Background: an optimization exercise with open tools, aiming at small area. Do not read the settings as production practice. At most, simulation tests tie the RTL to the original design; equivalence was not proved. Some runs may be left out. An edit can pass the tests and still lose a function that they never use. For runs 2 to 5, only the layout was checked, not whether the RTL still works. In runs 6 to 9 the design's own scripts or RTL, not TritonCTS, make the clock network. The clock input has no modelled driver; a real chip could not lean on it and would need a root buffer or a full tree. Power is estimated from default activity; no workload was simulated.

### Signal wires on met1, run 1

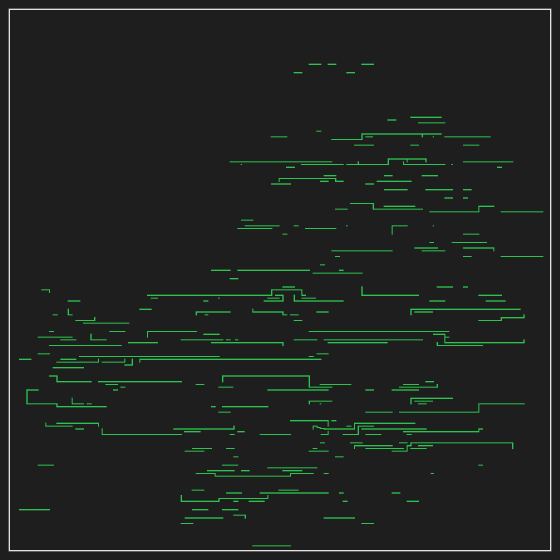
### The metal 2 layer, run 1

Cells faint in the background.
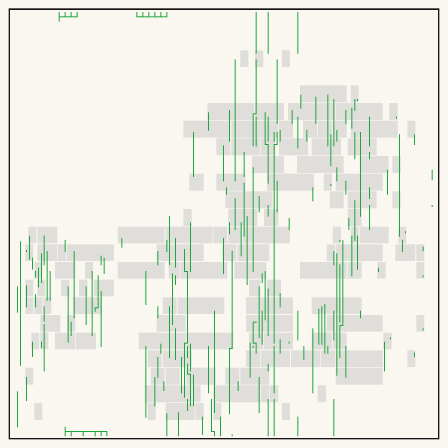
### The metal 3 layer, run 1

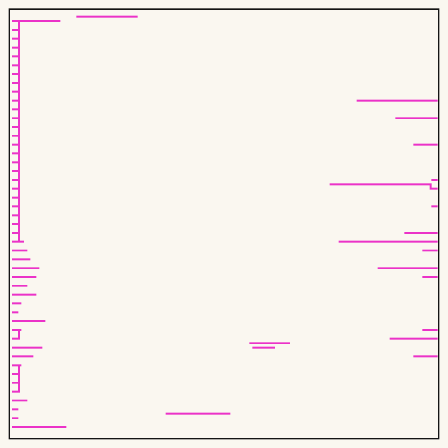
### Track usage over the die, run 1

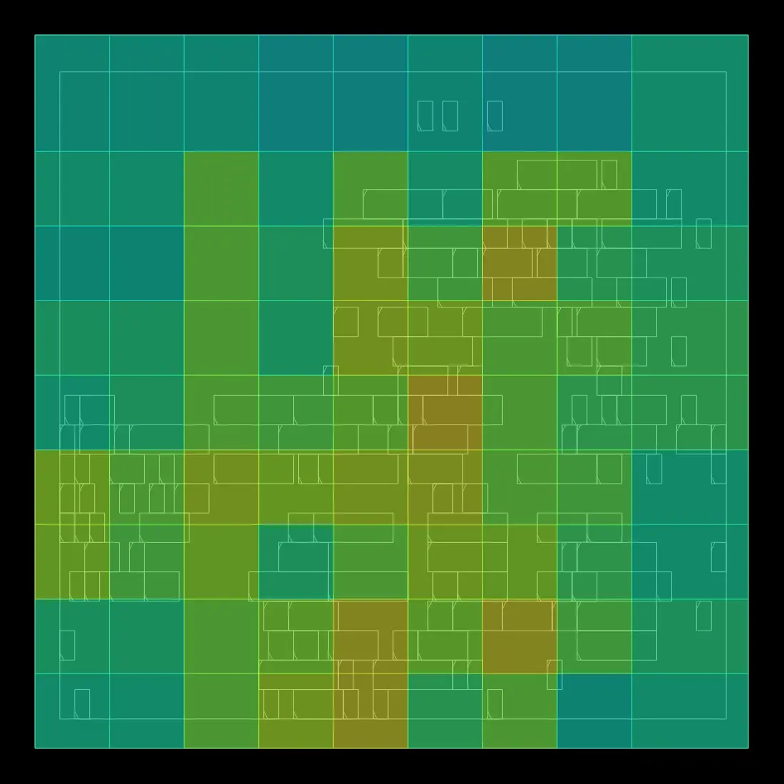
[flow/design.v]
module protein_kontrol(
input clk,
input rst,
input [5:0] kodon1,
input [5:0] kodon2,
output [63:0] puan,
output reg [9:0] uzunluk,
output reg bitti_mi
    );
    wire [5:0] x = kodon1 ^ kodon2;
    wire d0 = x[1] | x[0];
    wire d1 = x[3] | x[2];
    wire d2 = x[5] | x[4];
    reg [1:0] m1, m2;
    reg [11:0] p;
    reg basla;
    wire start = kodon1 == 6'b000110;
    wire stop  = ~kodon1[5] & kodon1[4] & ~kodon1[2] & ~kodon1[0] & ~(kodon1[3] & kodon1[1]);
    wire uzun = &{uzunluk[9:5], uzunluk[3], uzunluk[0]};
    wire clr = rst | bitti_mi;
    wire [1:0] a = ~m2 & {2{basla}};
    wire [12:0] pc;
    wire [11:0] ps;
    assign ps[0] = p[0] ^ a[0];
    assign pc[1] = p[0] & a[0];
    assign ps[1] = p[1] ^ a[1] ^ pc[1];
    assign pc[2] = (p[1] & a[1]) | (pc[1] & (p[1] ^ a[1]));
    genvar i;
    generate for (i = 2; i < 12; i = i + 1) begin : pinc
        assign ps[i] = p[i] ^ pc[i];
        assign pc[i+1] = p[i] & pc[i];
    end endgenerate
    wire [10:0] lc;
    wire [9:0] ls;
    assign lc[0] = basla;
    generate for (i = 0; i < 10; i = i + 1) begin : linc
        assign ls[i] = uzunluk[i] ^ lc[i];
        assign lc[i+1] = uzunluk[i] & lc[i];
    end endgenerate
    always @(posedge clk) begin
        m1 <= {(d0 & d1) | (d0 & d2) | (d1 & d2), d0 ^ d1 ^ d2};
        m2 <= m1;
        basla <= ~clr & (basla | start);
        bitti_mi <= ~clr & (uzun | stop);
        uzunluk <= ls & {10{~clr}};
        p <= ps & {12{~clr}};
    end
    assign puan = {52'd0, p};
endmodule
[flow/flow/run.sh]
#!/bin/bash
set -euo pipefail
bash standard.sh synth > synth.log 2>&1
bash standard.sh SKIP_REPAIR_TIE_FANOUT=1 \
  "BUFFER_PORTS_ARGS=-buffer_cell sky130_fd_sc_hd__buf_1" \
  "CTS_ARGS=-buf_list sky130_fd_sc_hd__clkbuf_8 -root_buf sky130_fd_sc_hd__clkbuf_8 -dont_use_dummy_load" \
  finish > layout.log 2>&1
[flow/standard.sh]
#!/bin/bash
# synth_recipe.tcl (not shown) runs the flow's synth.tcl, then flattens the netlist and writes it again
# the make line also repeats each setting of config.mk as NAME=value (left out here)
make -C /OpenROAD-flow-scripts/flow DESIGN_CONFIG=/design/flow/config.mk WORK_HOME=/design/flow/orfs CLKGATE_MAP_FILE= SYNTH_SCRIPT=/design/flow/synth_recipe.tcl "${@:-finish}"
[flow/config.mk]
export PLATFORM = sky130hd
export DESIGN_NAME = protein_kontrol
export DESIGN_NICKNAME = protein_kontrol
export VERILOG_FILES = /design/flow/design.v
export SDC_FILE = /design/flow/constraint.sdc
export NUM_CORES = 8
export LEC_CHECK = 0
export CAP_MARGIN = 20
export CORE_MARGIN = 2
export CORE_UTILIZATION = 40
export SLEW_MARGIN = 20
[flow/constraint.sdc]
create_clock -name core_clock -period 5.0 [get_ports {clk}]
set_input_delay 1.0000 -clock core_clock [delete_from_list [all_inputs] [get_ports {clk}]]
set_output_delay 1.0000 -clock core_clock [all_outputs]
set_load 0.01 [all_outputs]
==> results by group, run 1 <==
STA
  • Worst hold slack: 0.3178 ns
  • RSZ-0062 raised after global routing: no
  • FMAX: 0.3372 GHz
  • Rel. slew slack: 0.3977
  • Pins over their slew limit: 0
  • Finish-stage setup viols: 0
  • Fin. Hold Viols: 0
  • Minimum clock period: 2.965 ns

Clock tree
  • Worst-path clk slew: roughly 0.090 ns
  • Skew-Pair Late Insertion Delay: 0.26 ns
  • Clock Tree Buf Depth: 2
  • Hold-fix buffers at CTS: 0
  • Post-cts resize count: 0
  • # Post-CTS Setup Buffers: 0
  • Total CTS buffers: 3
  • CTS tree: done

Critical path
  • Arr. time, crit path: 3.13 ns
  • Critical Path End Type: register
  • Worst R2R End: p[11]$_DFF_P_
  • Critical path startpoint category: register
  • Worst R2R Path Depth: 14

Layout
  • Syn-to-layout area delta: -10.67%
  • Final Instance Area: between 1000 and 1500 µm²
  • N_diodes: 0

Min path
  • Worst hold-check path type: register to register

Detailed routing
  • Vias/cell: 4.175
  • First-pass DRT Iterations: 4

Floorplanning
  • Die area: 4353 µm²
  • Height of the die: 65.98 µm

Synthesis
  • Avg Cell Area, Syn: 10.24 µm²
  • Ys Warns: 1
  • Synth Cell Area: 1536 µm²
  • FFs w/ async S/R, synth: 0
  • Largest area contributor in the netlist: dfxtp_1
  • Post-synth EDFFs: 0

Placed design
  • DP HPWL: 1560 µm
  • I/O Buffers: 36
  • Dpl ws: 2.043 ns

Global routing
  • Vias in the first global route: 748
  • Gr ovfl total: 0
  • Pin count of the biggest net entering global routing: 53

Outcome
  • Status: no timing/DRC/antenna violations

Power
  • Pwr dens: 277.4 nW/µm²
About 'Signal wires on met1':
main direction: horizontal
nets with wire on the layer: 140
share of all routed wire: 42%
wire length on this layer: 797 µm
longest straight run: 22.1 µm

About 'The metal 2 layer':
main direction: vertical
wire length on this layer: 855 µm
share of all routed wire: 45%
nets with wire on the layer: 138
longest straight run: 30.6 µm
WL final: 1884 µm
via count: 764
met2 Usage GRT: 0.1515

About 'The metal 3 layer':
share of all routed wire: 12%
longest straight run: 34.0 µm
nets with wire on the layer: 29
met3 GRT Util: 0.02385

About 'Track usage over the die':
utilization after layout: 0.3721
GR Util met1: 0.09884
Avg WL per Cell: 10.30 µm
Global Route Usage Sum: 0.08912
grt peak-use layer: met2

==> run 1: power by group <==
group / internal, mW / total, mW / switching, mW / leakage (nW)
combinational: 0.00832 / 0.0356 / 0.0273 / 0.393
clock: 0.0538 / 0.113 / 0.0593 / 0.0216
sequential: 0.230 / 0.232 / 0.00177 / 0.227
==> run 1: final cells by class <==
class,instances,area (µm²),share of cell area
clock buffers,3,41.29,0.03008
flip-flops and latches,28,560.5,0.4084
repair buffers,36,135.1,0.09845
well taps,48,60.06,0.04376
multi-input cells,68,575.6,0.4193
==> run 1: placed cells by master, fill, tap and decap left out <==
cell type	instances
conb_1	1
nor2_1	5
or2_2	1
nand2_1	4
nand4b_1	1
nand4_1	1
ha_1	19
clkbuf_8	3
and4bb_2	1
nor2b_1	2
and4_1	1
and2_1	20
a21oi_1	2
buf_1	36
fa_1	2
dfxtp_1	28
xnor2_1	8
==> run 1: how the worst max path moves through the flow <==
stage,endpoint,depth (start not counted)
CTS,p[11]$_DFF_P_,14
global route,p[11]$_DFF_P_,14
floorplan,p[10]$_DFF_P_,13
finish,p[11]$_DFF_P_,14
global placement,p[11]$_DFF_P_,14
detailed placement,p[11]$_DFF_P_,14
==> run 1: kinds of logic after synthesis <==
| logic type | synth area share |
|---|---|
| buffers and inverters | 0.2606 |
| AND/OR/NAND/NOR | 0.1393 |
| flip-flops | 0.3648 |
| adder cells (fa/ha/maj) | 0.1808 |
| XOR/XNOR | 0.04560 |
| AO/OA/AOI/OAI | 0.006515 |
| other | 0.002441 |
==> run 1: worst max-delay path: stages (launching register included) <==
cell and delay (ns):
dfxtp_1 0.34, nor2b_1 0.14, ha_1 0.18, fa_1 0.36
ha_1 0.19, ha_1 0.18, ha_1 0.18, ha_1 0.18
ha_1 0.18, ha_1 0.18, ha_1 0.18, ha_1 0.18
ha_1 0.19, xnor2_1 0.18, nor2_1 0.05
==> run 1: layer usage <==
layer  track usage  share of wire  vias to the layer above
li1              -              -                      396
met1       0.09884           0.42                      324
met2        0.1515           0.45                       44
met3       0.02385           0.12                        0
met4       0.05357              0                        0
met5             0              0                        -
==> run 1: flip-flops by register name, indices dropped and copies added (netlist names) <==
signal,cells
m1,2
p,12
basla,1
uzunluk,10
bitti_mi,1
m2,2
### The worst timing path, run 1

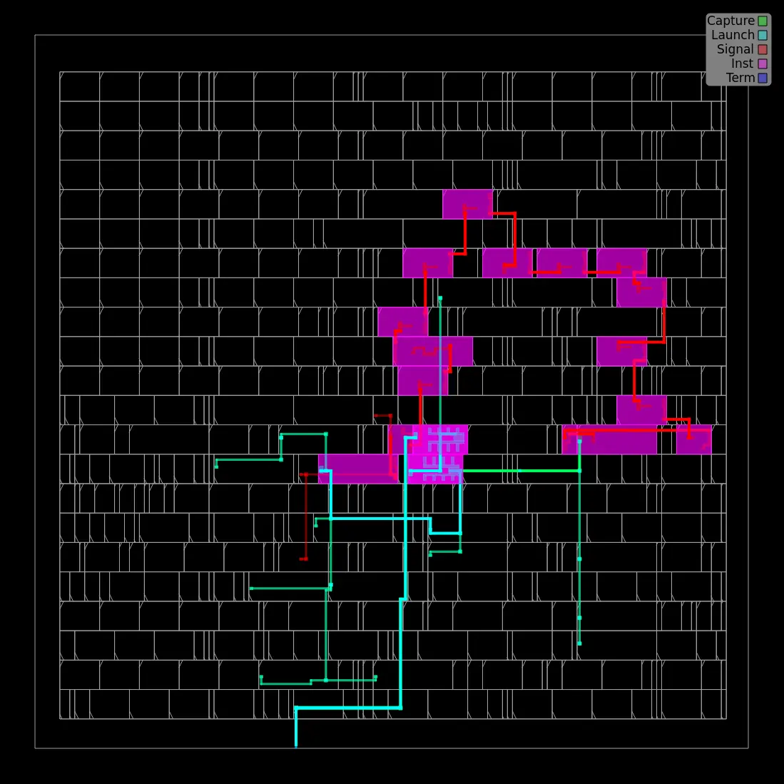

==> run 2: changes to the inputs <==
==> flow/design.v (replaced) <==
module protein_kontrol(
input clk,
input rst,
input [5:0] kodon1,
input [5:0] kodon2,
output [63:0] puan,
output reg [9:0] uzunluk,
output reg bitti_mi
    );
    wire e0 = kodon1[1:0] == kodon2[1:0];
    wire e1 = kodon1[3:2] == kodon2[3:2];
    wire e2 = kodon1[5:4] == kodon2[5:4];
    reg [1:0] c1, c2;
    reg [11:0] p;
    reg basla;
    wire start = kodon1 == 6'b000110;
    wire stop  = kodon1 == 6'b011000 || kodon1 == 6'b010000 || kodon1 == 6'b010010;
    wire uzun = &{uzunluk[9:5], uzunluk[3], uzunluk[0]};
    always @(posedge clk) begin
        c1 <= e0 + e1 + e2;
        c2 <= c1;
        if (rst || bitti_mi) begin
            basla <= 1'b0;
            bitti_mi <= 1'b0;
            uzunluk <= 10'd0;
            p <= 12'd0;
        end else begin
            basla <= basla | start;
            bitti_mi <= uzun | stop;
            uzunluk <= uzunluk + {9'd0, basla};
            p <= p + (basla ? {10'd0, c2} : 12'd0);
        end
    end
    assign puan = {52'd0, p};
endmodule
### The worst timing path, run 2

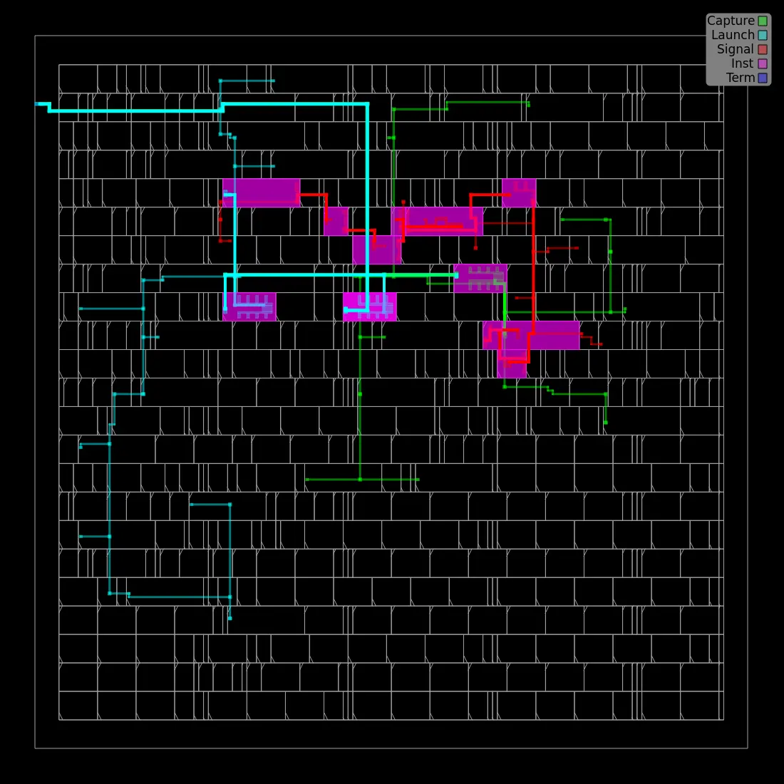
fin cells: 225
Final WS setup: 2.855 ns

### The metal 3 layer, run 2

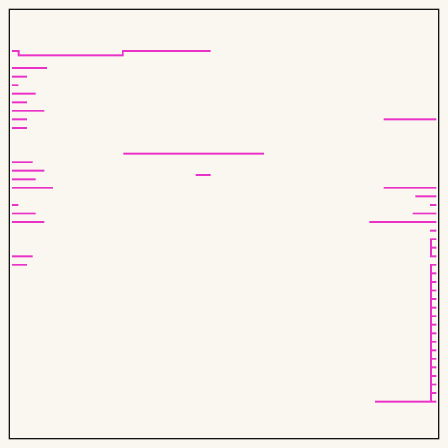
share of all routed wire: 7.8%
main direction: horizontal

==> run 2 against run 1 <==
Die area grew 6.4%. Clock skew shrank 0.0089 ns. First-iteration DRC count grew 150%. Routed wire length grew 31%. Worst setup slack gained 0.82 ns. Final cell count grew 23%. Sequential power is essentially flat. Combinational power grew 1%. Global-route usage grew 2.1 points. Cell area grew 8.0%. Synthesized area grew 6.8%. Clock power grew 4%. Largest power group unchanged. Highest routed layer is now met4.
==> results by group, run 2 <==
Critical path
  • Cell Chain, Critical Path: and2_1 -> ha_1 -> inv_1 -> fa_1 -> nand4b_1 -> or4_1 -> a21oi_1
  • CP max-delay cell: or4_1
  • Buf/Inv on CP: 1
  • Critical path startpoint category: register
  • CP top delay family: simple AND/OR/NAND/NOR gates
  • Critical Path End Type: register
  • Arr. time, crit path: 2.34 ns

Layout
  • Commonest non-fill, non-tap cells in the layout: buf_1 (36), dfxtp_1 (28), a21oi_1 (13)
  • Register area: 560.5 µm²
  • Multi-input gate area in the final layout: 656.9 µm²
  • Biggest regs: p: 12 flops, uzunluk: 10 flops
  • Largest reg by FF count: p
  • Syn-to-layout area delta: -9.680%
  • Utilization after layout: 0.3733
  • N_diodes: 0

STA
  • Fin. Hold Viols: 0
  • Minimum clock period: 2.145 ns
  • Worst-margin pin slew: 0.5755 ns
  • Rel. slew slack: 0.6163
  • FMAX: around 0.47 GHz
  • RSZ-0062 raised after global routing: no
  • Pins over their slew limit: 0

Global routing
  • Global Route Usage Sum: 0.1097

Floorplanning
  • Height of the die: 68.06 µm
  • Die area: 4632 µm²

Detailed routing
  • Vias/cell: just under 5
  • First-pass DRT Iterations: 4
  • Via count: 1084
  • Avg WL per Cell: 10.97 µm

Clock tree
  • Total CTS buffers: 3
  • CTS tree: done
  • Worst-path clk slew: ~0.090 ns
  • Clock Tree Buf Depth: 2
  • Skew-Pair Late Insertion Delay: between 0.2 and 0.3 ns
  • Hold-fix buffers at CTS: 0
  • Post-cts resize count: 0

Synthesis
  • Post-synth EDFFs: 0
  • Avg Cell Area, Syn: 8.640 µm²
  • Largest area contributor in the netlist: dfxtp_1
  • FFs w/ async S/R, synth: 0

Placed design
  • DP HPWL: about 1900 µm
  • I/O Buffers: 36

Min path
  • Worst hold-check path type: register to register

Power
  • Clock Power Share: 0.304
  • Pwr dens: 259.8 nW/µm²
  • Net Sw Power: slightly above 0.09 mW
  • Internal power: just under 0.3 mW

Outcome
  • Status: no timing/DRC/antenna violations
run 2: final timing paths:
check / cells past startpoint / end / from
hold reg to reg: 0 / c2[1]$_DFF_P_ / c1[1]$_DFF_P_
setup reg to reg: 7 / p[10]$_SDFF_PP0_ / basla$_SDFF_PP0_
hold / removal: 0 / c2[1]$_DFF_P_ / c1[1]$_DFF_P_
setup / recovery: 7 / p[10]$_SDFF_PP0_ / basla$_SDFF_PP0_
run 2: worst register-to-register path, delay by kind of cell (launching register included):
kind	cells	cell delay (ns)
flops	1	0.38
fa+ha+maj	2	0.56
compound gates	1	0.14
buf+inv	1	0.05
simple gates	3	0.94
run 2: metal layers:
metal / part of all wire / wire length [µm] / up-vias / track usage
li1: - / - / 562 / -
met1: 0.50 / 1222 / 489 / 0.1589
met2: 0.42 / 1033 / 31 / 0.1614
met3: 0.078 / 192 / 2 / 0.03454
met4: 0.0077 / 19 / 0 / 0.01750
met5: 0 / 0 / - / 0
run 2: power by group through the flow:
stage | Clock [mW] | Sequential (mW) | Combinational [mW]
6_report | 0.117 | 0.232 | 0.0360
5_1_grt | 0.131 | 0.233 | 0.0419
4_1_cts | 0.124 | 0.232 | 0.0359
3_5_place_dp | 0 | 0.237 | 0.0359
3_3_place_gp | 0 | 0.237 | 0.0357
2_1_floorplan | 0 | 0.237 | 0.0581
run 2: final cells by class:
cell class | instances | area share
Multi-Input combinational cell | 101 | 0.4430
Sequential cell | 28 | 0.3781
Timing Repair Buffer | 36 | 0.09114
Tap cell | 50 | 0.04219
Clock buffer | 3 | 0.02785
Inverter | 7 | 0.01772
run 2: per-stage QoR:
| step | worst slack [ns] | instances | hold slack [ns] |
|---|---|---|---|
| 2_1_floorplan | 3.032 | 190 | 0.3096 |
| 5_1_grt | 2.709 | 225 | 0.3423 |
| 3_3_place_gp | 2.939 | 222 | 0.3099 |
| 3_5_place_dp | 2.877 | 222 | 0.3138 |
| 6_report | 2.855 | 225 | 0.3324 |
| 4_1_cts | 2.832 | 225 | 0.3364 |
run 2: logic make-up after synthesis:
family,after synthesis,synth area share
AND/OR/NAND/NOR,56,0.1867
adder cells (fa/ha/maj),6,0.05488
XOR/XNOR,11,0.05869
flip-flops,28,0.3415
AO/OA/AOI/OAI,25,0.08536
buffers and inverters,61,0.2584
multiplexers,2,0.01220
other,1,0.002284
==> run 3: changes to the inputs <==
==> flow/flow/run.sh (replaced) <==
#!/bin/bash
set -euo pipefail
bash standard.sh synth > synth.log 2>&1
bash standard.sh SKIP_REPAIR_TIE_FANOUT=1 \
  "BUFFER_PORTS_ARGS=-buffer_cell sky130_fd_sc_hd__buf_1" \
  "CTS_ARGS=-sink_clustering_enable -sink_clustering_size 30 -sink_clustering_max_diameter 500 -buf_list sky130_fd_sc_hd__clkbuf_8 -root_buf sky130_fd_sc_hd__clkbuf_8 -dont_use_dummy_load" \
  finish > layout.log 2>&1
### Track usage over the die, run 3

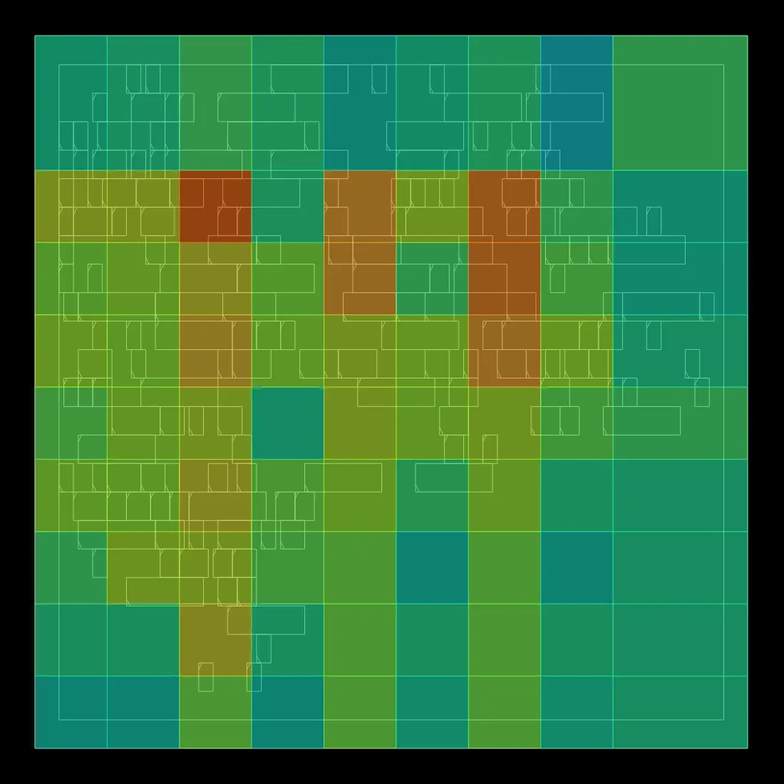
Avg WL per Cell: 10.97 µm
met3 GRT Util: 0.03454
met2 Usage GRT: 0.1614
GR Util met1: 0.1589
utilization after layout: 0.3733

==> run 3 against run 2 <==
Critical endpoint unchanged. Non-clock buffer count is the same. Final cell count did not move. Count of clock-buffer cells in the layout unchanged. Cell area unchanged. Hold slack stayed put. Die area is the same. Largest power group unchanged. Combinational power barely moved. Still clean. Routed wire length did not move. Critical path depth did not move. Synthesized area is the same. Largest cell class unchanged. Highest routed layer unchanged. Clock power barely moved.
==> results by group, run 3 <==
Synthesis
  • Post-synth EDFFs: 0
  • Ys Warns: 1
  • Synth Cell Area: 1642 µm²
  • FFs w/ async S/R, synth: 0
  • Largest area contributor in the netlist: dfxtp_1
  • Avg Cell Area, Syn: approximately 8.6 µm²

Layout
  • Commonest non-fill, non-tap cells in the layout: buf_1 (36), dfxtp_1 (28), a21oi_1 (13)
  • Most common cell after layout, fill and taps aside: buf_1
  • Largest reg by FF count: p
  • N_diodes: 0
  • Syn-to-layout area delta: -9.680%
  • Biggest regs: p: 12 flops, uzunluk: 10 flops

Clock tree
  • Post-cts resize count: 0
  • Worst-path clk slew: 0.09 ns
  • CTS tree: done
  • # Post-CTS Setup Buffers: 0
  • Total CTS buffers: 3
  • Clock Tree Buf Depth: 2
  • Skew-Pair Late Insertion Delay: 0.27 ns

Global routing
  • Vias in the first global route: 884
  • Grt peak-use layer: met2
  • Gr ovfl total: 0
  • Pin count of the biggest net entering global routing: 53

Detailed routing
  • Vias/cell: around 4.8
  • WL final: 2468 µm
  • Via count: 1084

Outcome
  • Status: no timing/DRC/antenna violations

Critical path
  • Stages on worst setup path: 7
  • Arr. time, crit path: 2.34 ns
  • Slowest stage delay, CP: a little over 0.5 ns
  • CP max-delay cell: or4_1
  • Worst R2R Path Depth: 7
  • CP top delay family: simple AND/OR/NAND/NOR gates
  • Buf/Inv on CP: 1
  • Critical Path End Type: register

Min path
  • Hold path depth: 0

STA
  • RSZ-0062 raised after global routing: no
  • Pins over their slew limit: 0
  • Fin. Hold Viols: 0
  • Final WS setup: 2.855 ns
  • Rel. slew slack: 0.6163
  • Finish-stage setup viols: 0

Floorplanning
  • Die area: 4632 µm²

Power
  • Pwr dens: roughly 260 nW/µm²

Placed design
  • Dpl ws: 2.877 ns
  • I/O Buffers: 36
### Signal wires on met1, run 3

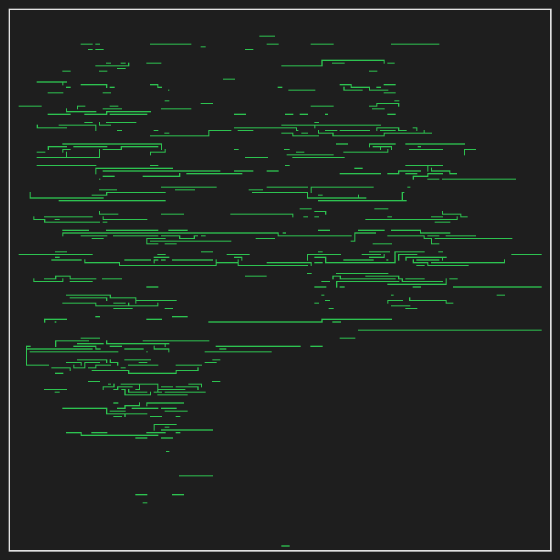
share of all routed wire: 50%
nets with wire on the layer: 167
longest straight run: 27.1 µm

==> run 3: cell counts after synthesis <==
No cell type changed its count.
==> run 3: routing by layer <==
layer,vias up,share of wire
li1,562,-
met1,489,0.50
met2,31,0.42
met3,2,0.078
met4,0,0.0077
met5,-,0
==> run 3: cell families (layout without fill, tap and decap cells) <==
logic type | Yosys count | after routing | share of synthesized area
buffers and inverters | 61 | 46 | 0.2584
AND/OR/NAND/NOR | 56 | 56 | 0.1867
flip-flops | 28 | 28 | 0.3415
AO/OA/AOI/OAI | 25 | 25 | 0.08536
XOR/XNOR | 11 | 11 | 0.05869
adder cells (fa/ha/maj) | 6 | 6 | 0.05488
multiplexers | 2 | 2 | 0.01220
other | 1 | 1 | 0.002284
==> run 3: worst paths after layout <==
| path | from | end | slack (ns) |
|---|---|---|---|
| setup / recovery | basla$_SDFF_PP0_ | p[10]$_SDFF_PP0_ | 2.85 |
| hold / removal | c1[1]$_DFF_P_ | c2[1]$_DFF_P_ | 0.33 |
| setup reg to reg | basla$_SDFF_PP0_ | p[10]$_SDFF_PP0_ | 2.85 |
| hold reg to reg | c1[1]$_DFF_P_ | c2[1]$_DFF_P_ | 0.33 |
==> run 3: stage by stage <==
step           hold WS (ns)  cell area, µm²  std cells    util
2_1_floorplan        0.3096            1642        190       -
3_3_place_gp         0.3099            1441        222  0.3629
3_5_place_dp         0.3138            1441        222  0.3629
4_1_cts              0.3364            1483        225  0.3733
5_1_grt              0.3423            1483        225  0.3733
6_report             0.3324            1483        225  0.3733
==> run 3: power breakdown <==
part           total (mW)  switching (mW)  internal [mW]
Combinational      0.0360          0.0283        0.00763
Clock               0.117          0.0633         0.0539
Sequential          0.232         0.00175          0.230
==> run 3: area by class of cell <==
class,instances,area (µm²)
Multi-Input combinational cell,101,656.9
Timing Repair Buffer,36,135.1
Sequential cell,28,560.5
Inverter,7,26.28
Fill cell,434,2489
Clock buffer,3,41.29
Tap cell,50,62.56
### The metal 2 layer, run 3

Cells faint in the background.
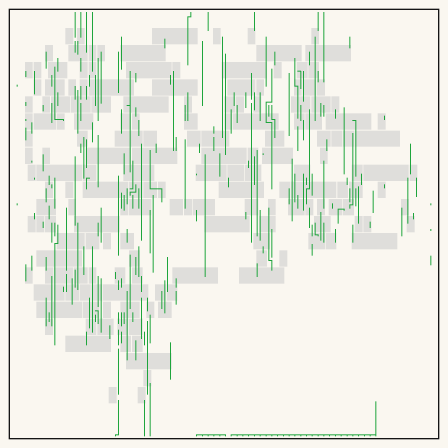

==> run 4: changes to the inputs <==
==> flow/flow/run.sh (replaced) <==
#!/bin/bash
# Own layout flow: the standard synthesis unchanged, then the standard ORFS
# layout with two changes:
#  - the constant-0 outputs share the one tie cell synthesis makes (no per-port
#    tie cells, SKIP_REPAIR_TIE_FANOUT);
#  - port buffers use the smallest buffer, buf_1, instead of clkdlybuf4s50_1.
set -euo pipefail
bash standard.sh synth > synth.log 2>&1
bash standard.sh SKIP_REPAIR_TIE_FANOUT=1 \
  "BUFFER_PORTS_ARGS=-buffer_cell sky130_fd_sc_hd__buf_1" finish > layout.log 2>&1
### The metal 2 layer, run 4

Cells faint in the background.
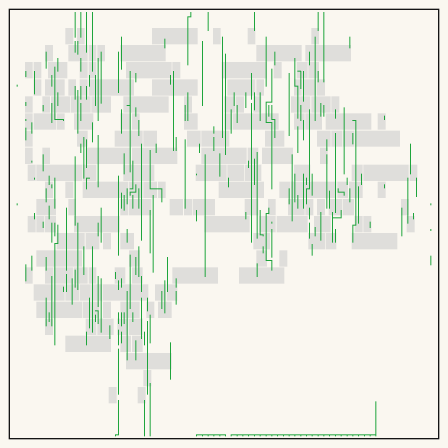
wire length on this layer: 1040 µm
share of all routed wire: 42%
longest straight run: 23.0 µm
nets with wire on the layer: 162
main direction: vertical

### Signal wires on met1, run 4

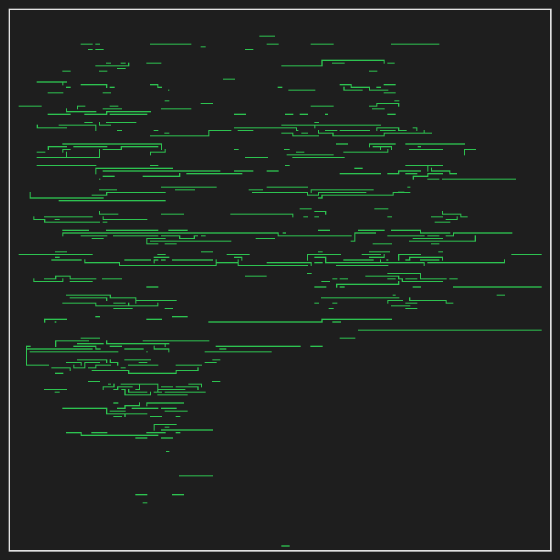
share of all routed wire: 49%
wire length on this layer: 1210 µm
main direction: horizontal
nets with wire on the layer: 168
WL final: 2475 µm
via count: 1087
GR Util met1: 0.1599

==> run 4 against run 3 <==
Still clean on timing, DRC and antenna. Combinational power barely moved. Hold slack barely moved. Flip-flop and latch count did not move. Non-clock buffer count did not move. Via count rose by 0.28%. Global-route usage rose by 0.34 points. Synthesized area did not move. Core utilization rose by 0.35 points. Register-to-register slack barely moved. Clock skew barely moved. Die area did not move. Critical endpoint unchanged. Highest routed layer unchanged.
==> results by group, run 4 <==
Global routing
  • Vias in the first global route: 889
  • Pin count of the biggest net entering global routing: 53
  • Global Route Usage Sum: 0.1131
  • Gr ovfl total: 0

Placed design
  • Placed Cells: approximately 220
  • Dpl ws: 2.877 ns
  • DP HPWL: about 1900 µm
  • I/O Buffers: 36

Layout
  • Largest reg by FF count: p
  • Largest register FFs: 12
  • Biggest regs: p: 12 flops, uzunluk: 10 flops
  • Syn-to-layout area delta: -8.841%
  • Fin cells: 226
  • N_diodes: 0
  • Commonest non-fill, non-tap cells in the layout: buf_1 (36), dfxtp_1 (28), a21oi_1 (13)

Synthesis
  • Synth Cell Area: 1642 µm²
  • Ranking of synthesized cells by area: dfxtp_1 (34%), buf_4 (24%), xor2_1 (5.3%)
  • Ys Warns: 1
  • FFs w/ async S/R, synth: 0
  • Largest area contributor in the netlist: dfxtp_1
  • Post-synth EDFFs: 0
  • Avg Cell Area, Syn: 8.640 µm²
  • Count of cell types in the netlist: 29

Clock tree
  • Post-cts resize count: 0
  • Total CTS buffers: 3
  • Clock Tree Buf Depth: 2
  • Hold-fix buffers at CTS: 0
  • CTS tree: done
  • Worst-path clk slew: 0.09 ns
  • Skew-Pair Late Insertion Delay: 0.27 ns

STA
  • RSZ-0062 raised after global routing: no
  • Pins over their slew limit: 0
  • Fin. Hold Viols: 0
  • Worst-margin pin slew: 0.5648 ns
  • Finish-stage setup viols: 0
  • Rel. slew slack: 0.6234
  • Final WS setup: 2.856 ns
  • FMAX: roughly 0.47 GHz
  • Minimum clock period: roughly 2.1 ns

Detailed routing
  • First-pass DRT Iterations: 4
  • Avg WL per Cell: 10.95 µm
  • Vias/cell: 4.810

Critical path
  • Arr. time, crit path: 2.35 ns
  • Critical path startpoint category: register
  • Slowest stage delay, CP: 0.52 ns
  • Critical Path End Type: register
  • Cell Chain, Critical Path: and2_1 -> ha_1 -> inv_1 -> fa_1 -> nand4b_1 -> or4_1 -> a21oi_1
  • CP max-delay cell: or4_1

Outcome
  • Status: no timing/DRC/antenna violations

Power
  • Pwr dens: 270.6 nW/µm²

Floorplanning
  • Die area: 4632 µm²
  • Height of the die: 68.06 µm
## run 4: cell types whose count changed in the layout (fill, tap and decap cells not counted), sizes merged
cell and delta:
clkbuf +1
## run 4: area by class of cell
| cell class | count | area (µm²) |
|---|---|---|
| fill | 432 | 2475 |
| multi-input combinational | 101 | 656.9 |
| sequential | 28 | 560.5 |
| timing repair buffer | 36 | 135.1 |
| tap | 50 | 62.56 |
| clock buffer | 4 | 55.05 |
| inverter | 7 | 26.28 |
## run 4: stage by stage
step                cell area (µm²)  hold WS, ns    util  power [mW]
floorplan                      1642       0.3096       -      0.2950
finish                         1496       0.3324  0.3768      0.4050
CTS                            1496       0.3364  0.3768      0.4130
global route                   1496       0.3423  0.3768      0.4287
detailed placement             1441       0.3138  0.3629      0.2734
global placement               1441       0.3099  0.3629      0.2730
## run 4: worst paths after layout
check,from,end,cells after the start
setup reg to reg,basla$_SDFF_PP0_,p[10]$_SDFF_PP0_,7
hold / removal,c1[1]$_DFF_P_,c2[1]$_DFF_P_,0
setup / recovery,basla$_SDFF_PP0_,p[10]$_SDFF_PP0_,7
hold reg to reg,c1[1]$_DFF_P_,c2[1]$_DFF_P_,0
## run 4: kinds of logic after synthesis
family                   Yosys count  share of synthesized area
AO/OA/AOI/OAI                     25                    0.08536
multiplexers                       2                    0.01220
adder cells (fa/ha/maj)            6                    0.05488
buffers and inverters             61                     0.2584
AND/OR/NAND/NOR                   56                     0.1867
flip-flops                        28                     0.3415
XOR/XNOR                          11                    0.05869
other                              1                   0.002284
## run 4: per-layer routing
metal	vias to the layer above	track usage	share of wire
li1	563	-	-
met1	488	0.1599	0.49
met2	32	0.1614	0.42
met3	4	0.03947	0.078
met4	0	0.03250	0.011
met5	-	0	0
## run 4: critical path: cells and delay by family, from the launching register on
kind	cells	cell delay (ns)
flip-flops	1	0.38
adder cells (fa/ha/maj)	2	0.56
AND/OR/NAND/NOR	3	0.95
AO/OA/AOI/OAI	1	0.14
buffers and inverters	1	0.05
## run 4: report_power, final
group | leakage, nW | internal (mW) | switching [mW]
registers | 0.227 | 0.230 | 0.00175
logic | 0.266 | 0.00763 | 0.0283
clock network | 0.0288 | 0.0704 | 0.0665
### Sequential cells coloured by netlist name, run 4

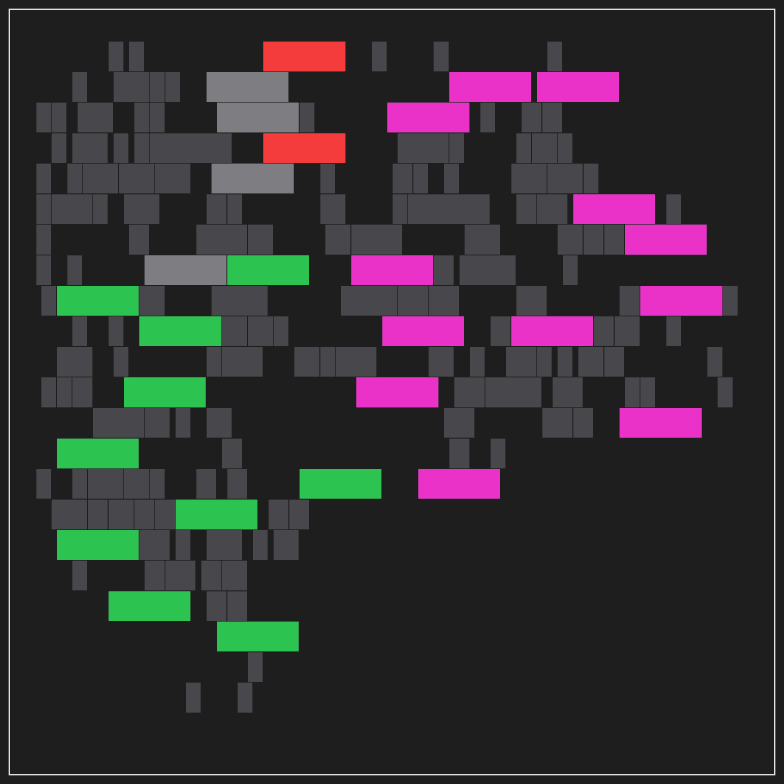

==> run 5: changes to the inputs <==
==> flow/design.v (replaced) <==
`timescale 1ns / 1ps
module nukleotid_kontrol(
input clk,
input [1:0] nukleotid1,
input [1:0] nukleotid2,
output reg cikis
    );
    always@(posedge clk)
    begin
    if(nukleotid1==nukleotid2)
        cikis <= 1'b1;
    else
        cikis <= 1'b0;
    end
endmodule
`timescale 1ns / 1ps
module kodon_kontrol(
input clk,
input [5:0] kodon1,
input [5:0] kodon2,
output reg [1:0] skor
    );
    wire  cikis1,cikis2,cikis3;
    nukleotid_kontrol u0 (clk,kodon1[5:4],kodon2[5:4],cikis1);
    nukleotid_kontrol u1 (clk,kodon1[3:2],kodon2[3:2],cikis2);
    nukleotid_kontrol u2 (clk,kodon1[1:0],kodon2[1:0],cikis3);
    always@(posedge clk)  
    begin
    if(cikis1==1'b0&&cikis2==1'b0&&cikis3==1'b0)
     skor <= 2'b00;
    else if (cikis1==1'b1&&cikis2==1'b1&&cikis3==1'b1)  
     skor <= 2'b11;
     else if (cikis1==1'b0&&cikis2==1'b0&&cikis3==1'b1)
     skor <= 2'b01;
     else if (cikis1==1'b0&&cikis2==1'b1&&cikis3==1'b0)
     skor <= 2'b01;
     else if (cikis1==1'b1&&cikis2==1'b0&&cikis3==1'b0)
     skor <= 2'b01;
     else
     skor <= 2'b10;
    end
endmodule
`timescale 1ns / 1ps
module protein_kontrol(
input clk,
input rst,  
input [5:0] kodon1,
input [5:0] kodon2,
output reg [63:0] puan,
output reg [9:0] uzunluk,
output reg bitti_mi
    );
    wire [1:0] cikis;  
    kodon_kontrol u0 (clk,kodon1,kodon2,cikis);
    reg [9:0] uzunluk_next;
    reg [63:0] puan_next;
    reg bitti_mi_next;
    reg basla,basla_next;  
    always@* begin
    uzunluk_next = uzunluk;
    puan_next = puan;
    bitti_mi_next = bitti_mi;
    basla_next = basla;
    if(kodon1==6'b000110)
        basla_next = 1'b1;
    if(uzunluk > 1000)
        bitti_mi_next = 1'b1;
    if(kodon1 == 6'b011000 || kodon1 == 6'b010000 || kodon1 == 6'b010010)  
        bitti_mi_next = 1'b1;
    if(basla && !bitti_mi)
    begin
        uzunluk_next = uzunluk + 1;
        puan_next = puan + cikis;
        basla_next = 1'b1;  
    end
    if(bitti_mi)
    begin
        uzunluk_next =0;
        puan_next = 0;
        bitti_mi_next = 0;  
        basla_next = 0;  
    end
    end
    always@(posedge clk)
    begin
    if(rst)
    begin
    basla <= 1'b0;
    bitti_mi <= 1'b0;
    uzunluk <= 10'd0;
    puan <= 64'd0;
    end
    else
    begin
    basla <= basla_next;
    bitti_mi <= bitti_mi_next;
    uzunluk <= uzunluk_next;
    puan <= puan_next;
    end
    end
endmodule
==> flow/run.sh (new file) <==
#!/bin/bash
# synth_recipe.tcl (not shown) runs the flow's synth.tcl, then flattens the netlist and writes it again
# the make line also repeats each setting of config.mk as NAME=value (left out here)
make -C /OpenROAD-flow-scripts/flow DESIGN_CONFIG=/design/flow/config.mk WORK_HOME=/design/flow/orfs CLKGATE_MAP_FILE= SYNTH_SCRIPT=/design/flow/synth_recipe.tcl finish
removed: flow/flow/run.sh
removed: flow/standard.sh
### Sequential cells coloured by netlist name, run 5

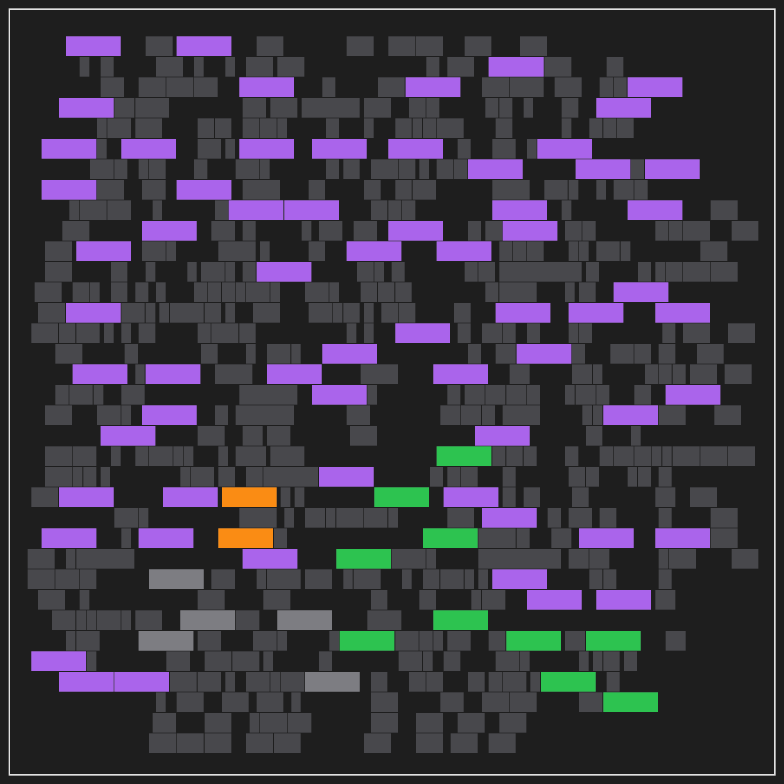
[u0.skor] orange | sequential cells: 2
[puan] purple | sequential cells: 64
[uzunluk] green | sequential cells: 10
sequential share of cell area: 0.3242
register area: 1622 µm²
utilization after layout: 0.5412
sequential power: 0.655 mW

==> run 5 against run 4 <==
Still clean on timing, DRC and antenna. Count of clock-buffer cells in the layout is 5 higher. Synthesized cell count is 130% higher. Routed wire length grew to 3.8 times the previous value. Power grew to 3.0 times the previous value. Critical endpoint is now puan[50]$_SDFFE_PP0P_. Largest power group unchanged.
==> results by group, run 5 <==
Outcome
  • Status: no timing/DRC/antenna violations

Synthesis
  • Largest area contributor in the netlist: dfxtp_1
  • Synth Cell Area: 3792 µm²
  • Post-Synth XOR/XNOR Area: 0.1155
  • Main combinational cell family by area after synthesis: simple AND/OR/NAND/NOR gates
  • Synth Area in Simple Gates: 0.3124
  • Count leader, synth: dfxtp_1
  • FFs w/ async S/R, synth: 0
  • Avg Cell Area, Syn: about 8.6 µm²
  • Adder-Cell Fraction of Synth Area: 0.02112
  • Mux share of post-synthesis cell area: 0.005279
  • Count of cell types in the netlist: 45
  • Synth Area in Compound Gates: 0.08941

Layout
  • Most common cell after layout, fill and taps aside: clkdlybuf4s50_1
  • Largest register FFs: 64
  • Fin cells: 660
  • N_diodes: 0
  • Syn-to-layout area delta: 31.87%
  • Commonest non-fill, non-tap cells in the layout: clkdlybuf4s50_1 (88), dfxtp_1 (81), nor2_1 (66)
  • Final Instance Area: around 5000 µm²
  • Fillers: 871
  • Largest reg by FF count: puan

Global routing
  • Met3 GRT Util: 0.03037
  • GR Util met1: 0.2604
  • Global Route Usage Sum: 0.1891
  • Pin count of the biggest net entering global routing: 48
  • Grt peak-use layer: met2

Floorplanning
  • Height of the die: 101.4 µm

Clock tree
  • Total CTS buffers: 9
  • Skew-Pair Late Insertion Delay: between 0.3 and 0.4 ns
  • # Post-CTS Setup Buffers: 0
  • Hold-fix buffers at CTS: 0
  • Post-cts resize count: 0
  • Worst-path clk slew: 0.08 ns
  • Clock Tree Buf Depth: 2

Detailed routing
  • First-pass DRT Iterations: 4
  • WL final: 9417 µm
  • Via count: 3474
  • Vias/cell: 5.264

Min path
  • Worst hold-check path type: register to register

STA
  • RSZ-0062 raised after global routing: no
  • Fin. Hold Viols: 0
  • Minimum clock period: 3.341 ns
  • Worst-margin pin slew: 0.9452 ns
  • Pins over their slew limit: 0
  • FMAX: 0.2993 GHz

Power
  • Pwr dens: 241.1 nW/µm²
  • Total power draw: 1.206 mW

Placed design
  • Placed cell area: roughly 4800 µm²
  • DP HPWL: 6661 µm
  • I/O Buffers: 88
  • Placed Cells: between 600 and 700

Critical path
  • CP top delay family: simple AND/OR/NAND/NOR gates
  • Reg-to-reg slack, setup: about 1.7 ns
  • Cell Chain, Critical Path: ha_1 -> inv_1 -> fa_1 -> nand4bb_1 -> nor3_2 -> nand4_1 -> or3_1 -> a21oi_1
  • Arr. time, crit path: 3.62 ns
  • CP max-delay cell: nor3_2
  • Slowest stage delay, CP: between 0.7 and 0.8 ns
  • Critical path startpoint category: register
  • Buf/Inv on CP: 1
### Track usage over the die, run 5

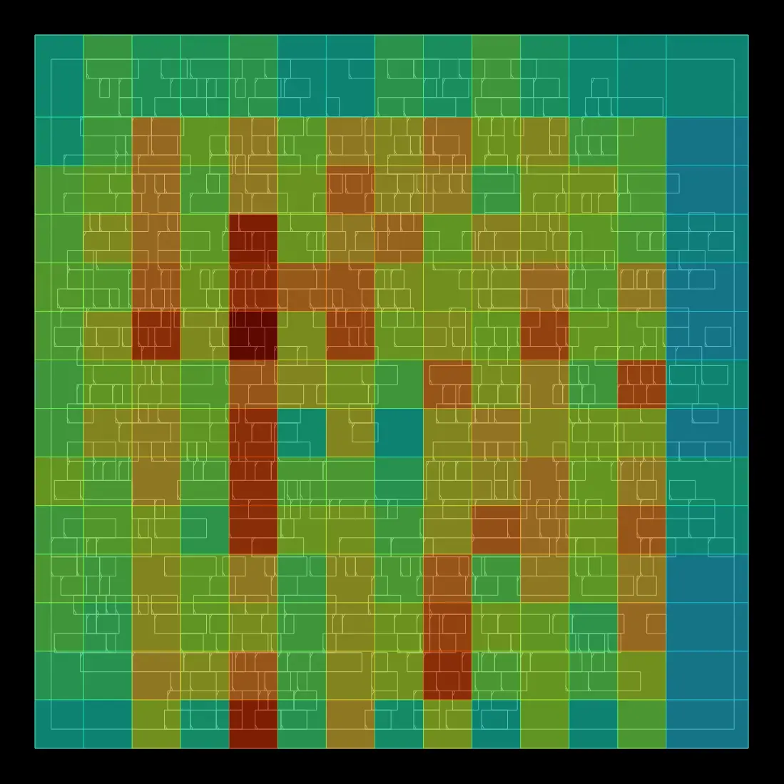
met2 Usage GRT: 0.3021
Avg WL per Cell: 14.27 µm

-- run 5: cell types whose count changed after synthesis, moves of 4 or more --
cell / before / now
xnor2_1: 1 / 18
buf_4: 52 / 1
nand4_1: 3 / 30
clkbuf_1: 2 / 10
a21oi_1: 13 / 32
dfxtp_1: 28 / 81
nor3_1: 1 / 5
inv_1: 7 / 12
o21ai_0: 6 / 22
or3_1: 7 / 20
nor2_1: 12 / 66
xor2_1: 10 / 32
nand3_1: 8 / 20
nand2_1: 8 / 26
-- run 5: per-layer routing --
| metal | vias to the layer above | part of all wire |
|---|---|---|
| met3 | 6 | 0.051 |
| met1 | 1647 | 0.48 |
| met4 | 0 | 0.0062 |
| li1 | 1736 | - |
| met2 | 85 | 0.46 |
| met5 | - | 0 |
-- run 5: final timing paths --
kind | to | start | depth (start not counted)
setup / recovery | puan[50]$_SDFFE_PP0P_ | puan[0]$_SDFFE_PP0P_ | 8
hold / removal | u0.skor[0]$_SDFF_PP0_ | u0.u1.cikis$_DFF_P_ | 1
setup reg to reg | puan[50]$_SDFFE_PP0P_ | puan[0]$_SDFFE_PP0P_ | 8
hold reg to reg | u0.skor[0]$_SDFF_PP0_ | u0.u1.cikis$_DFF_P_ | 1
-- run 5: cell families after synthesis --
kind of cell    count (synthesis)
simple gates                  213
flops                          81
compound gates                 63
xor+xnor                       50
buf+inv                        27
fa+ha+maj                       6
mux                             2
-- run 5: where the power goes --
| group | internal (mW) | leakage (nW) | total (mW) | switching (mW) |
|---|---|---|---|---|
| registers | 0.651 | 0.654 | 0.655 | 0.00410 |
| clock network | 0.277 | 0.109 | 0.510 | 0.233 |
| logic | 0.0191 | 0.842 | 0.0404 | 0.0213 |
| total | 0.947 | 1.60 | 1.21 | 0.259 |
-- run 5: area by class of cell --
type | instances | area (µm²) | area share
clock buffers | 9 | 123.9 | 0.02477
clock inverters | 6 | 83.83 | 0.01676
inverters | 12 | 45.04 | 0.009007
multi-input cells | 334 | 2077 | 0.4153
flip-flops and latches | 81 | 1622 | 0.3242
well taps | 129 | 161.4 | 0.03227
repair buffers | 89 | 888.4 | 0.1776
-- run 5: per-stage QoR --
stage                     hold WS [ns]  utilization  setup WS, ns
after floorplan                 0.4380            -         2.445
after global placement          0.4513       0.5171         1.814
after detailed placement        0.4618       0.5188         1.680
after CTS                       0.4799       0.5412         1.650
after global routing            0.5110       0.5412         1.386
final                           0.4725       0.5412         1.659
### The metal 3 layer, run 5

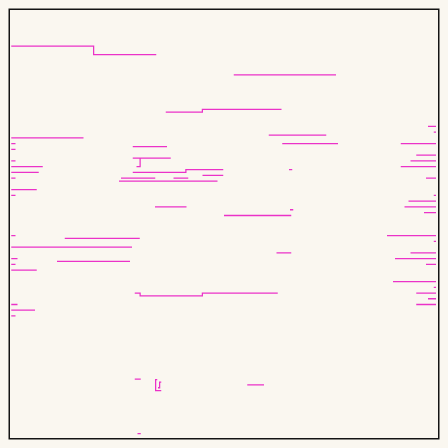

## Run 6: files that changed since run 5, shown whole
removed: flow/run.sh
==> flow/design.v <==
module protein_kontrol(
input clk,
input rst,
input [5:0] kodon1,
input [5:0] kodon2,
output [63:0] puan,
output reg [9:0] uzunluk,
output reg bitti_mi
    );
    wire [5:0] x = kodon1 ^ kodon2;
    wire d0 = x[1] | x[0];
    wire d1 = x[3] | x[2];
    wire d2 = x[5] | x[4];
    reg [1:0] m1, m2;
    reg [11:0] p;
    reg basla;
    wire start = kodon1 == 6'b000110;
    wire stop  = ~kodon1[5] & kodon1[4] & ~kodon1[2] & ~kodon1[0] & ~(kodon1[3] & kodon1[1]);
    wire uzun = &{uzunluk[9:5], uzunluk[3], uzunluk[0]};
    wire clr = rst | bitti_mi;
    wire [1:0] a = m2;
    wire [12:0] pc;
    wire [11:0] ps;
    assign ps[0] = p[0] ^ a[0];
    assign pc[1] = p[0] & a[0];
    assign ps[1] = p[1] ^ a[1] ^ pc[1];
    assign pc[2] = (p[1] & a[1]) | (pc[1] & (p[1] ^ a[1]));
    genvar i;
    generate for (i = 2; i < 12; i = i + 1) begin : pinc
        assign ps[i] = p[i] ^ pc[i];
        assign pc[i+1] = p[i] & pc[i];
    end endgenerate
    wire [10:0] lc;
    wire [9:0] ls;
    assign lc[0] = basla;
    generate for (i = 0; i < 10; i = i + 1) begin : linc
        assign ls[i] = uzunluk[i] ^ lc[i];
        assign lc[i+1] = uzunluk[i] & lc[i];
    end endgenerate
    always @(posedge clk) begin
        m1 <= {(d0 & d1) | (d0 & d2) | (d1 & d2), d0 ^ d1 ^ d2};
        m2 <= ~m1 & {2{~clr & (basla | start)}};
        basla <= ~clr & (basla | start);
        bitti_mi <= ~clr & (uzun | stop);
        uzunluk <= ls & {10{~clr}};
        p <= ps & {12{~clr}};
    end
    assign puan = {52'd0, p};
endmodule
==> flow/flow/run.sh <==
#!/bin/bash
# Own layout flow: the standard synthesis unchanged, then the standard ORFS
# layout with these changes:
#  - the constant-0 outputs share the one tie cell synthesis makes
#    (SKIP_REPAIR_TIE_FANOUT), instead of one tie cell per port;
#  - port buffers use buf_1 instead of clkdlybuf4s50_1;
#  - the clock tree is one buffer driving all flip-flops (cts_post.tcl).
set -euo pipefail
F=$PWD/flow
bash standard.sh synth > synth.log 2>&1
bash standard.sh SKIP_REPAIR_TIE_FANOUT=1 \
  "BUFFER_PORTS_ARGS=-buffer_cell sky130_fd_sc_hd__buf_1" \
  "CTS_ARGS=-buf_list sky130_fd_sc_hd__clkbuf_8 -root_buf sky130_fd_sc_hd__clkbuf_8 -dont_use_dummy_load" \
  POST_CTS_TCL=$F/cts_post.tcl CLK_LEAVES=${CLK_LEAVES:-2} CLK_LEAF_CELL=${CLK_LEAF_CELL:-sky130_fd_sc_hd__clkbuf_8} \
  finish > layout.log 2>&1
==> flow/flow/cts_post.tcl <==
# Replace the clock tree that CTS built with CLK_LEAVES buffers of cell
# CLK_LEAF_CELL, each driven by the clock port and driving an equal share of
# the flip-flops (split by position), placed at the centre of its share.
set block [ord::get_db_block]
set clk_net [$block findNet clk]
set nleaf $::env(CLK_LEAVES)
set cell $::env(CLK_LEAF_CELL)
set master [[ord::get_db] findMaster $cell]
# walk the tree: collect sinks (non-buffer loads) and the CTS buffers
set sinks {}
set bufs {}
set todo [list $clk_net]
while {[llength $todo]} {
  set net [lindex $todo 0]
  set todo [lrange $todo 1 end]
  foreach it [$net getITerms] {
    if {![$it isInputSignal]} { continue }
    set inst [$it getInst]
    if {[string match "sky130_fd_sc_hd__clkbuf_*" [[$inst getMaster] getName]]} {
      lappend bufs $inst
      lappend todo [[$inst findITerm X] getNet]
    } else {
      lappend sinks $it
    }
  }
}
foreach inst $bufs {
  set onet [[$inst findITerm X] getNet]
  foreach it [$inst getITerms] { if {[$it getNet] ne "NULL"} { $it disconnect } }
  odb::dbInst_destroy $inst
  if {$onet != $clk_net} { odb::dbNet_destroy $onet }
}
foreach it $sinks { $it disconnect }
# split sinks by position along the longer side
set keyed {}
foreach it $sinks {
  set bb [[$it getInst] getBBox]
  set x [expr {([$bb xMin] + [$bb xMax]) / 2}]
  set y [expr {([$bb yMin] + [$bb yMax]) / 2}]
  lappend keyed [list $x $y $it]
}
set xs [lsort -integer [lmap k $keyed {lindex $k 0}]]
set ys [lsort -integer [lmap k $keyed {lindex $k 1}]]
set axis [expr {([lindex $xs end] - [lindex $xs 0]) >= ([lindex $ys end] - [lindex $ys 0]) ? 0 : 1}]
set keyed [lsort -integer -index $axis $keyed]
set n [llength $keyed]
for {set g 0} {$g < $nleaf} {incr g} {
  set lo [expr {$g * $n / $nleaf}]
  set hi [expr {($g + 1) * $n / $nleaf - 1}]
  set inst [odb::dbInst_create $block $master "clkbuf_leaf_$g"]
  set net [odb::dbNet_create $block "clknet_leaf_$g"]
  $net setSigType CLOCK
  [$inst findITerm A] connect $clk_net
  [$inst findITerm X] connect $net
  set sx 0; set sy 0
  foreach k [lrange $keyed $lo $hi] {
    [lindex $k 2] connect $net
    set sx [expr {$sx + [lindex $k 0]}]
    set sy [expr {$sy + [lindex $k 1]}]
  }
  set m [expr {$hi - $lo + 1}]
  $inst setLocation [expr {$sx / $m}] [expr {$sy / $m}]
  $inst setPlacementStatus PLACED
  puts "clock leaf $g: $cell driving $m flip-flops"
}
detailed_placement
check_placement -verbose
estimate_parasitics -placement
report_check_types -max_slew -max_capacitance -violators
==> flow/standard.sh <==
#!/bin/bash
# synth_recipe.tcl (not shown) runs the flow's synth.tcl, then flattens the netlist and writes it again
# the make line also repeats each setting of config.mk as NAME=value (left out here)
make -C /OpenROAD-flow-scripts/flow DESIGN_CONFIG=/design/flow/config.mk WORK_HOME=/design/flow/orfs CLKGATE_MAP_FILE= SYNTH_SCRIPT=/design/flow/synth_recipe.tcl "${@:-finish}"
### The metal 3 layer, run 6

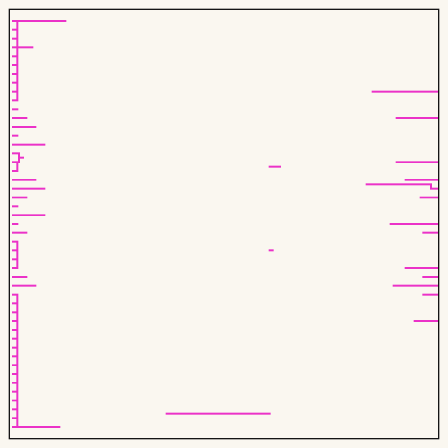
longest straight run: 20.4 µm
main direction: horizontal
met3 GRT Util: 0.02215
via count: 786
WL final: 1923 µm

==> run 6 against run 5 <==
Worst setup slack better by 0.55 ns. Combinational power down 11%. Global-route usage is 9.4 points lower. Via count decreased by 77%. Synthesized cell count down 66%. Register-to-register slack better by 0.55 ns. Cell area decreased by 73%. First-iteration DRC count decreased by 96%. Die area decreased by 58%. Critical endpoint is now p[11]$_DFF_P_. Largest power group unchanged. Highest routed layer unchanged.
==> results by group, run 6 <==
Synthesis
  • Register area share after synthesis: 0.3651
  • Avg Cell Area, Syn: 10.17 µm²
  • Ys Warns: 1
  • Post-synth EDFFs: 0
  • Count leader, synth: buf_4
  • FFs w/ async S/R, synth: 0
  • Largest area contributor in the netlist: dfxtp_1
  • Synth Cell Area: roughly 1500 µm²

Outcome
  • Status: no timing/DRC/antenna violations

Layout
  • Fillers: 383
  • Fin cells: 182
  • Commonest non-fill, non-tap cells in the layout: buf_1 (36), dfxtp_1 (28), and2_1 (20)
  • Biggest regs: p: 12 flops, uzunluk: 10 flops
  • Multi-input gate area in the final layout: about 570 µm²
  • N_diodes: 0
  • Largest register FFs: 12
  • Most common cell after layout, fill and taps aside: buf_1
  • Largest reg by FF count: p

Critical path
  • Worst R2R End: p[11]$_DFF_P_
  • Launch point of the worst path: p[0]$_DFF_P_
  • Reg2reg start: p[0]$_DFF_P_
  • Worst R2R Path Depth: 13
  • Reg-to-reg slack, setup: 2.21 ns
  • Critical path startpoint category: register
  • Arr. time, crit path: 2.83 ns
  • Critical Path End Type: register

Global routing
  • Gr ovfl total: 0
  • Global Route Usage Sum: 0.09471
  • First-pass GRT wire length: 3194 µm

STA
  • Finish-stage setup viols: 0
  • FMAX: ~0.36 GHz
  • Pins over their slew limit: 0
  • RSZ-0062 raised after global routing: no
  • Rel. slew slack: 0.4241
  • Minimum clock period: 2.792 ns

Power
  • Comb pwr share: 0.102
  • Worst vdd ir: 0.00009211 V
  • Net Sw Power: 0.08027 mW
  • Switching part of the total: 0.2280
  • Static leakage: 0.6305 nW
  • Pwr dens: approximately 260 nW/µm²
  • Sequential share of power: 0.648
  • Internal power: 0.2718 mW

Placed design
  • I/O Buffers: 36
  • DP HPWL: 1626 µm
  • Placed Cells: between 150 and 200

Clock tree
  • Worst-path clk slew: approximately 0.08 ns
  • Skew-Pair Late Insertion Delay: 0.14 ns

Floorplanning
  • Die area: about 4300 µm²
  • Height of the die: 65.95 µm

Min path
  • Worst hold-check path type: register to register
  • Hold path depth: 1

Detailed routing
  • Vias/cell: between 4 and 5
  • Avg WL per Cell: 10.57 µm
  • First-pass DRT Iterations: 2
### Sequential cells coloured by netlist name, run 6

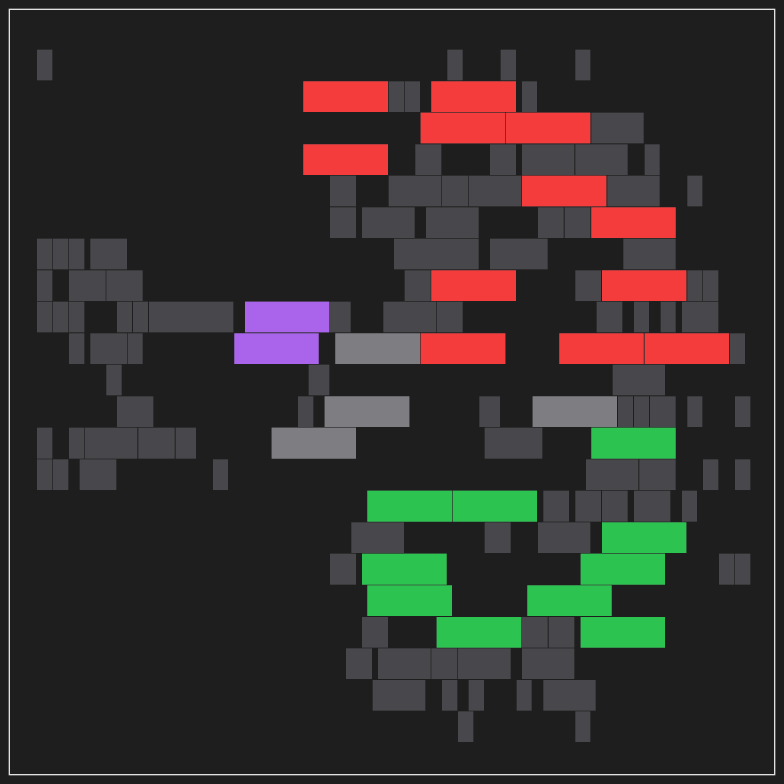
[uzunluk] green | sequential cells: 10
[m1] purple | sequential cells: 2
[p] red | sequential cells: 12
not coloured: 4
register area: 560.5 µm²
utilization after layout: 0.3677
sequential power: 0.228 mW

## run 6: cell type report
class	count	share of cell area
multi-input cells	68	0.4225
flip-flops and latches	28	0.4133
repair buffers	36	0.09963
well taps	48	0.04428
plain buffers	2	0.02030
## run 6: metal layers
layer | part of all wire | global-route usage | up-vias
met2 | 0.47 | 0.1717 | 39
li1 | - | - | 397
met3 | 0.11 | 0.02215 | 3
met5 | 0 | 0 | -
met4 | 0.020 | 0.04592 | 0
met1 | 0.41 | 0.1026 | 347
## run 6: worst max-delay path: stages (launching register included)
cell and delay, ns:
dfxtp_1 0.33, ha_1 0.19, fa_1 0.36, ha_1 0.19, ha_1 0.17, ha_1 0.18
ha_1 0.18, ha_1 0.17, ha_1 0.17, ha_1 0.18, ha_1 0.18, ha_1 0.19
xnor2_1 0.15, nor2_1 0.05
## run 6: how the worst min path moves through the flow
stage                              from       endpoint  slack, ns
after floorplan           m1[0]$_DFF_P_  m2[0]$_DFF_P_       0.38
after global placement    m1[1]$_DFF_P_  m2[1]$_DFF_P_       0.38
after detailed placement  m1[0]$_DFF_P_  m2[0]$_DFF_P_       0.38
after global routing      m1[0]$_DFF_P_  m2[0]$_DFF_P_       0.42
final                     m1[0]$_DFF_P_  m2[0]$_DFF_P_       0.39
## run 6: logic make-up after synthesis
logic type               Yosys count  share of synthesized area
AO/OA/AOI/OAI                      2                   0.006520
XOR/XNOR                           8                    0.04564
adder cells (fa/ha/maj)           21                     0.1809
buffers and inverters             55                     0.2616
flip-flops                        28                     0.3651
other                              1                   0.002443
AND/OR/NAND/NOR                   36                     0.1377
## run 6: through the flow
| stage | worst slack, ns | power [mW] | area, µm² |
|---|---|---|---|
| global placement | 2.227 | 0.2684 | 1329 |
| floorplan | 2.263 | 0.2917 | 1535 |
| global route | 2.061 | 0.3716 | 1356 |
| finish | 2.208 | 0.3520 | 1356 |
| detailed placement | 2.203 | 0.2692 | 1329 |
## run 6: power groups by stage
stage | clock [mW] | combinational (mW) | sequential, mW
3_3_place_gp | 0 | 0.0352 | 0.233
5_1_grt | 0.102 | 0.0409 | 0.229
6_report | 0.0883 | 0.0358 | 0.228
2_1_floorplan | 0 | 0.0584 | 0.233
3_5_place_dp | 0 | 0.0359 | 0.233
### Track usage over the die, run 6

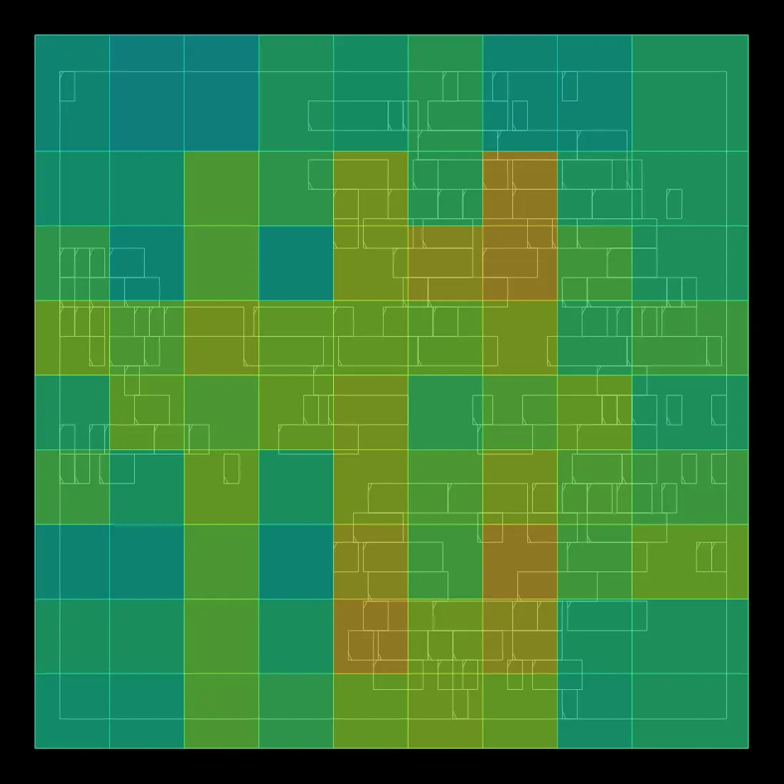

==> run 7: changes to the inputs <==
--- a/flow/flow/run.sh
+++ b/flow/flow/run.sh
@@ -11,5 +11,5 @@
 bash standard.sh SKIP_REPAIR_TIE_FANOUT=1 \
   "BUFFER_PORTS_ARGS=-buffer_cell sky130_fd_sc_hd__buf_1" \
   "CTS_ARGS=-buf_list sky130_fd_sc_hd__clkbuf_8 -root_buf sky130_fd_sc_hd__clkbuf_8 -dont_use_dummy_load" \
-  POST_CTS_TCL=$F/cts_post.tcl CLK_LEAVES=${CLK_LEAVES:-2} CLK_LEAF_CELL=${CLK_LEAF_CELL:-sky130_fd_sc_hd__clkbuf_8} \
+  POST_CTS_TCL=$F/cts_post.tcl CLK_LEAVES=${CLK_LEAVES:-4} CLK_LEAF_CELL=${CLK_LEAF_CELL:-sky130_fd_sc_hd__clkbuf_2} \
   finish > layout.log 2>&1
### Track usage over the die, run 7

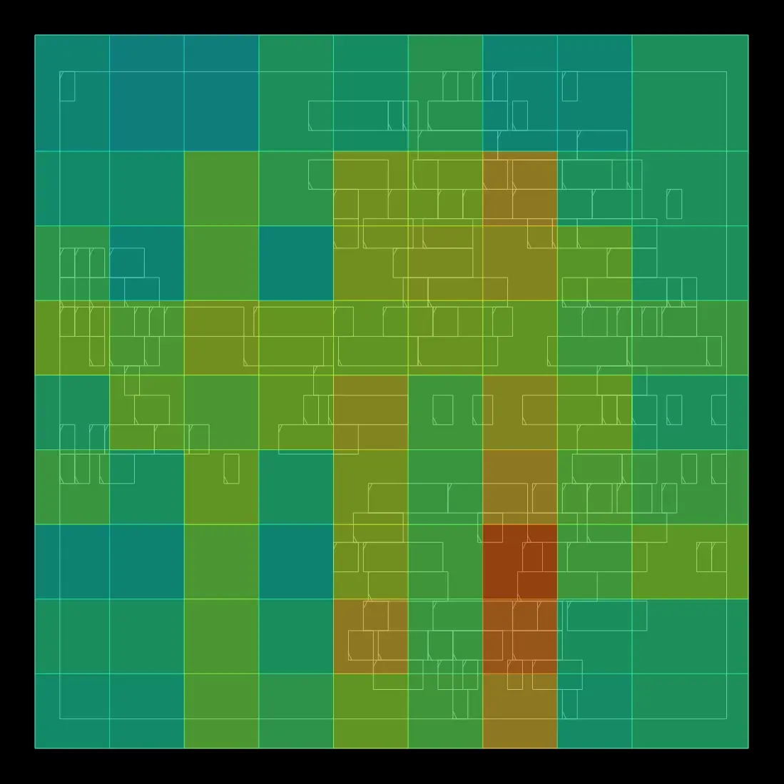
met3 GRT Util: 0.02726
GR Util met1: 0.1058
utilization after layout: 0.3657

==> run 7 against run 6 <==
Critical path type unchanged. Critical endpoint unchanged. Final cell count increased by 1.1%. Die area did not move. Power fell by 3.9%. Highest routed layer unchanged. Global-route usage rose by 0.46 points. First-iteration DRC count is 86% higher. Cell area is 0.55% lower. Hold slack improved by 0.0048 ns. Fmax shrank 0.17%. Register-to-register slack is essentially flat. Synthesized area did not move.
==> results by group, run 7 <==
Critical path
  • Critical path startpoint category: register

Detailed routing
  • WL final: 1966 µm
  • Avg WL per Cell: 10.68 µm
  • Vias/cell: 4.348

Placed design
  • DP HPWL: 1626 µm
  • I/O Buffers: 36
  • Dpl ws: 2.203 ns

Layout
  • Largest register FFs: 12
  • Biggest regs: p: 12 flops, uzunluk: 10 flops
  • Largest reg by FF count: p
  • Multi-input gate area in the final layout: 573.1 µm²
  • Commonest non-fill, non-tap cells in the layout: buf_1 (36), dfxtp_1 (28), and2_1 (20)

Synthesis
  • Synth Cell Area: 1535 µm²
  • FFs w/ async S/R, synth: 0
  • Ys Warns: 1
  • Post-synth EDFFs: 0
  • Ranking of synthesized cells by area: dfxtp_1 (37%), buf_4 (25%), ha_1 (15%)

Power
  • Worst vdd ir: 0.0001039 V
  • Static leakage: approximately 0.63 nW
  • Pwr dens: 250.7 nW/µm²

Min path
  • Worst hold-check path type: register to register

Global routing
  • First-pass GRT wire length: 3229 µm
  • Pin count of the biggest net entering global routing: 53
  • Vias in the first global route: 764

STA
  • RSZ-0062 raised after global routing: no
  • Fin. Hold Viols: 0
  • Finish-stage setup viols: 0
  • Worst hold slack: between 0.3 and 0.4 ns

Outcome
  • Status: no timing/DRC/antenna violations

Floorplanning
  • Height of the die: 65.95 µm

Clock tree
  • Skew-Pair Late Insertion Delay: about 0.14 ns
### Sequential cells coloured by netlist name, run 7

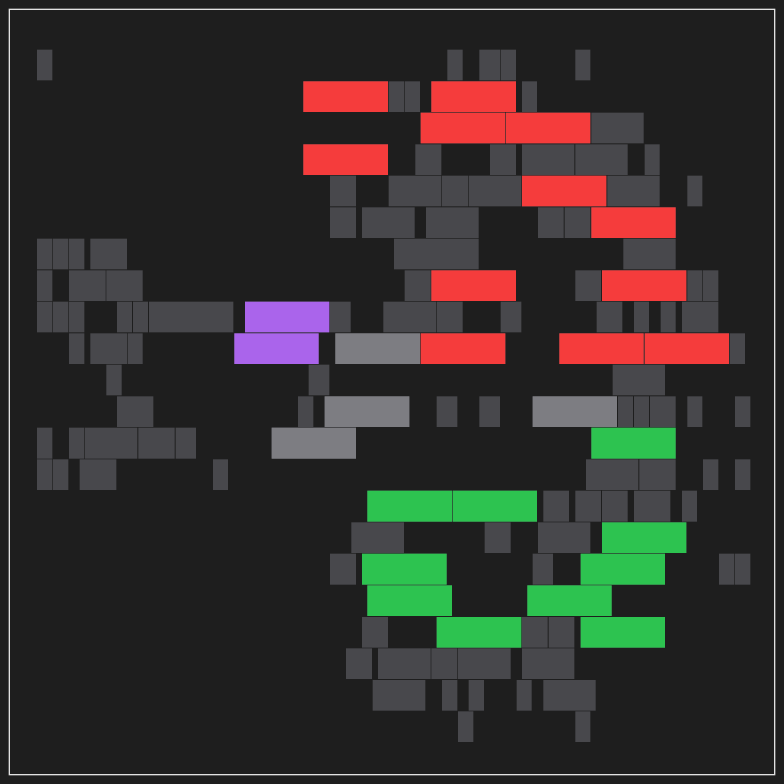
[m1] purple | sequential cells: 2
[p] red | sequential cells: 12
[uzunluk] green | sequential cells: 10
not coloured: 4
sequential share of cell area: 0.4156

run 7: cell counts after synthesis:
Identical to the previous run, type by type.
run 7: path summary, 6_finish.rpt:
kind                                     from       endpoint  slack (ns)  cells after the start
worst max-delay path             p[0]$_DFF_P_  p[11]$_DFF_P_        2.20                     13
worst min-delay path            m1[0]$_DFF_P_  m2[0]$_DFF_P_        0.40                      1
worst max register to register   p[0]$_DFF_P_  p[11]$_DFF_P_        2.20                     13
worst min register to register  m1[0]$_DFF_P_  m2[0]$_DFF_P_        0.40                      1
run 7: report_power, final:
part | internal (mW) | switching (mW) | total (mW)
registers | 0.227 | 0.00117 | 0.228
logic | 0.00816 | 0.0276 | 0.0357
clock network | 0.0224 | 0.0518 | 0.0742
run 7: cell families after synthesis:
| logic type | synth area share |
|---|---|
| adder cells (fa/ha/maj) | 0.1809 |
| XOR/XNOR | 0.04564 |
| other | 0.002443 |
| buffers and inverters | 0.2616 |
| AND/OR/NAND/NOR | 0.1377 |
| flip-flops | 0.3651 |
| AO/OA/AOI/OAI | 0.006520 |
run 7: cell type report:
| cell class | count | area share |
|---|---|---|
| plain buffers | 4 | 0.01484 |
| flip-flops and latches | 28 | 0.4156 |
| well taps | 48 | 0.04453 |
| repair buffers | 36 | 0.1002 |
| multi-input cells | 68 | 0.4249 |
run 7: critical path, cell delays in order (launching register included):
cell,delay [ns]
dfxtp_1,0.34
ha_1,0.19
fa_1,0.36
ha_1,0.19
ha_1,0.17
ha_1,0.17
ha_1,0.18
ha_1,0.18
ha_1,0.17
ha_1,0.18
ha_1,0.18
ha_1,0.19
xnor2_1,0.15
nor2_1,0.05
run 7: stage by stage:
stage | cells | instance area [µm²]
floorplan | 151 | 1535
global placement | 180 | 1329
detailed placement | 180 | 1329
global route | 184 | 1349
finish | 184 | 1349
run 7: layer usage:
layer | up-vias | GRT usage | share of wire
li1 | 401 | - | -
met4 | 0 | 0.06888 | 0.021
met5 | - | 0 | 0
met2 | 41 | 0.1692 | 0.46
met1 | 353 | 0.1058 | 0.41
met3 | 5 | 0.02726 | 0.11
### The metal 2 layer, run 7

Cells faint in the background.
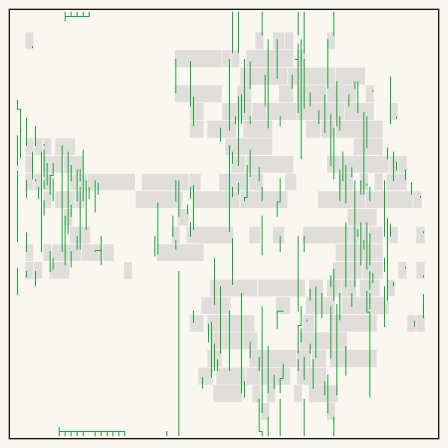

==> run 8: changes to the inputs <==
--- a/flow/flow/run.sh
+++ b/flow/flow/run.sh
@@ -11,5 +11,5 @@
 bash standard.sh SKIP_REPAIR_TIE_FANOUT=1 \
   "BUFFER_PORTS_ARGS=-buffer_cell sky130_fd_sc_hd__buf_1" \
   "CTS_ARGS=-buf_list sky130_fd_sc_hd__clkbuf_8 -root_buf sky130_fd_sc_hd__clkbuf_8 -dont_use_dummy_load" \
-  POST_CTS_TCL=$F/cts_post.tcl CLK_LEAVES=${CLK_LEAVES:-4} CLK_LEAF_CELL=${CLK_LEAF_CELL:-sky130_fd_sc_hd__clkbuf_2} \
+  POST_CTS_TCL=$F/cts_post.tcl CLK_LEAVES=${CLK_LEAVES:-1} CLK_LEAF_CELL=${CLK_LEAF_CELL:-sky130_fd_sc_hd__clkbuf_16} \
   finish > layout.log 2>&1
### The metal 2 layer, run 8

Cells faint in the background.
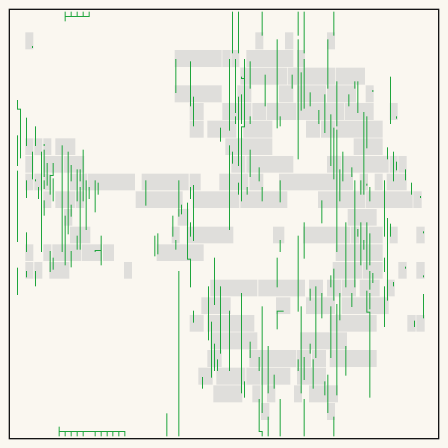
nets with wire on the layer: 147
wire length on this layer: 938 µm
share of all routed wire: 49%
main direction: vertical

### Track usage over the die, run 8

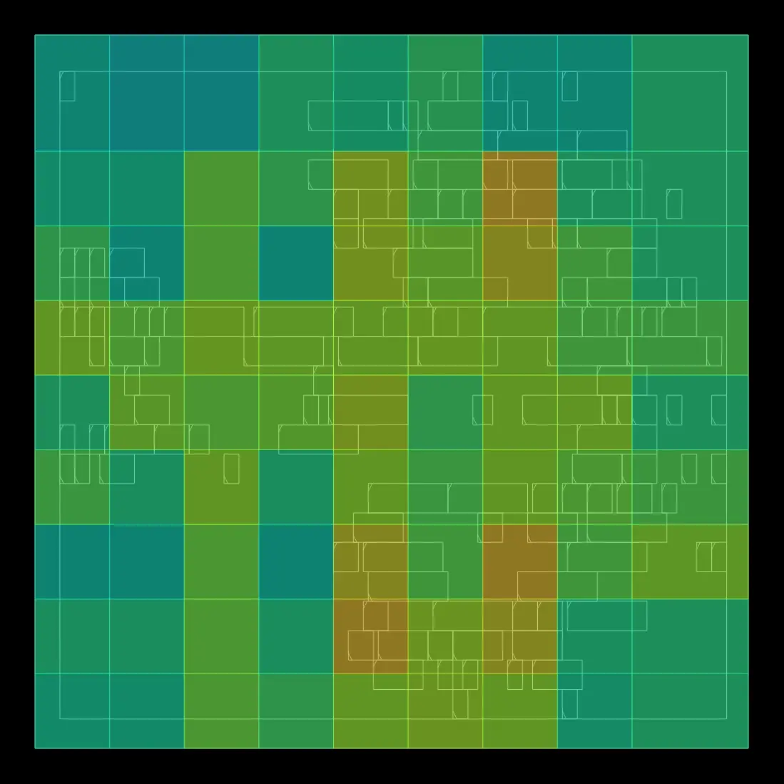
Global Route Usage Sum: 0.09292
met2 Usage GRT: 0.1768

==> run 8 against run 7 <==
Final cell count down 1.6%. Core utilization grew 0.14 points. Routed wire length down 2.4%. Synthesized cell count stayed put. Global-route usage shrank 0.64 points. Sequential share of layout area decreased by 0.15 points. Power increased by 4.0%. Synthesized area unchanged. Worst setup slack worse by 0.0038 ns. Clock skew is 0.0049 ns lower. Sequential power about the same. Cell area rose by 0.37%.
==> results by group, run 8 <==
Global routing
  • Pin count of the biggest net entering global routing: 53
  • Vias in the first global route: ~740
  • Gr ovfl total: 0

Layout
  • Syn-to-layout area delta: -11.82%
  • Largest reg by FF count: p
  • Most common cell after layout, fill and taps aside: buf_1

STA
  • Fin. Hold Viols: 0
  • Minimum clock period: 2.801 ns
  • Final WS setup: 2.199 ns

Min path
  • Hold EP: m2[0]$_DFF_P_
  • Hold path depth: 1

Power
  • Pwr dens: 259.7 nW/µm²
  • Total power draw: 0.3516 mW
  • Switching part of the total: 0.2264
  • Internal power: 0.2720 mW
  • Net Sw Power: 0.07960 mW

Synthesis
  • Ys Warns: 1
  • Synth Cell Area: roughly 1500 µm²
  • Largest area contributor in the netlist: dfxtp_1
  • Post-synth EDFFs: 0
  • Count leader, synth: buf_4
  • Avg Cell Area, Syn: slightly above 10 µm²

Outcome
  • Status: no timing/DRC/antenna violations

Detailed routing
  • First-pass DRT Iterations: 2
  • Via count: 786

Floorplanning
  • Die area: between 4000 and 5000 µm²

Critical path
  • Reg2reg start: p[0]$_DFF_P_
  • Worst R2R Path Depth: 13
  • Worst R2R End: p[11]$_DFF_P_

Placed design
  • DP HPWL: between 1500 and 2000 µm
-- run 8: cell counts after synthesis --
No cell type changed its count.
-- run 8: kinds of logic (layout without fill, tap and decap cells) --
family,Yosys count,in the layout,synth area share
buf+inv,55,37,0.2616
flops,28,28,0.3651
compound gates,2,2,0.006520
simple gates,36,36,0.1377
xor+xnor,8,8,0.04564
other cells,1,1,0.002443
fa+ha+maj,21,21,0.1809
-- run 8: metrics by stage --
stage | cell area [µm²] | hold WS, ns | util
3_5_place_dp | 1329 | 0.3803 | 0.3602
2_1_floorplan | 1535 | 0.3763 | -
6_report | 1354 | 0.3964 | 0.3670
5_1_grt | 1354 | 0.4248 | 0.3670
3_3_place_gp | 1329 | 0.3818 | 0.3602
-- run 8: how the worst max path moves through the flow --
stage | start | end | slack, ns | depth (start not counted)
finish | p[0]$_DFF_P_ | p[11]$_DFF_P_ | 2.20 | 13
global route | p[0]$_DFF_P_ | p[11]$_DFF_P_ | 2.06 | 13
detailed placement | p[0]$_DFF_P_ | p[10]$_DFF_P_ | 2.20 | 12
global placement | p[0]$_DFF_P_ | p[11]$_DFF_P_ | 2.23 | 13
floorplan | p[0]$_DFF_P_ | p[10]$_DFF_P_ | 2.26 | 12
-- run 8: area by class of cell --
| cell class | count | area (µm²) |
|---|---|---|
| repair buffers | 36 | 135.1 |
| well taps | 48 | 60.06 |
| plain buffers | 1 | 25.02 |
| fillers | 382 | 2335 |
| multi-input cells | 68 | 573.1 |
| flip-flops and latches | 28 | 560.5 |
-- run 8: critical path, cell delays in order, from the launching register on --
cell     delay [ns]
dfxtp_1        0.34
ha_1           0.19
fa_1           0.36
ha_1           0.19
ha_1           0.17
ha_1           0.18
ha_1           0.18
ha_1           0.18
ha_1           0.17
ha_1           0.18
ha_1           0.18
ha_1           0.19
xnor2_1        0.15
nor2_1         0.05
-- run 8: power groups by stage --
stage | clock network, mW | logic, mW | registers, mW
after floorplan | 0 | 0.0584 | 0.233
after global placement | 0 | 0.0352 | 0.233
after detailed placement | 0 | 0.0359 | 0.233
after global routing | 0.100 | 0.0409 | 0.229
final | 0.0877 | 0.0357 | 0.228
-- run 8: routing by layer --
layer	part of all wire	vias up	GRT usage	wire length, µm
li1	-	393	-	-
met1	0.39	353	0.09634	746
met2	0.49	38	0.1768	937
met3	0.10	2	0.02215	199
met4	0.018	0	0.03827	34
met5	0	-	0	0
### The worst timing path, run 8

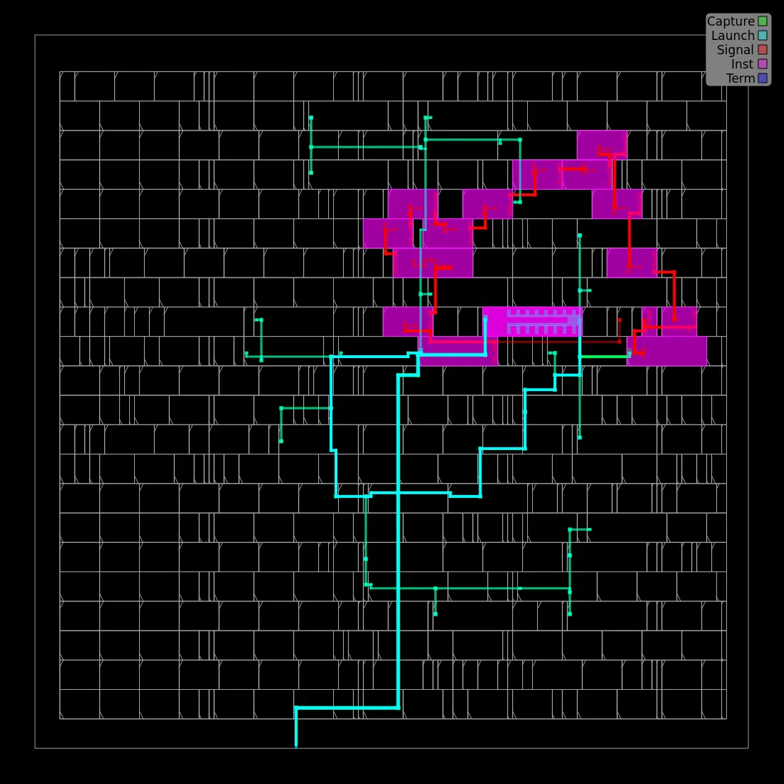

==> run 9: changes to the inputs <==
==> flow/flow/run.sh (replaced) <==
#!/bin/bash
# Own layout flow: the standard synthesis unchanged, then the standard ORFS
# layout with these changes:
#  - the constant-0 outputs share the one tie cell synthesis makes
#    (SKIP_REPAIR_TIE_FANOUT), instead of one tie cell per port;
#  - port buffers use buf_1 instead of clkdlybuf4s50_1;
#  - the clock tree is four clkbuf_2, each driven by the clock port and
#    driving a quarter of the flip-flops (cts_post.tcl).
set -euo pipefail
F=$PWD/flow
bash standard.sh synth > synth.log 2>&1
bash standard.sh SKIP_REPAIR_TIE_FANOUT=1 \
  "BUFFER_PORTS_ARGS=-buffer_cell sky130_fd_sc_hd__buf_1" \
  "CTS_ARGS=-buf_list sky130_fd_sc_hd__clkbuf_8 -root_buf sky130_fd_sc_hd__clkbuf_8 -dont_use_dummy_load" \
  POST_CTS_TCL=$F/cts_post.tcl CLK_LEAVES=${CLK_LEAVES:-4} CLK_LEAF_CELL=${CLK_LEAF_CELL:-sky130_fd_sc_hd__clkbuf_2} \
  finish > layout.log 2>&1
### The worst timing path, run 9

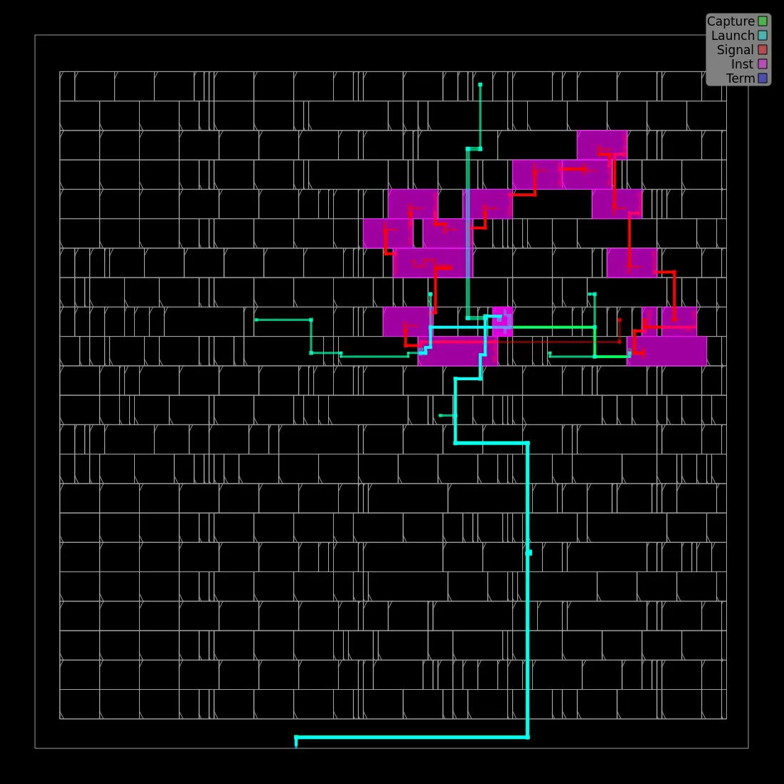
setup TNS: 0 ns
Final WS setup: 2.203 ns
fin cells: 184
minimum clock period: 2.797 ns

==> run 9 against run 8 <==
Combinational power about the same. First-iteration DRC count increased by 63%. Synthesized cell count unchanged. Routed wire length increased by 2.4%. Largest power group unchanged. Global-route usage increased by 0.64 points. Cell area decreased by 0.37%. Highest routed layer unchanged. Still clean. Hold slack improved by 0.0030 ns.
==> results by group, run 9 <==
Global routing
  • Met3 GRT Util: 0.02726
  • Grt peak-use layer: met2
  • Vias in the first global route: 764
  • Gr ovfl total: 0

Detailed routing
  • First-pass DRT Iterations: 2
  • Avg WL per Cell: 10.68 µm
  • Vias/cell: 4.348

Placed design
  • Dpl ws: 2.203 ns
  • I/O Buffers: 36

Critical path
  • Arr. time, crit path: ~2.8 ns
  • Critical path startpoint category: register
  • CP max-delay cell: fa_1

Layout
  • Multi-input gate area in the final layout: roughly 570 µm²
  • Most common cell after layout, fill and taps aside: buf_1
  • Commonest non-fill, non-tap cells in the layout: buf_1 (36), dfxtp_1 (28), and2_1 (20)
  • Largest reg by FF count: p
  • N_diodes: 0
  • Register area: roughly 560 µm²
  • Biggest regs: p: 12 flops, uzunluk: 10 flops

Clock tree
  • Worst-path clk slew: roughly 0.12 ns

Power
  • Total power draw: 0.3382 mW
  • Sequential share of power: 0.675
  • Pwr dens: 250.7 nW/µm²
  • Net Sw Power: 0.08052 mW

STA
  • FMAX: 0.3575 GHz
  • Rel. slew slack: 0.4336
  • Pins over their slew limit: 0

Floorplanning
  • Height of the die: 65.95 µm

Synthesis
  • Ys Warns: 1
  • Ranking of synthesized cells by area: dfxtp_1 (37%), buf_4 (25%), ha_1 (15%)
  • Count of cell types in the netlist: 17
  • Largest area contributor in the netlist: dfxtp_1
  • Avg Cell Area, Syn: 10.17 µm²

Outcome
  • Status: no timing/DRC/antenna violations
### The metal 3 layer, run 9

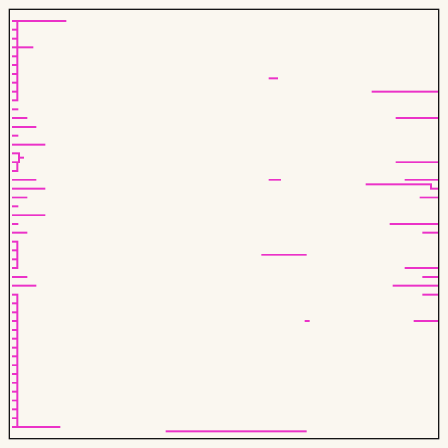
share of all routed wire: 11%
nets with wire on the layer: 26
via count: 800
WL final: 1966 µm

## run 9: changes by cell type in the layout (fill, tap and decap cells not counted)
| cell | previous run | this run |
|---|---|---|
| clkbuf_2 | 0 | 4 |
| clkbuf_16 | 1 | 0 |
## run 9: path summary, 6_finish.rpt
path | startpoint | end | slack (ns) | depth (start not counted)
setup / recovery | p[0]$_DFF_P_ | p[11]$_DFF_P_ | 2.20 | 13
hold / removal | m1[0]$_DFF_P_ | m2[0]$_DFF_P_ | 0.40 | 1
setup reg to reg | p[0]$_DFF_P_ | p[11]$_DFF_P_ | 2.20 | 13
hold reg to reg | m1[0]$_DFF_P_ | m2[0]$_DFF_P_ | 0.40 | 1
## run 9: cell families after synthesis
| family | after synthesis | share of synthesized area |
|---|---|---|
| AND/OR/NAND/NOR | 36 | 0.1377 |
| other | 1 | 0.002443 |
| AO/OA/AOI/OAI | 2 | 0.006520 |
| adder cells (fa/ha/maj) | 21 | 0.1809 |
| XOR/XNOR | 8 | 0.04564 |
| buffers and inverters | 55 | 0.2616 |
| flip-flops | 28 | 0.3651 |
## run 9: critical path: cells and delay by family (launching register included)
family / cells / cell delay [ns]
flops: 1 / 0.34
xor+xnor: 1 / 0.15
simple gates: 1 / 0.05
fa+ha+maj: 11 / 2.16
## run 9: stage by stage
step / util / std cells
6_report: 0.3657 / 184
2_1_floorplan: - / 151
3_5_place_dp: 0.3602 / 180
3_3_place_gp: 0.3602 / 180
5_1_grt: 0.3657 / 184
## run 9: cell type report
class / count / share of cell area
multi-input cells: 68 / 0.4249
well taps: 48 / 0.04453
repair buffers: 36 / 0.1002
plain buffers: 4 / 0.01484
flip-flops and latches: 28 / 0.4156
## run 9: power groups by stage
stage	logic [mW]	clock network, mW	registers [mW]
after floorplan	0.0584	0	0.233
after detailed placement	0.0359	0	0.233
after global placement	0.0352	0	0.233
after global routing	0.0409	0.0888	0.229
final	0.0357	0.0742	0.228
## run 9: metal layers
metal  vias to the layer above  part of all wire
li1                        401                 -
met1                       353              0.41
met2                        41              0.46
met3                         5              0.11
met4                         0             0.021
met5                         -                 0

[re-timing with driven ports]
The results above use ideal ports. As a check the final layouts listed here were re-extracted and re-timed, cells and wires unchanged.
Step 1 sets driving cells, clkbuf_16 on the clock port and buf_2 on the other inputs (assumed; they add their load-dependent delay and slew).
Step 2 times the ports against the registers' clock, not the clock port: input delays grow and output delays shrink by t, the midpoint of the rising clock arrivals with the driver on.
a / b / c = ideal / step 1 / step 2; a / b = the first two.
run	shift t [ns]	setup WS [ns]	hold slack, ns	slew at the worst register clock pin (ns)	worst data-port slew with drivers (ns)
run 1	0.279	2.035 / 2.035 / 2.035	0.318 / 0.318 / 0.318	0.09 / 0.09	0.03
run 2	0.290	2.855 / 2.855 / 2.855	0.332 / 0.332 / 0.332	0.09 / 0.09	0.03
run 3	0.290	2.855 / 2.855 / 2.855	0.332 / 0.332 / 0.332	0.09 / 0.09	0.03
run 4	0.294	2.856 / 2.856 / 2.856	0.332 / 0.332 / 0.332	0.09 / 0.09	0.03
run 5	0.378	1.659 / 1.659 / 1.659	0.473 / 0.473 / 0.473	0.08 / 0.08	0.04
run 6	0.171	2.208 / 2.208 / 2.208	0.395 / 0.395 / 0.395	0.08 / 0.08	0.04
run 7	0.176	2.203 / 2.203 / 2.203	0.399 / 0.399 / 0.399	0.12 / 0.12	0.04
run 8	0.185	2.199 / 2.199 / 2.199	0.396 / 0.396 / 0.396	0.10 / 0.10	0.04
run 9	0.176	2.203 / 2.203 / 2.203	0.399 / 0.399 / 0.399	0.12 / 0.12	0.04
After both steps setup and hold are still met in every run listed.
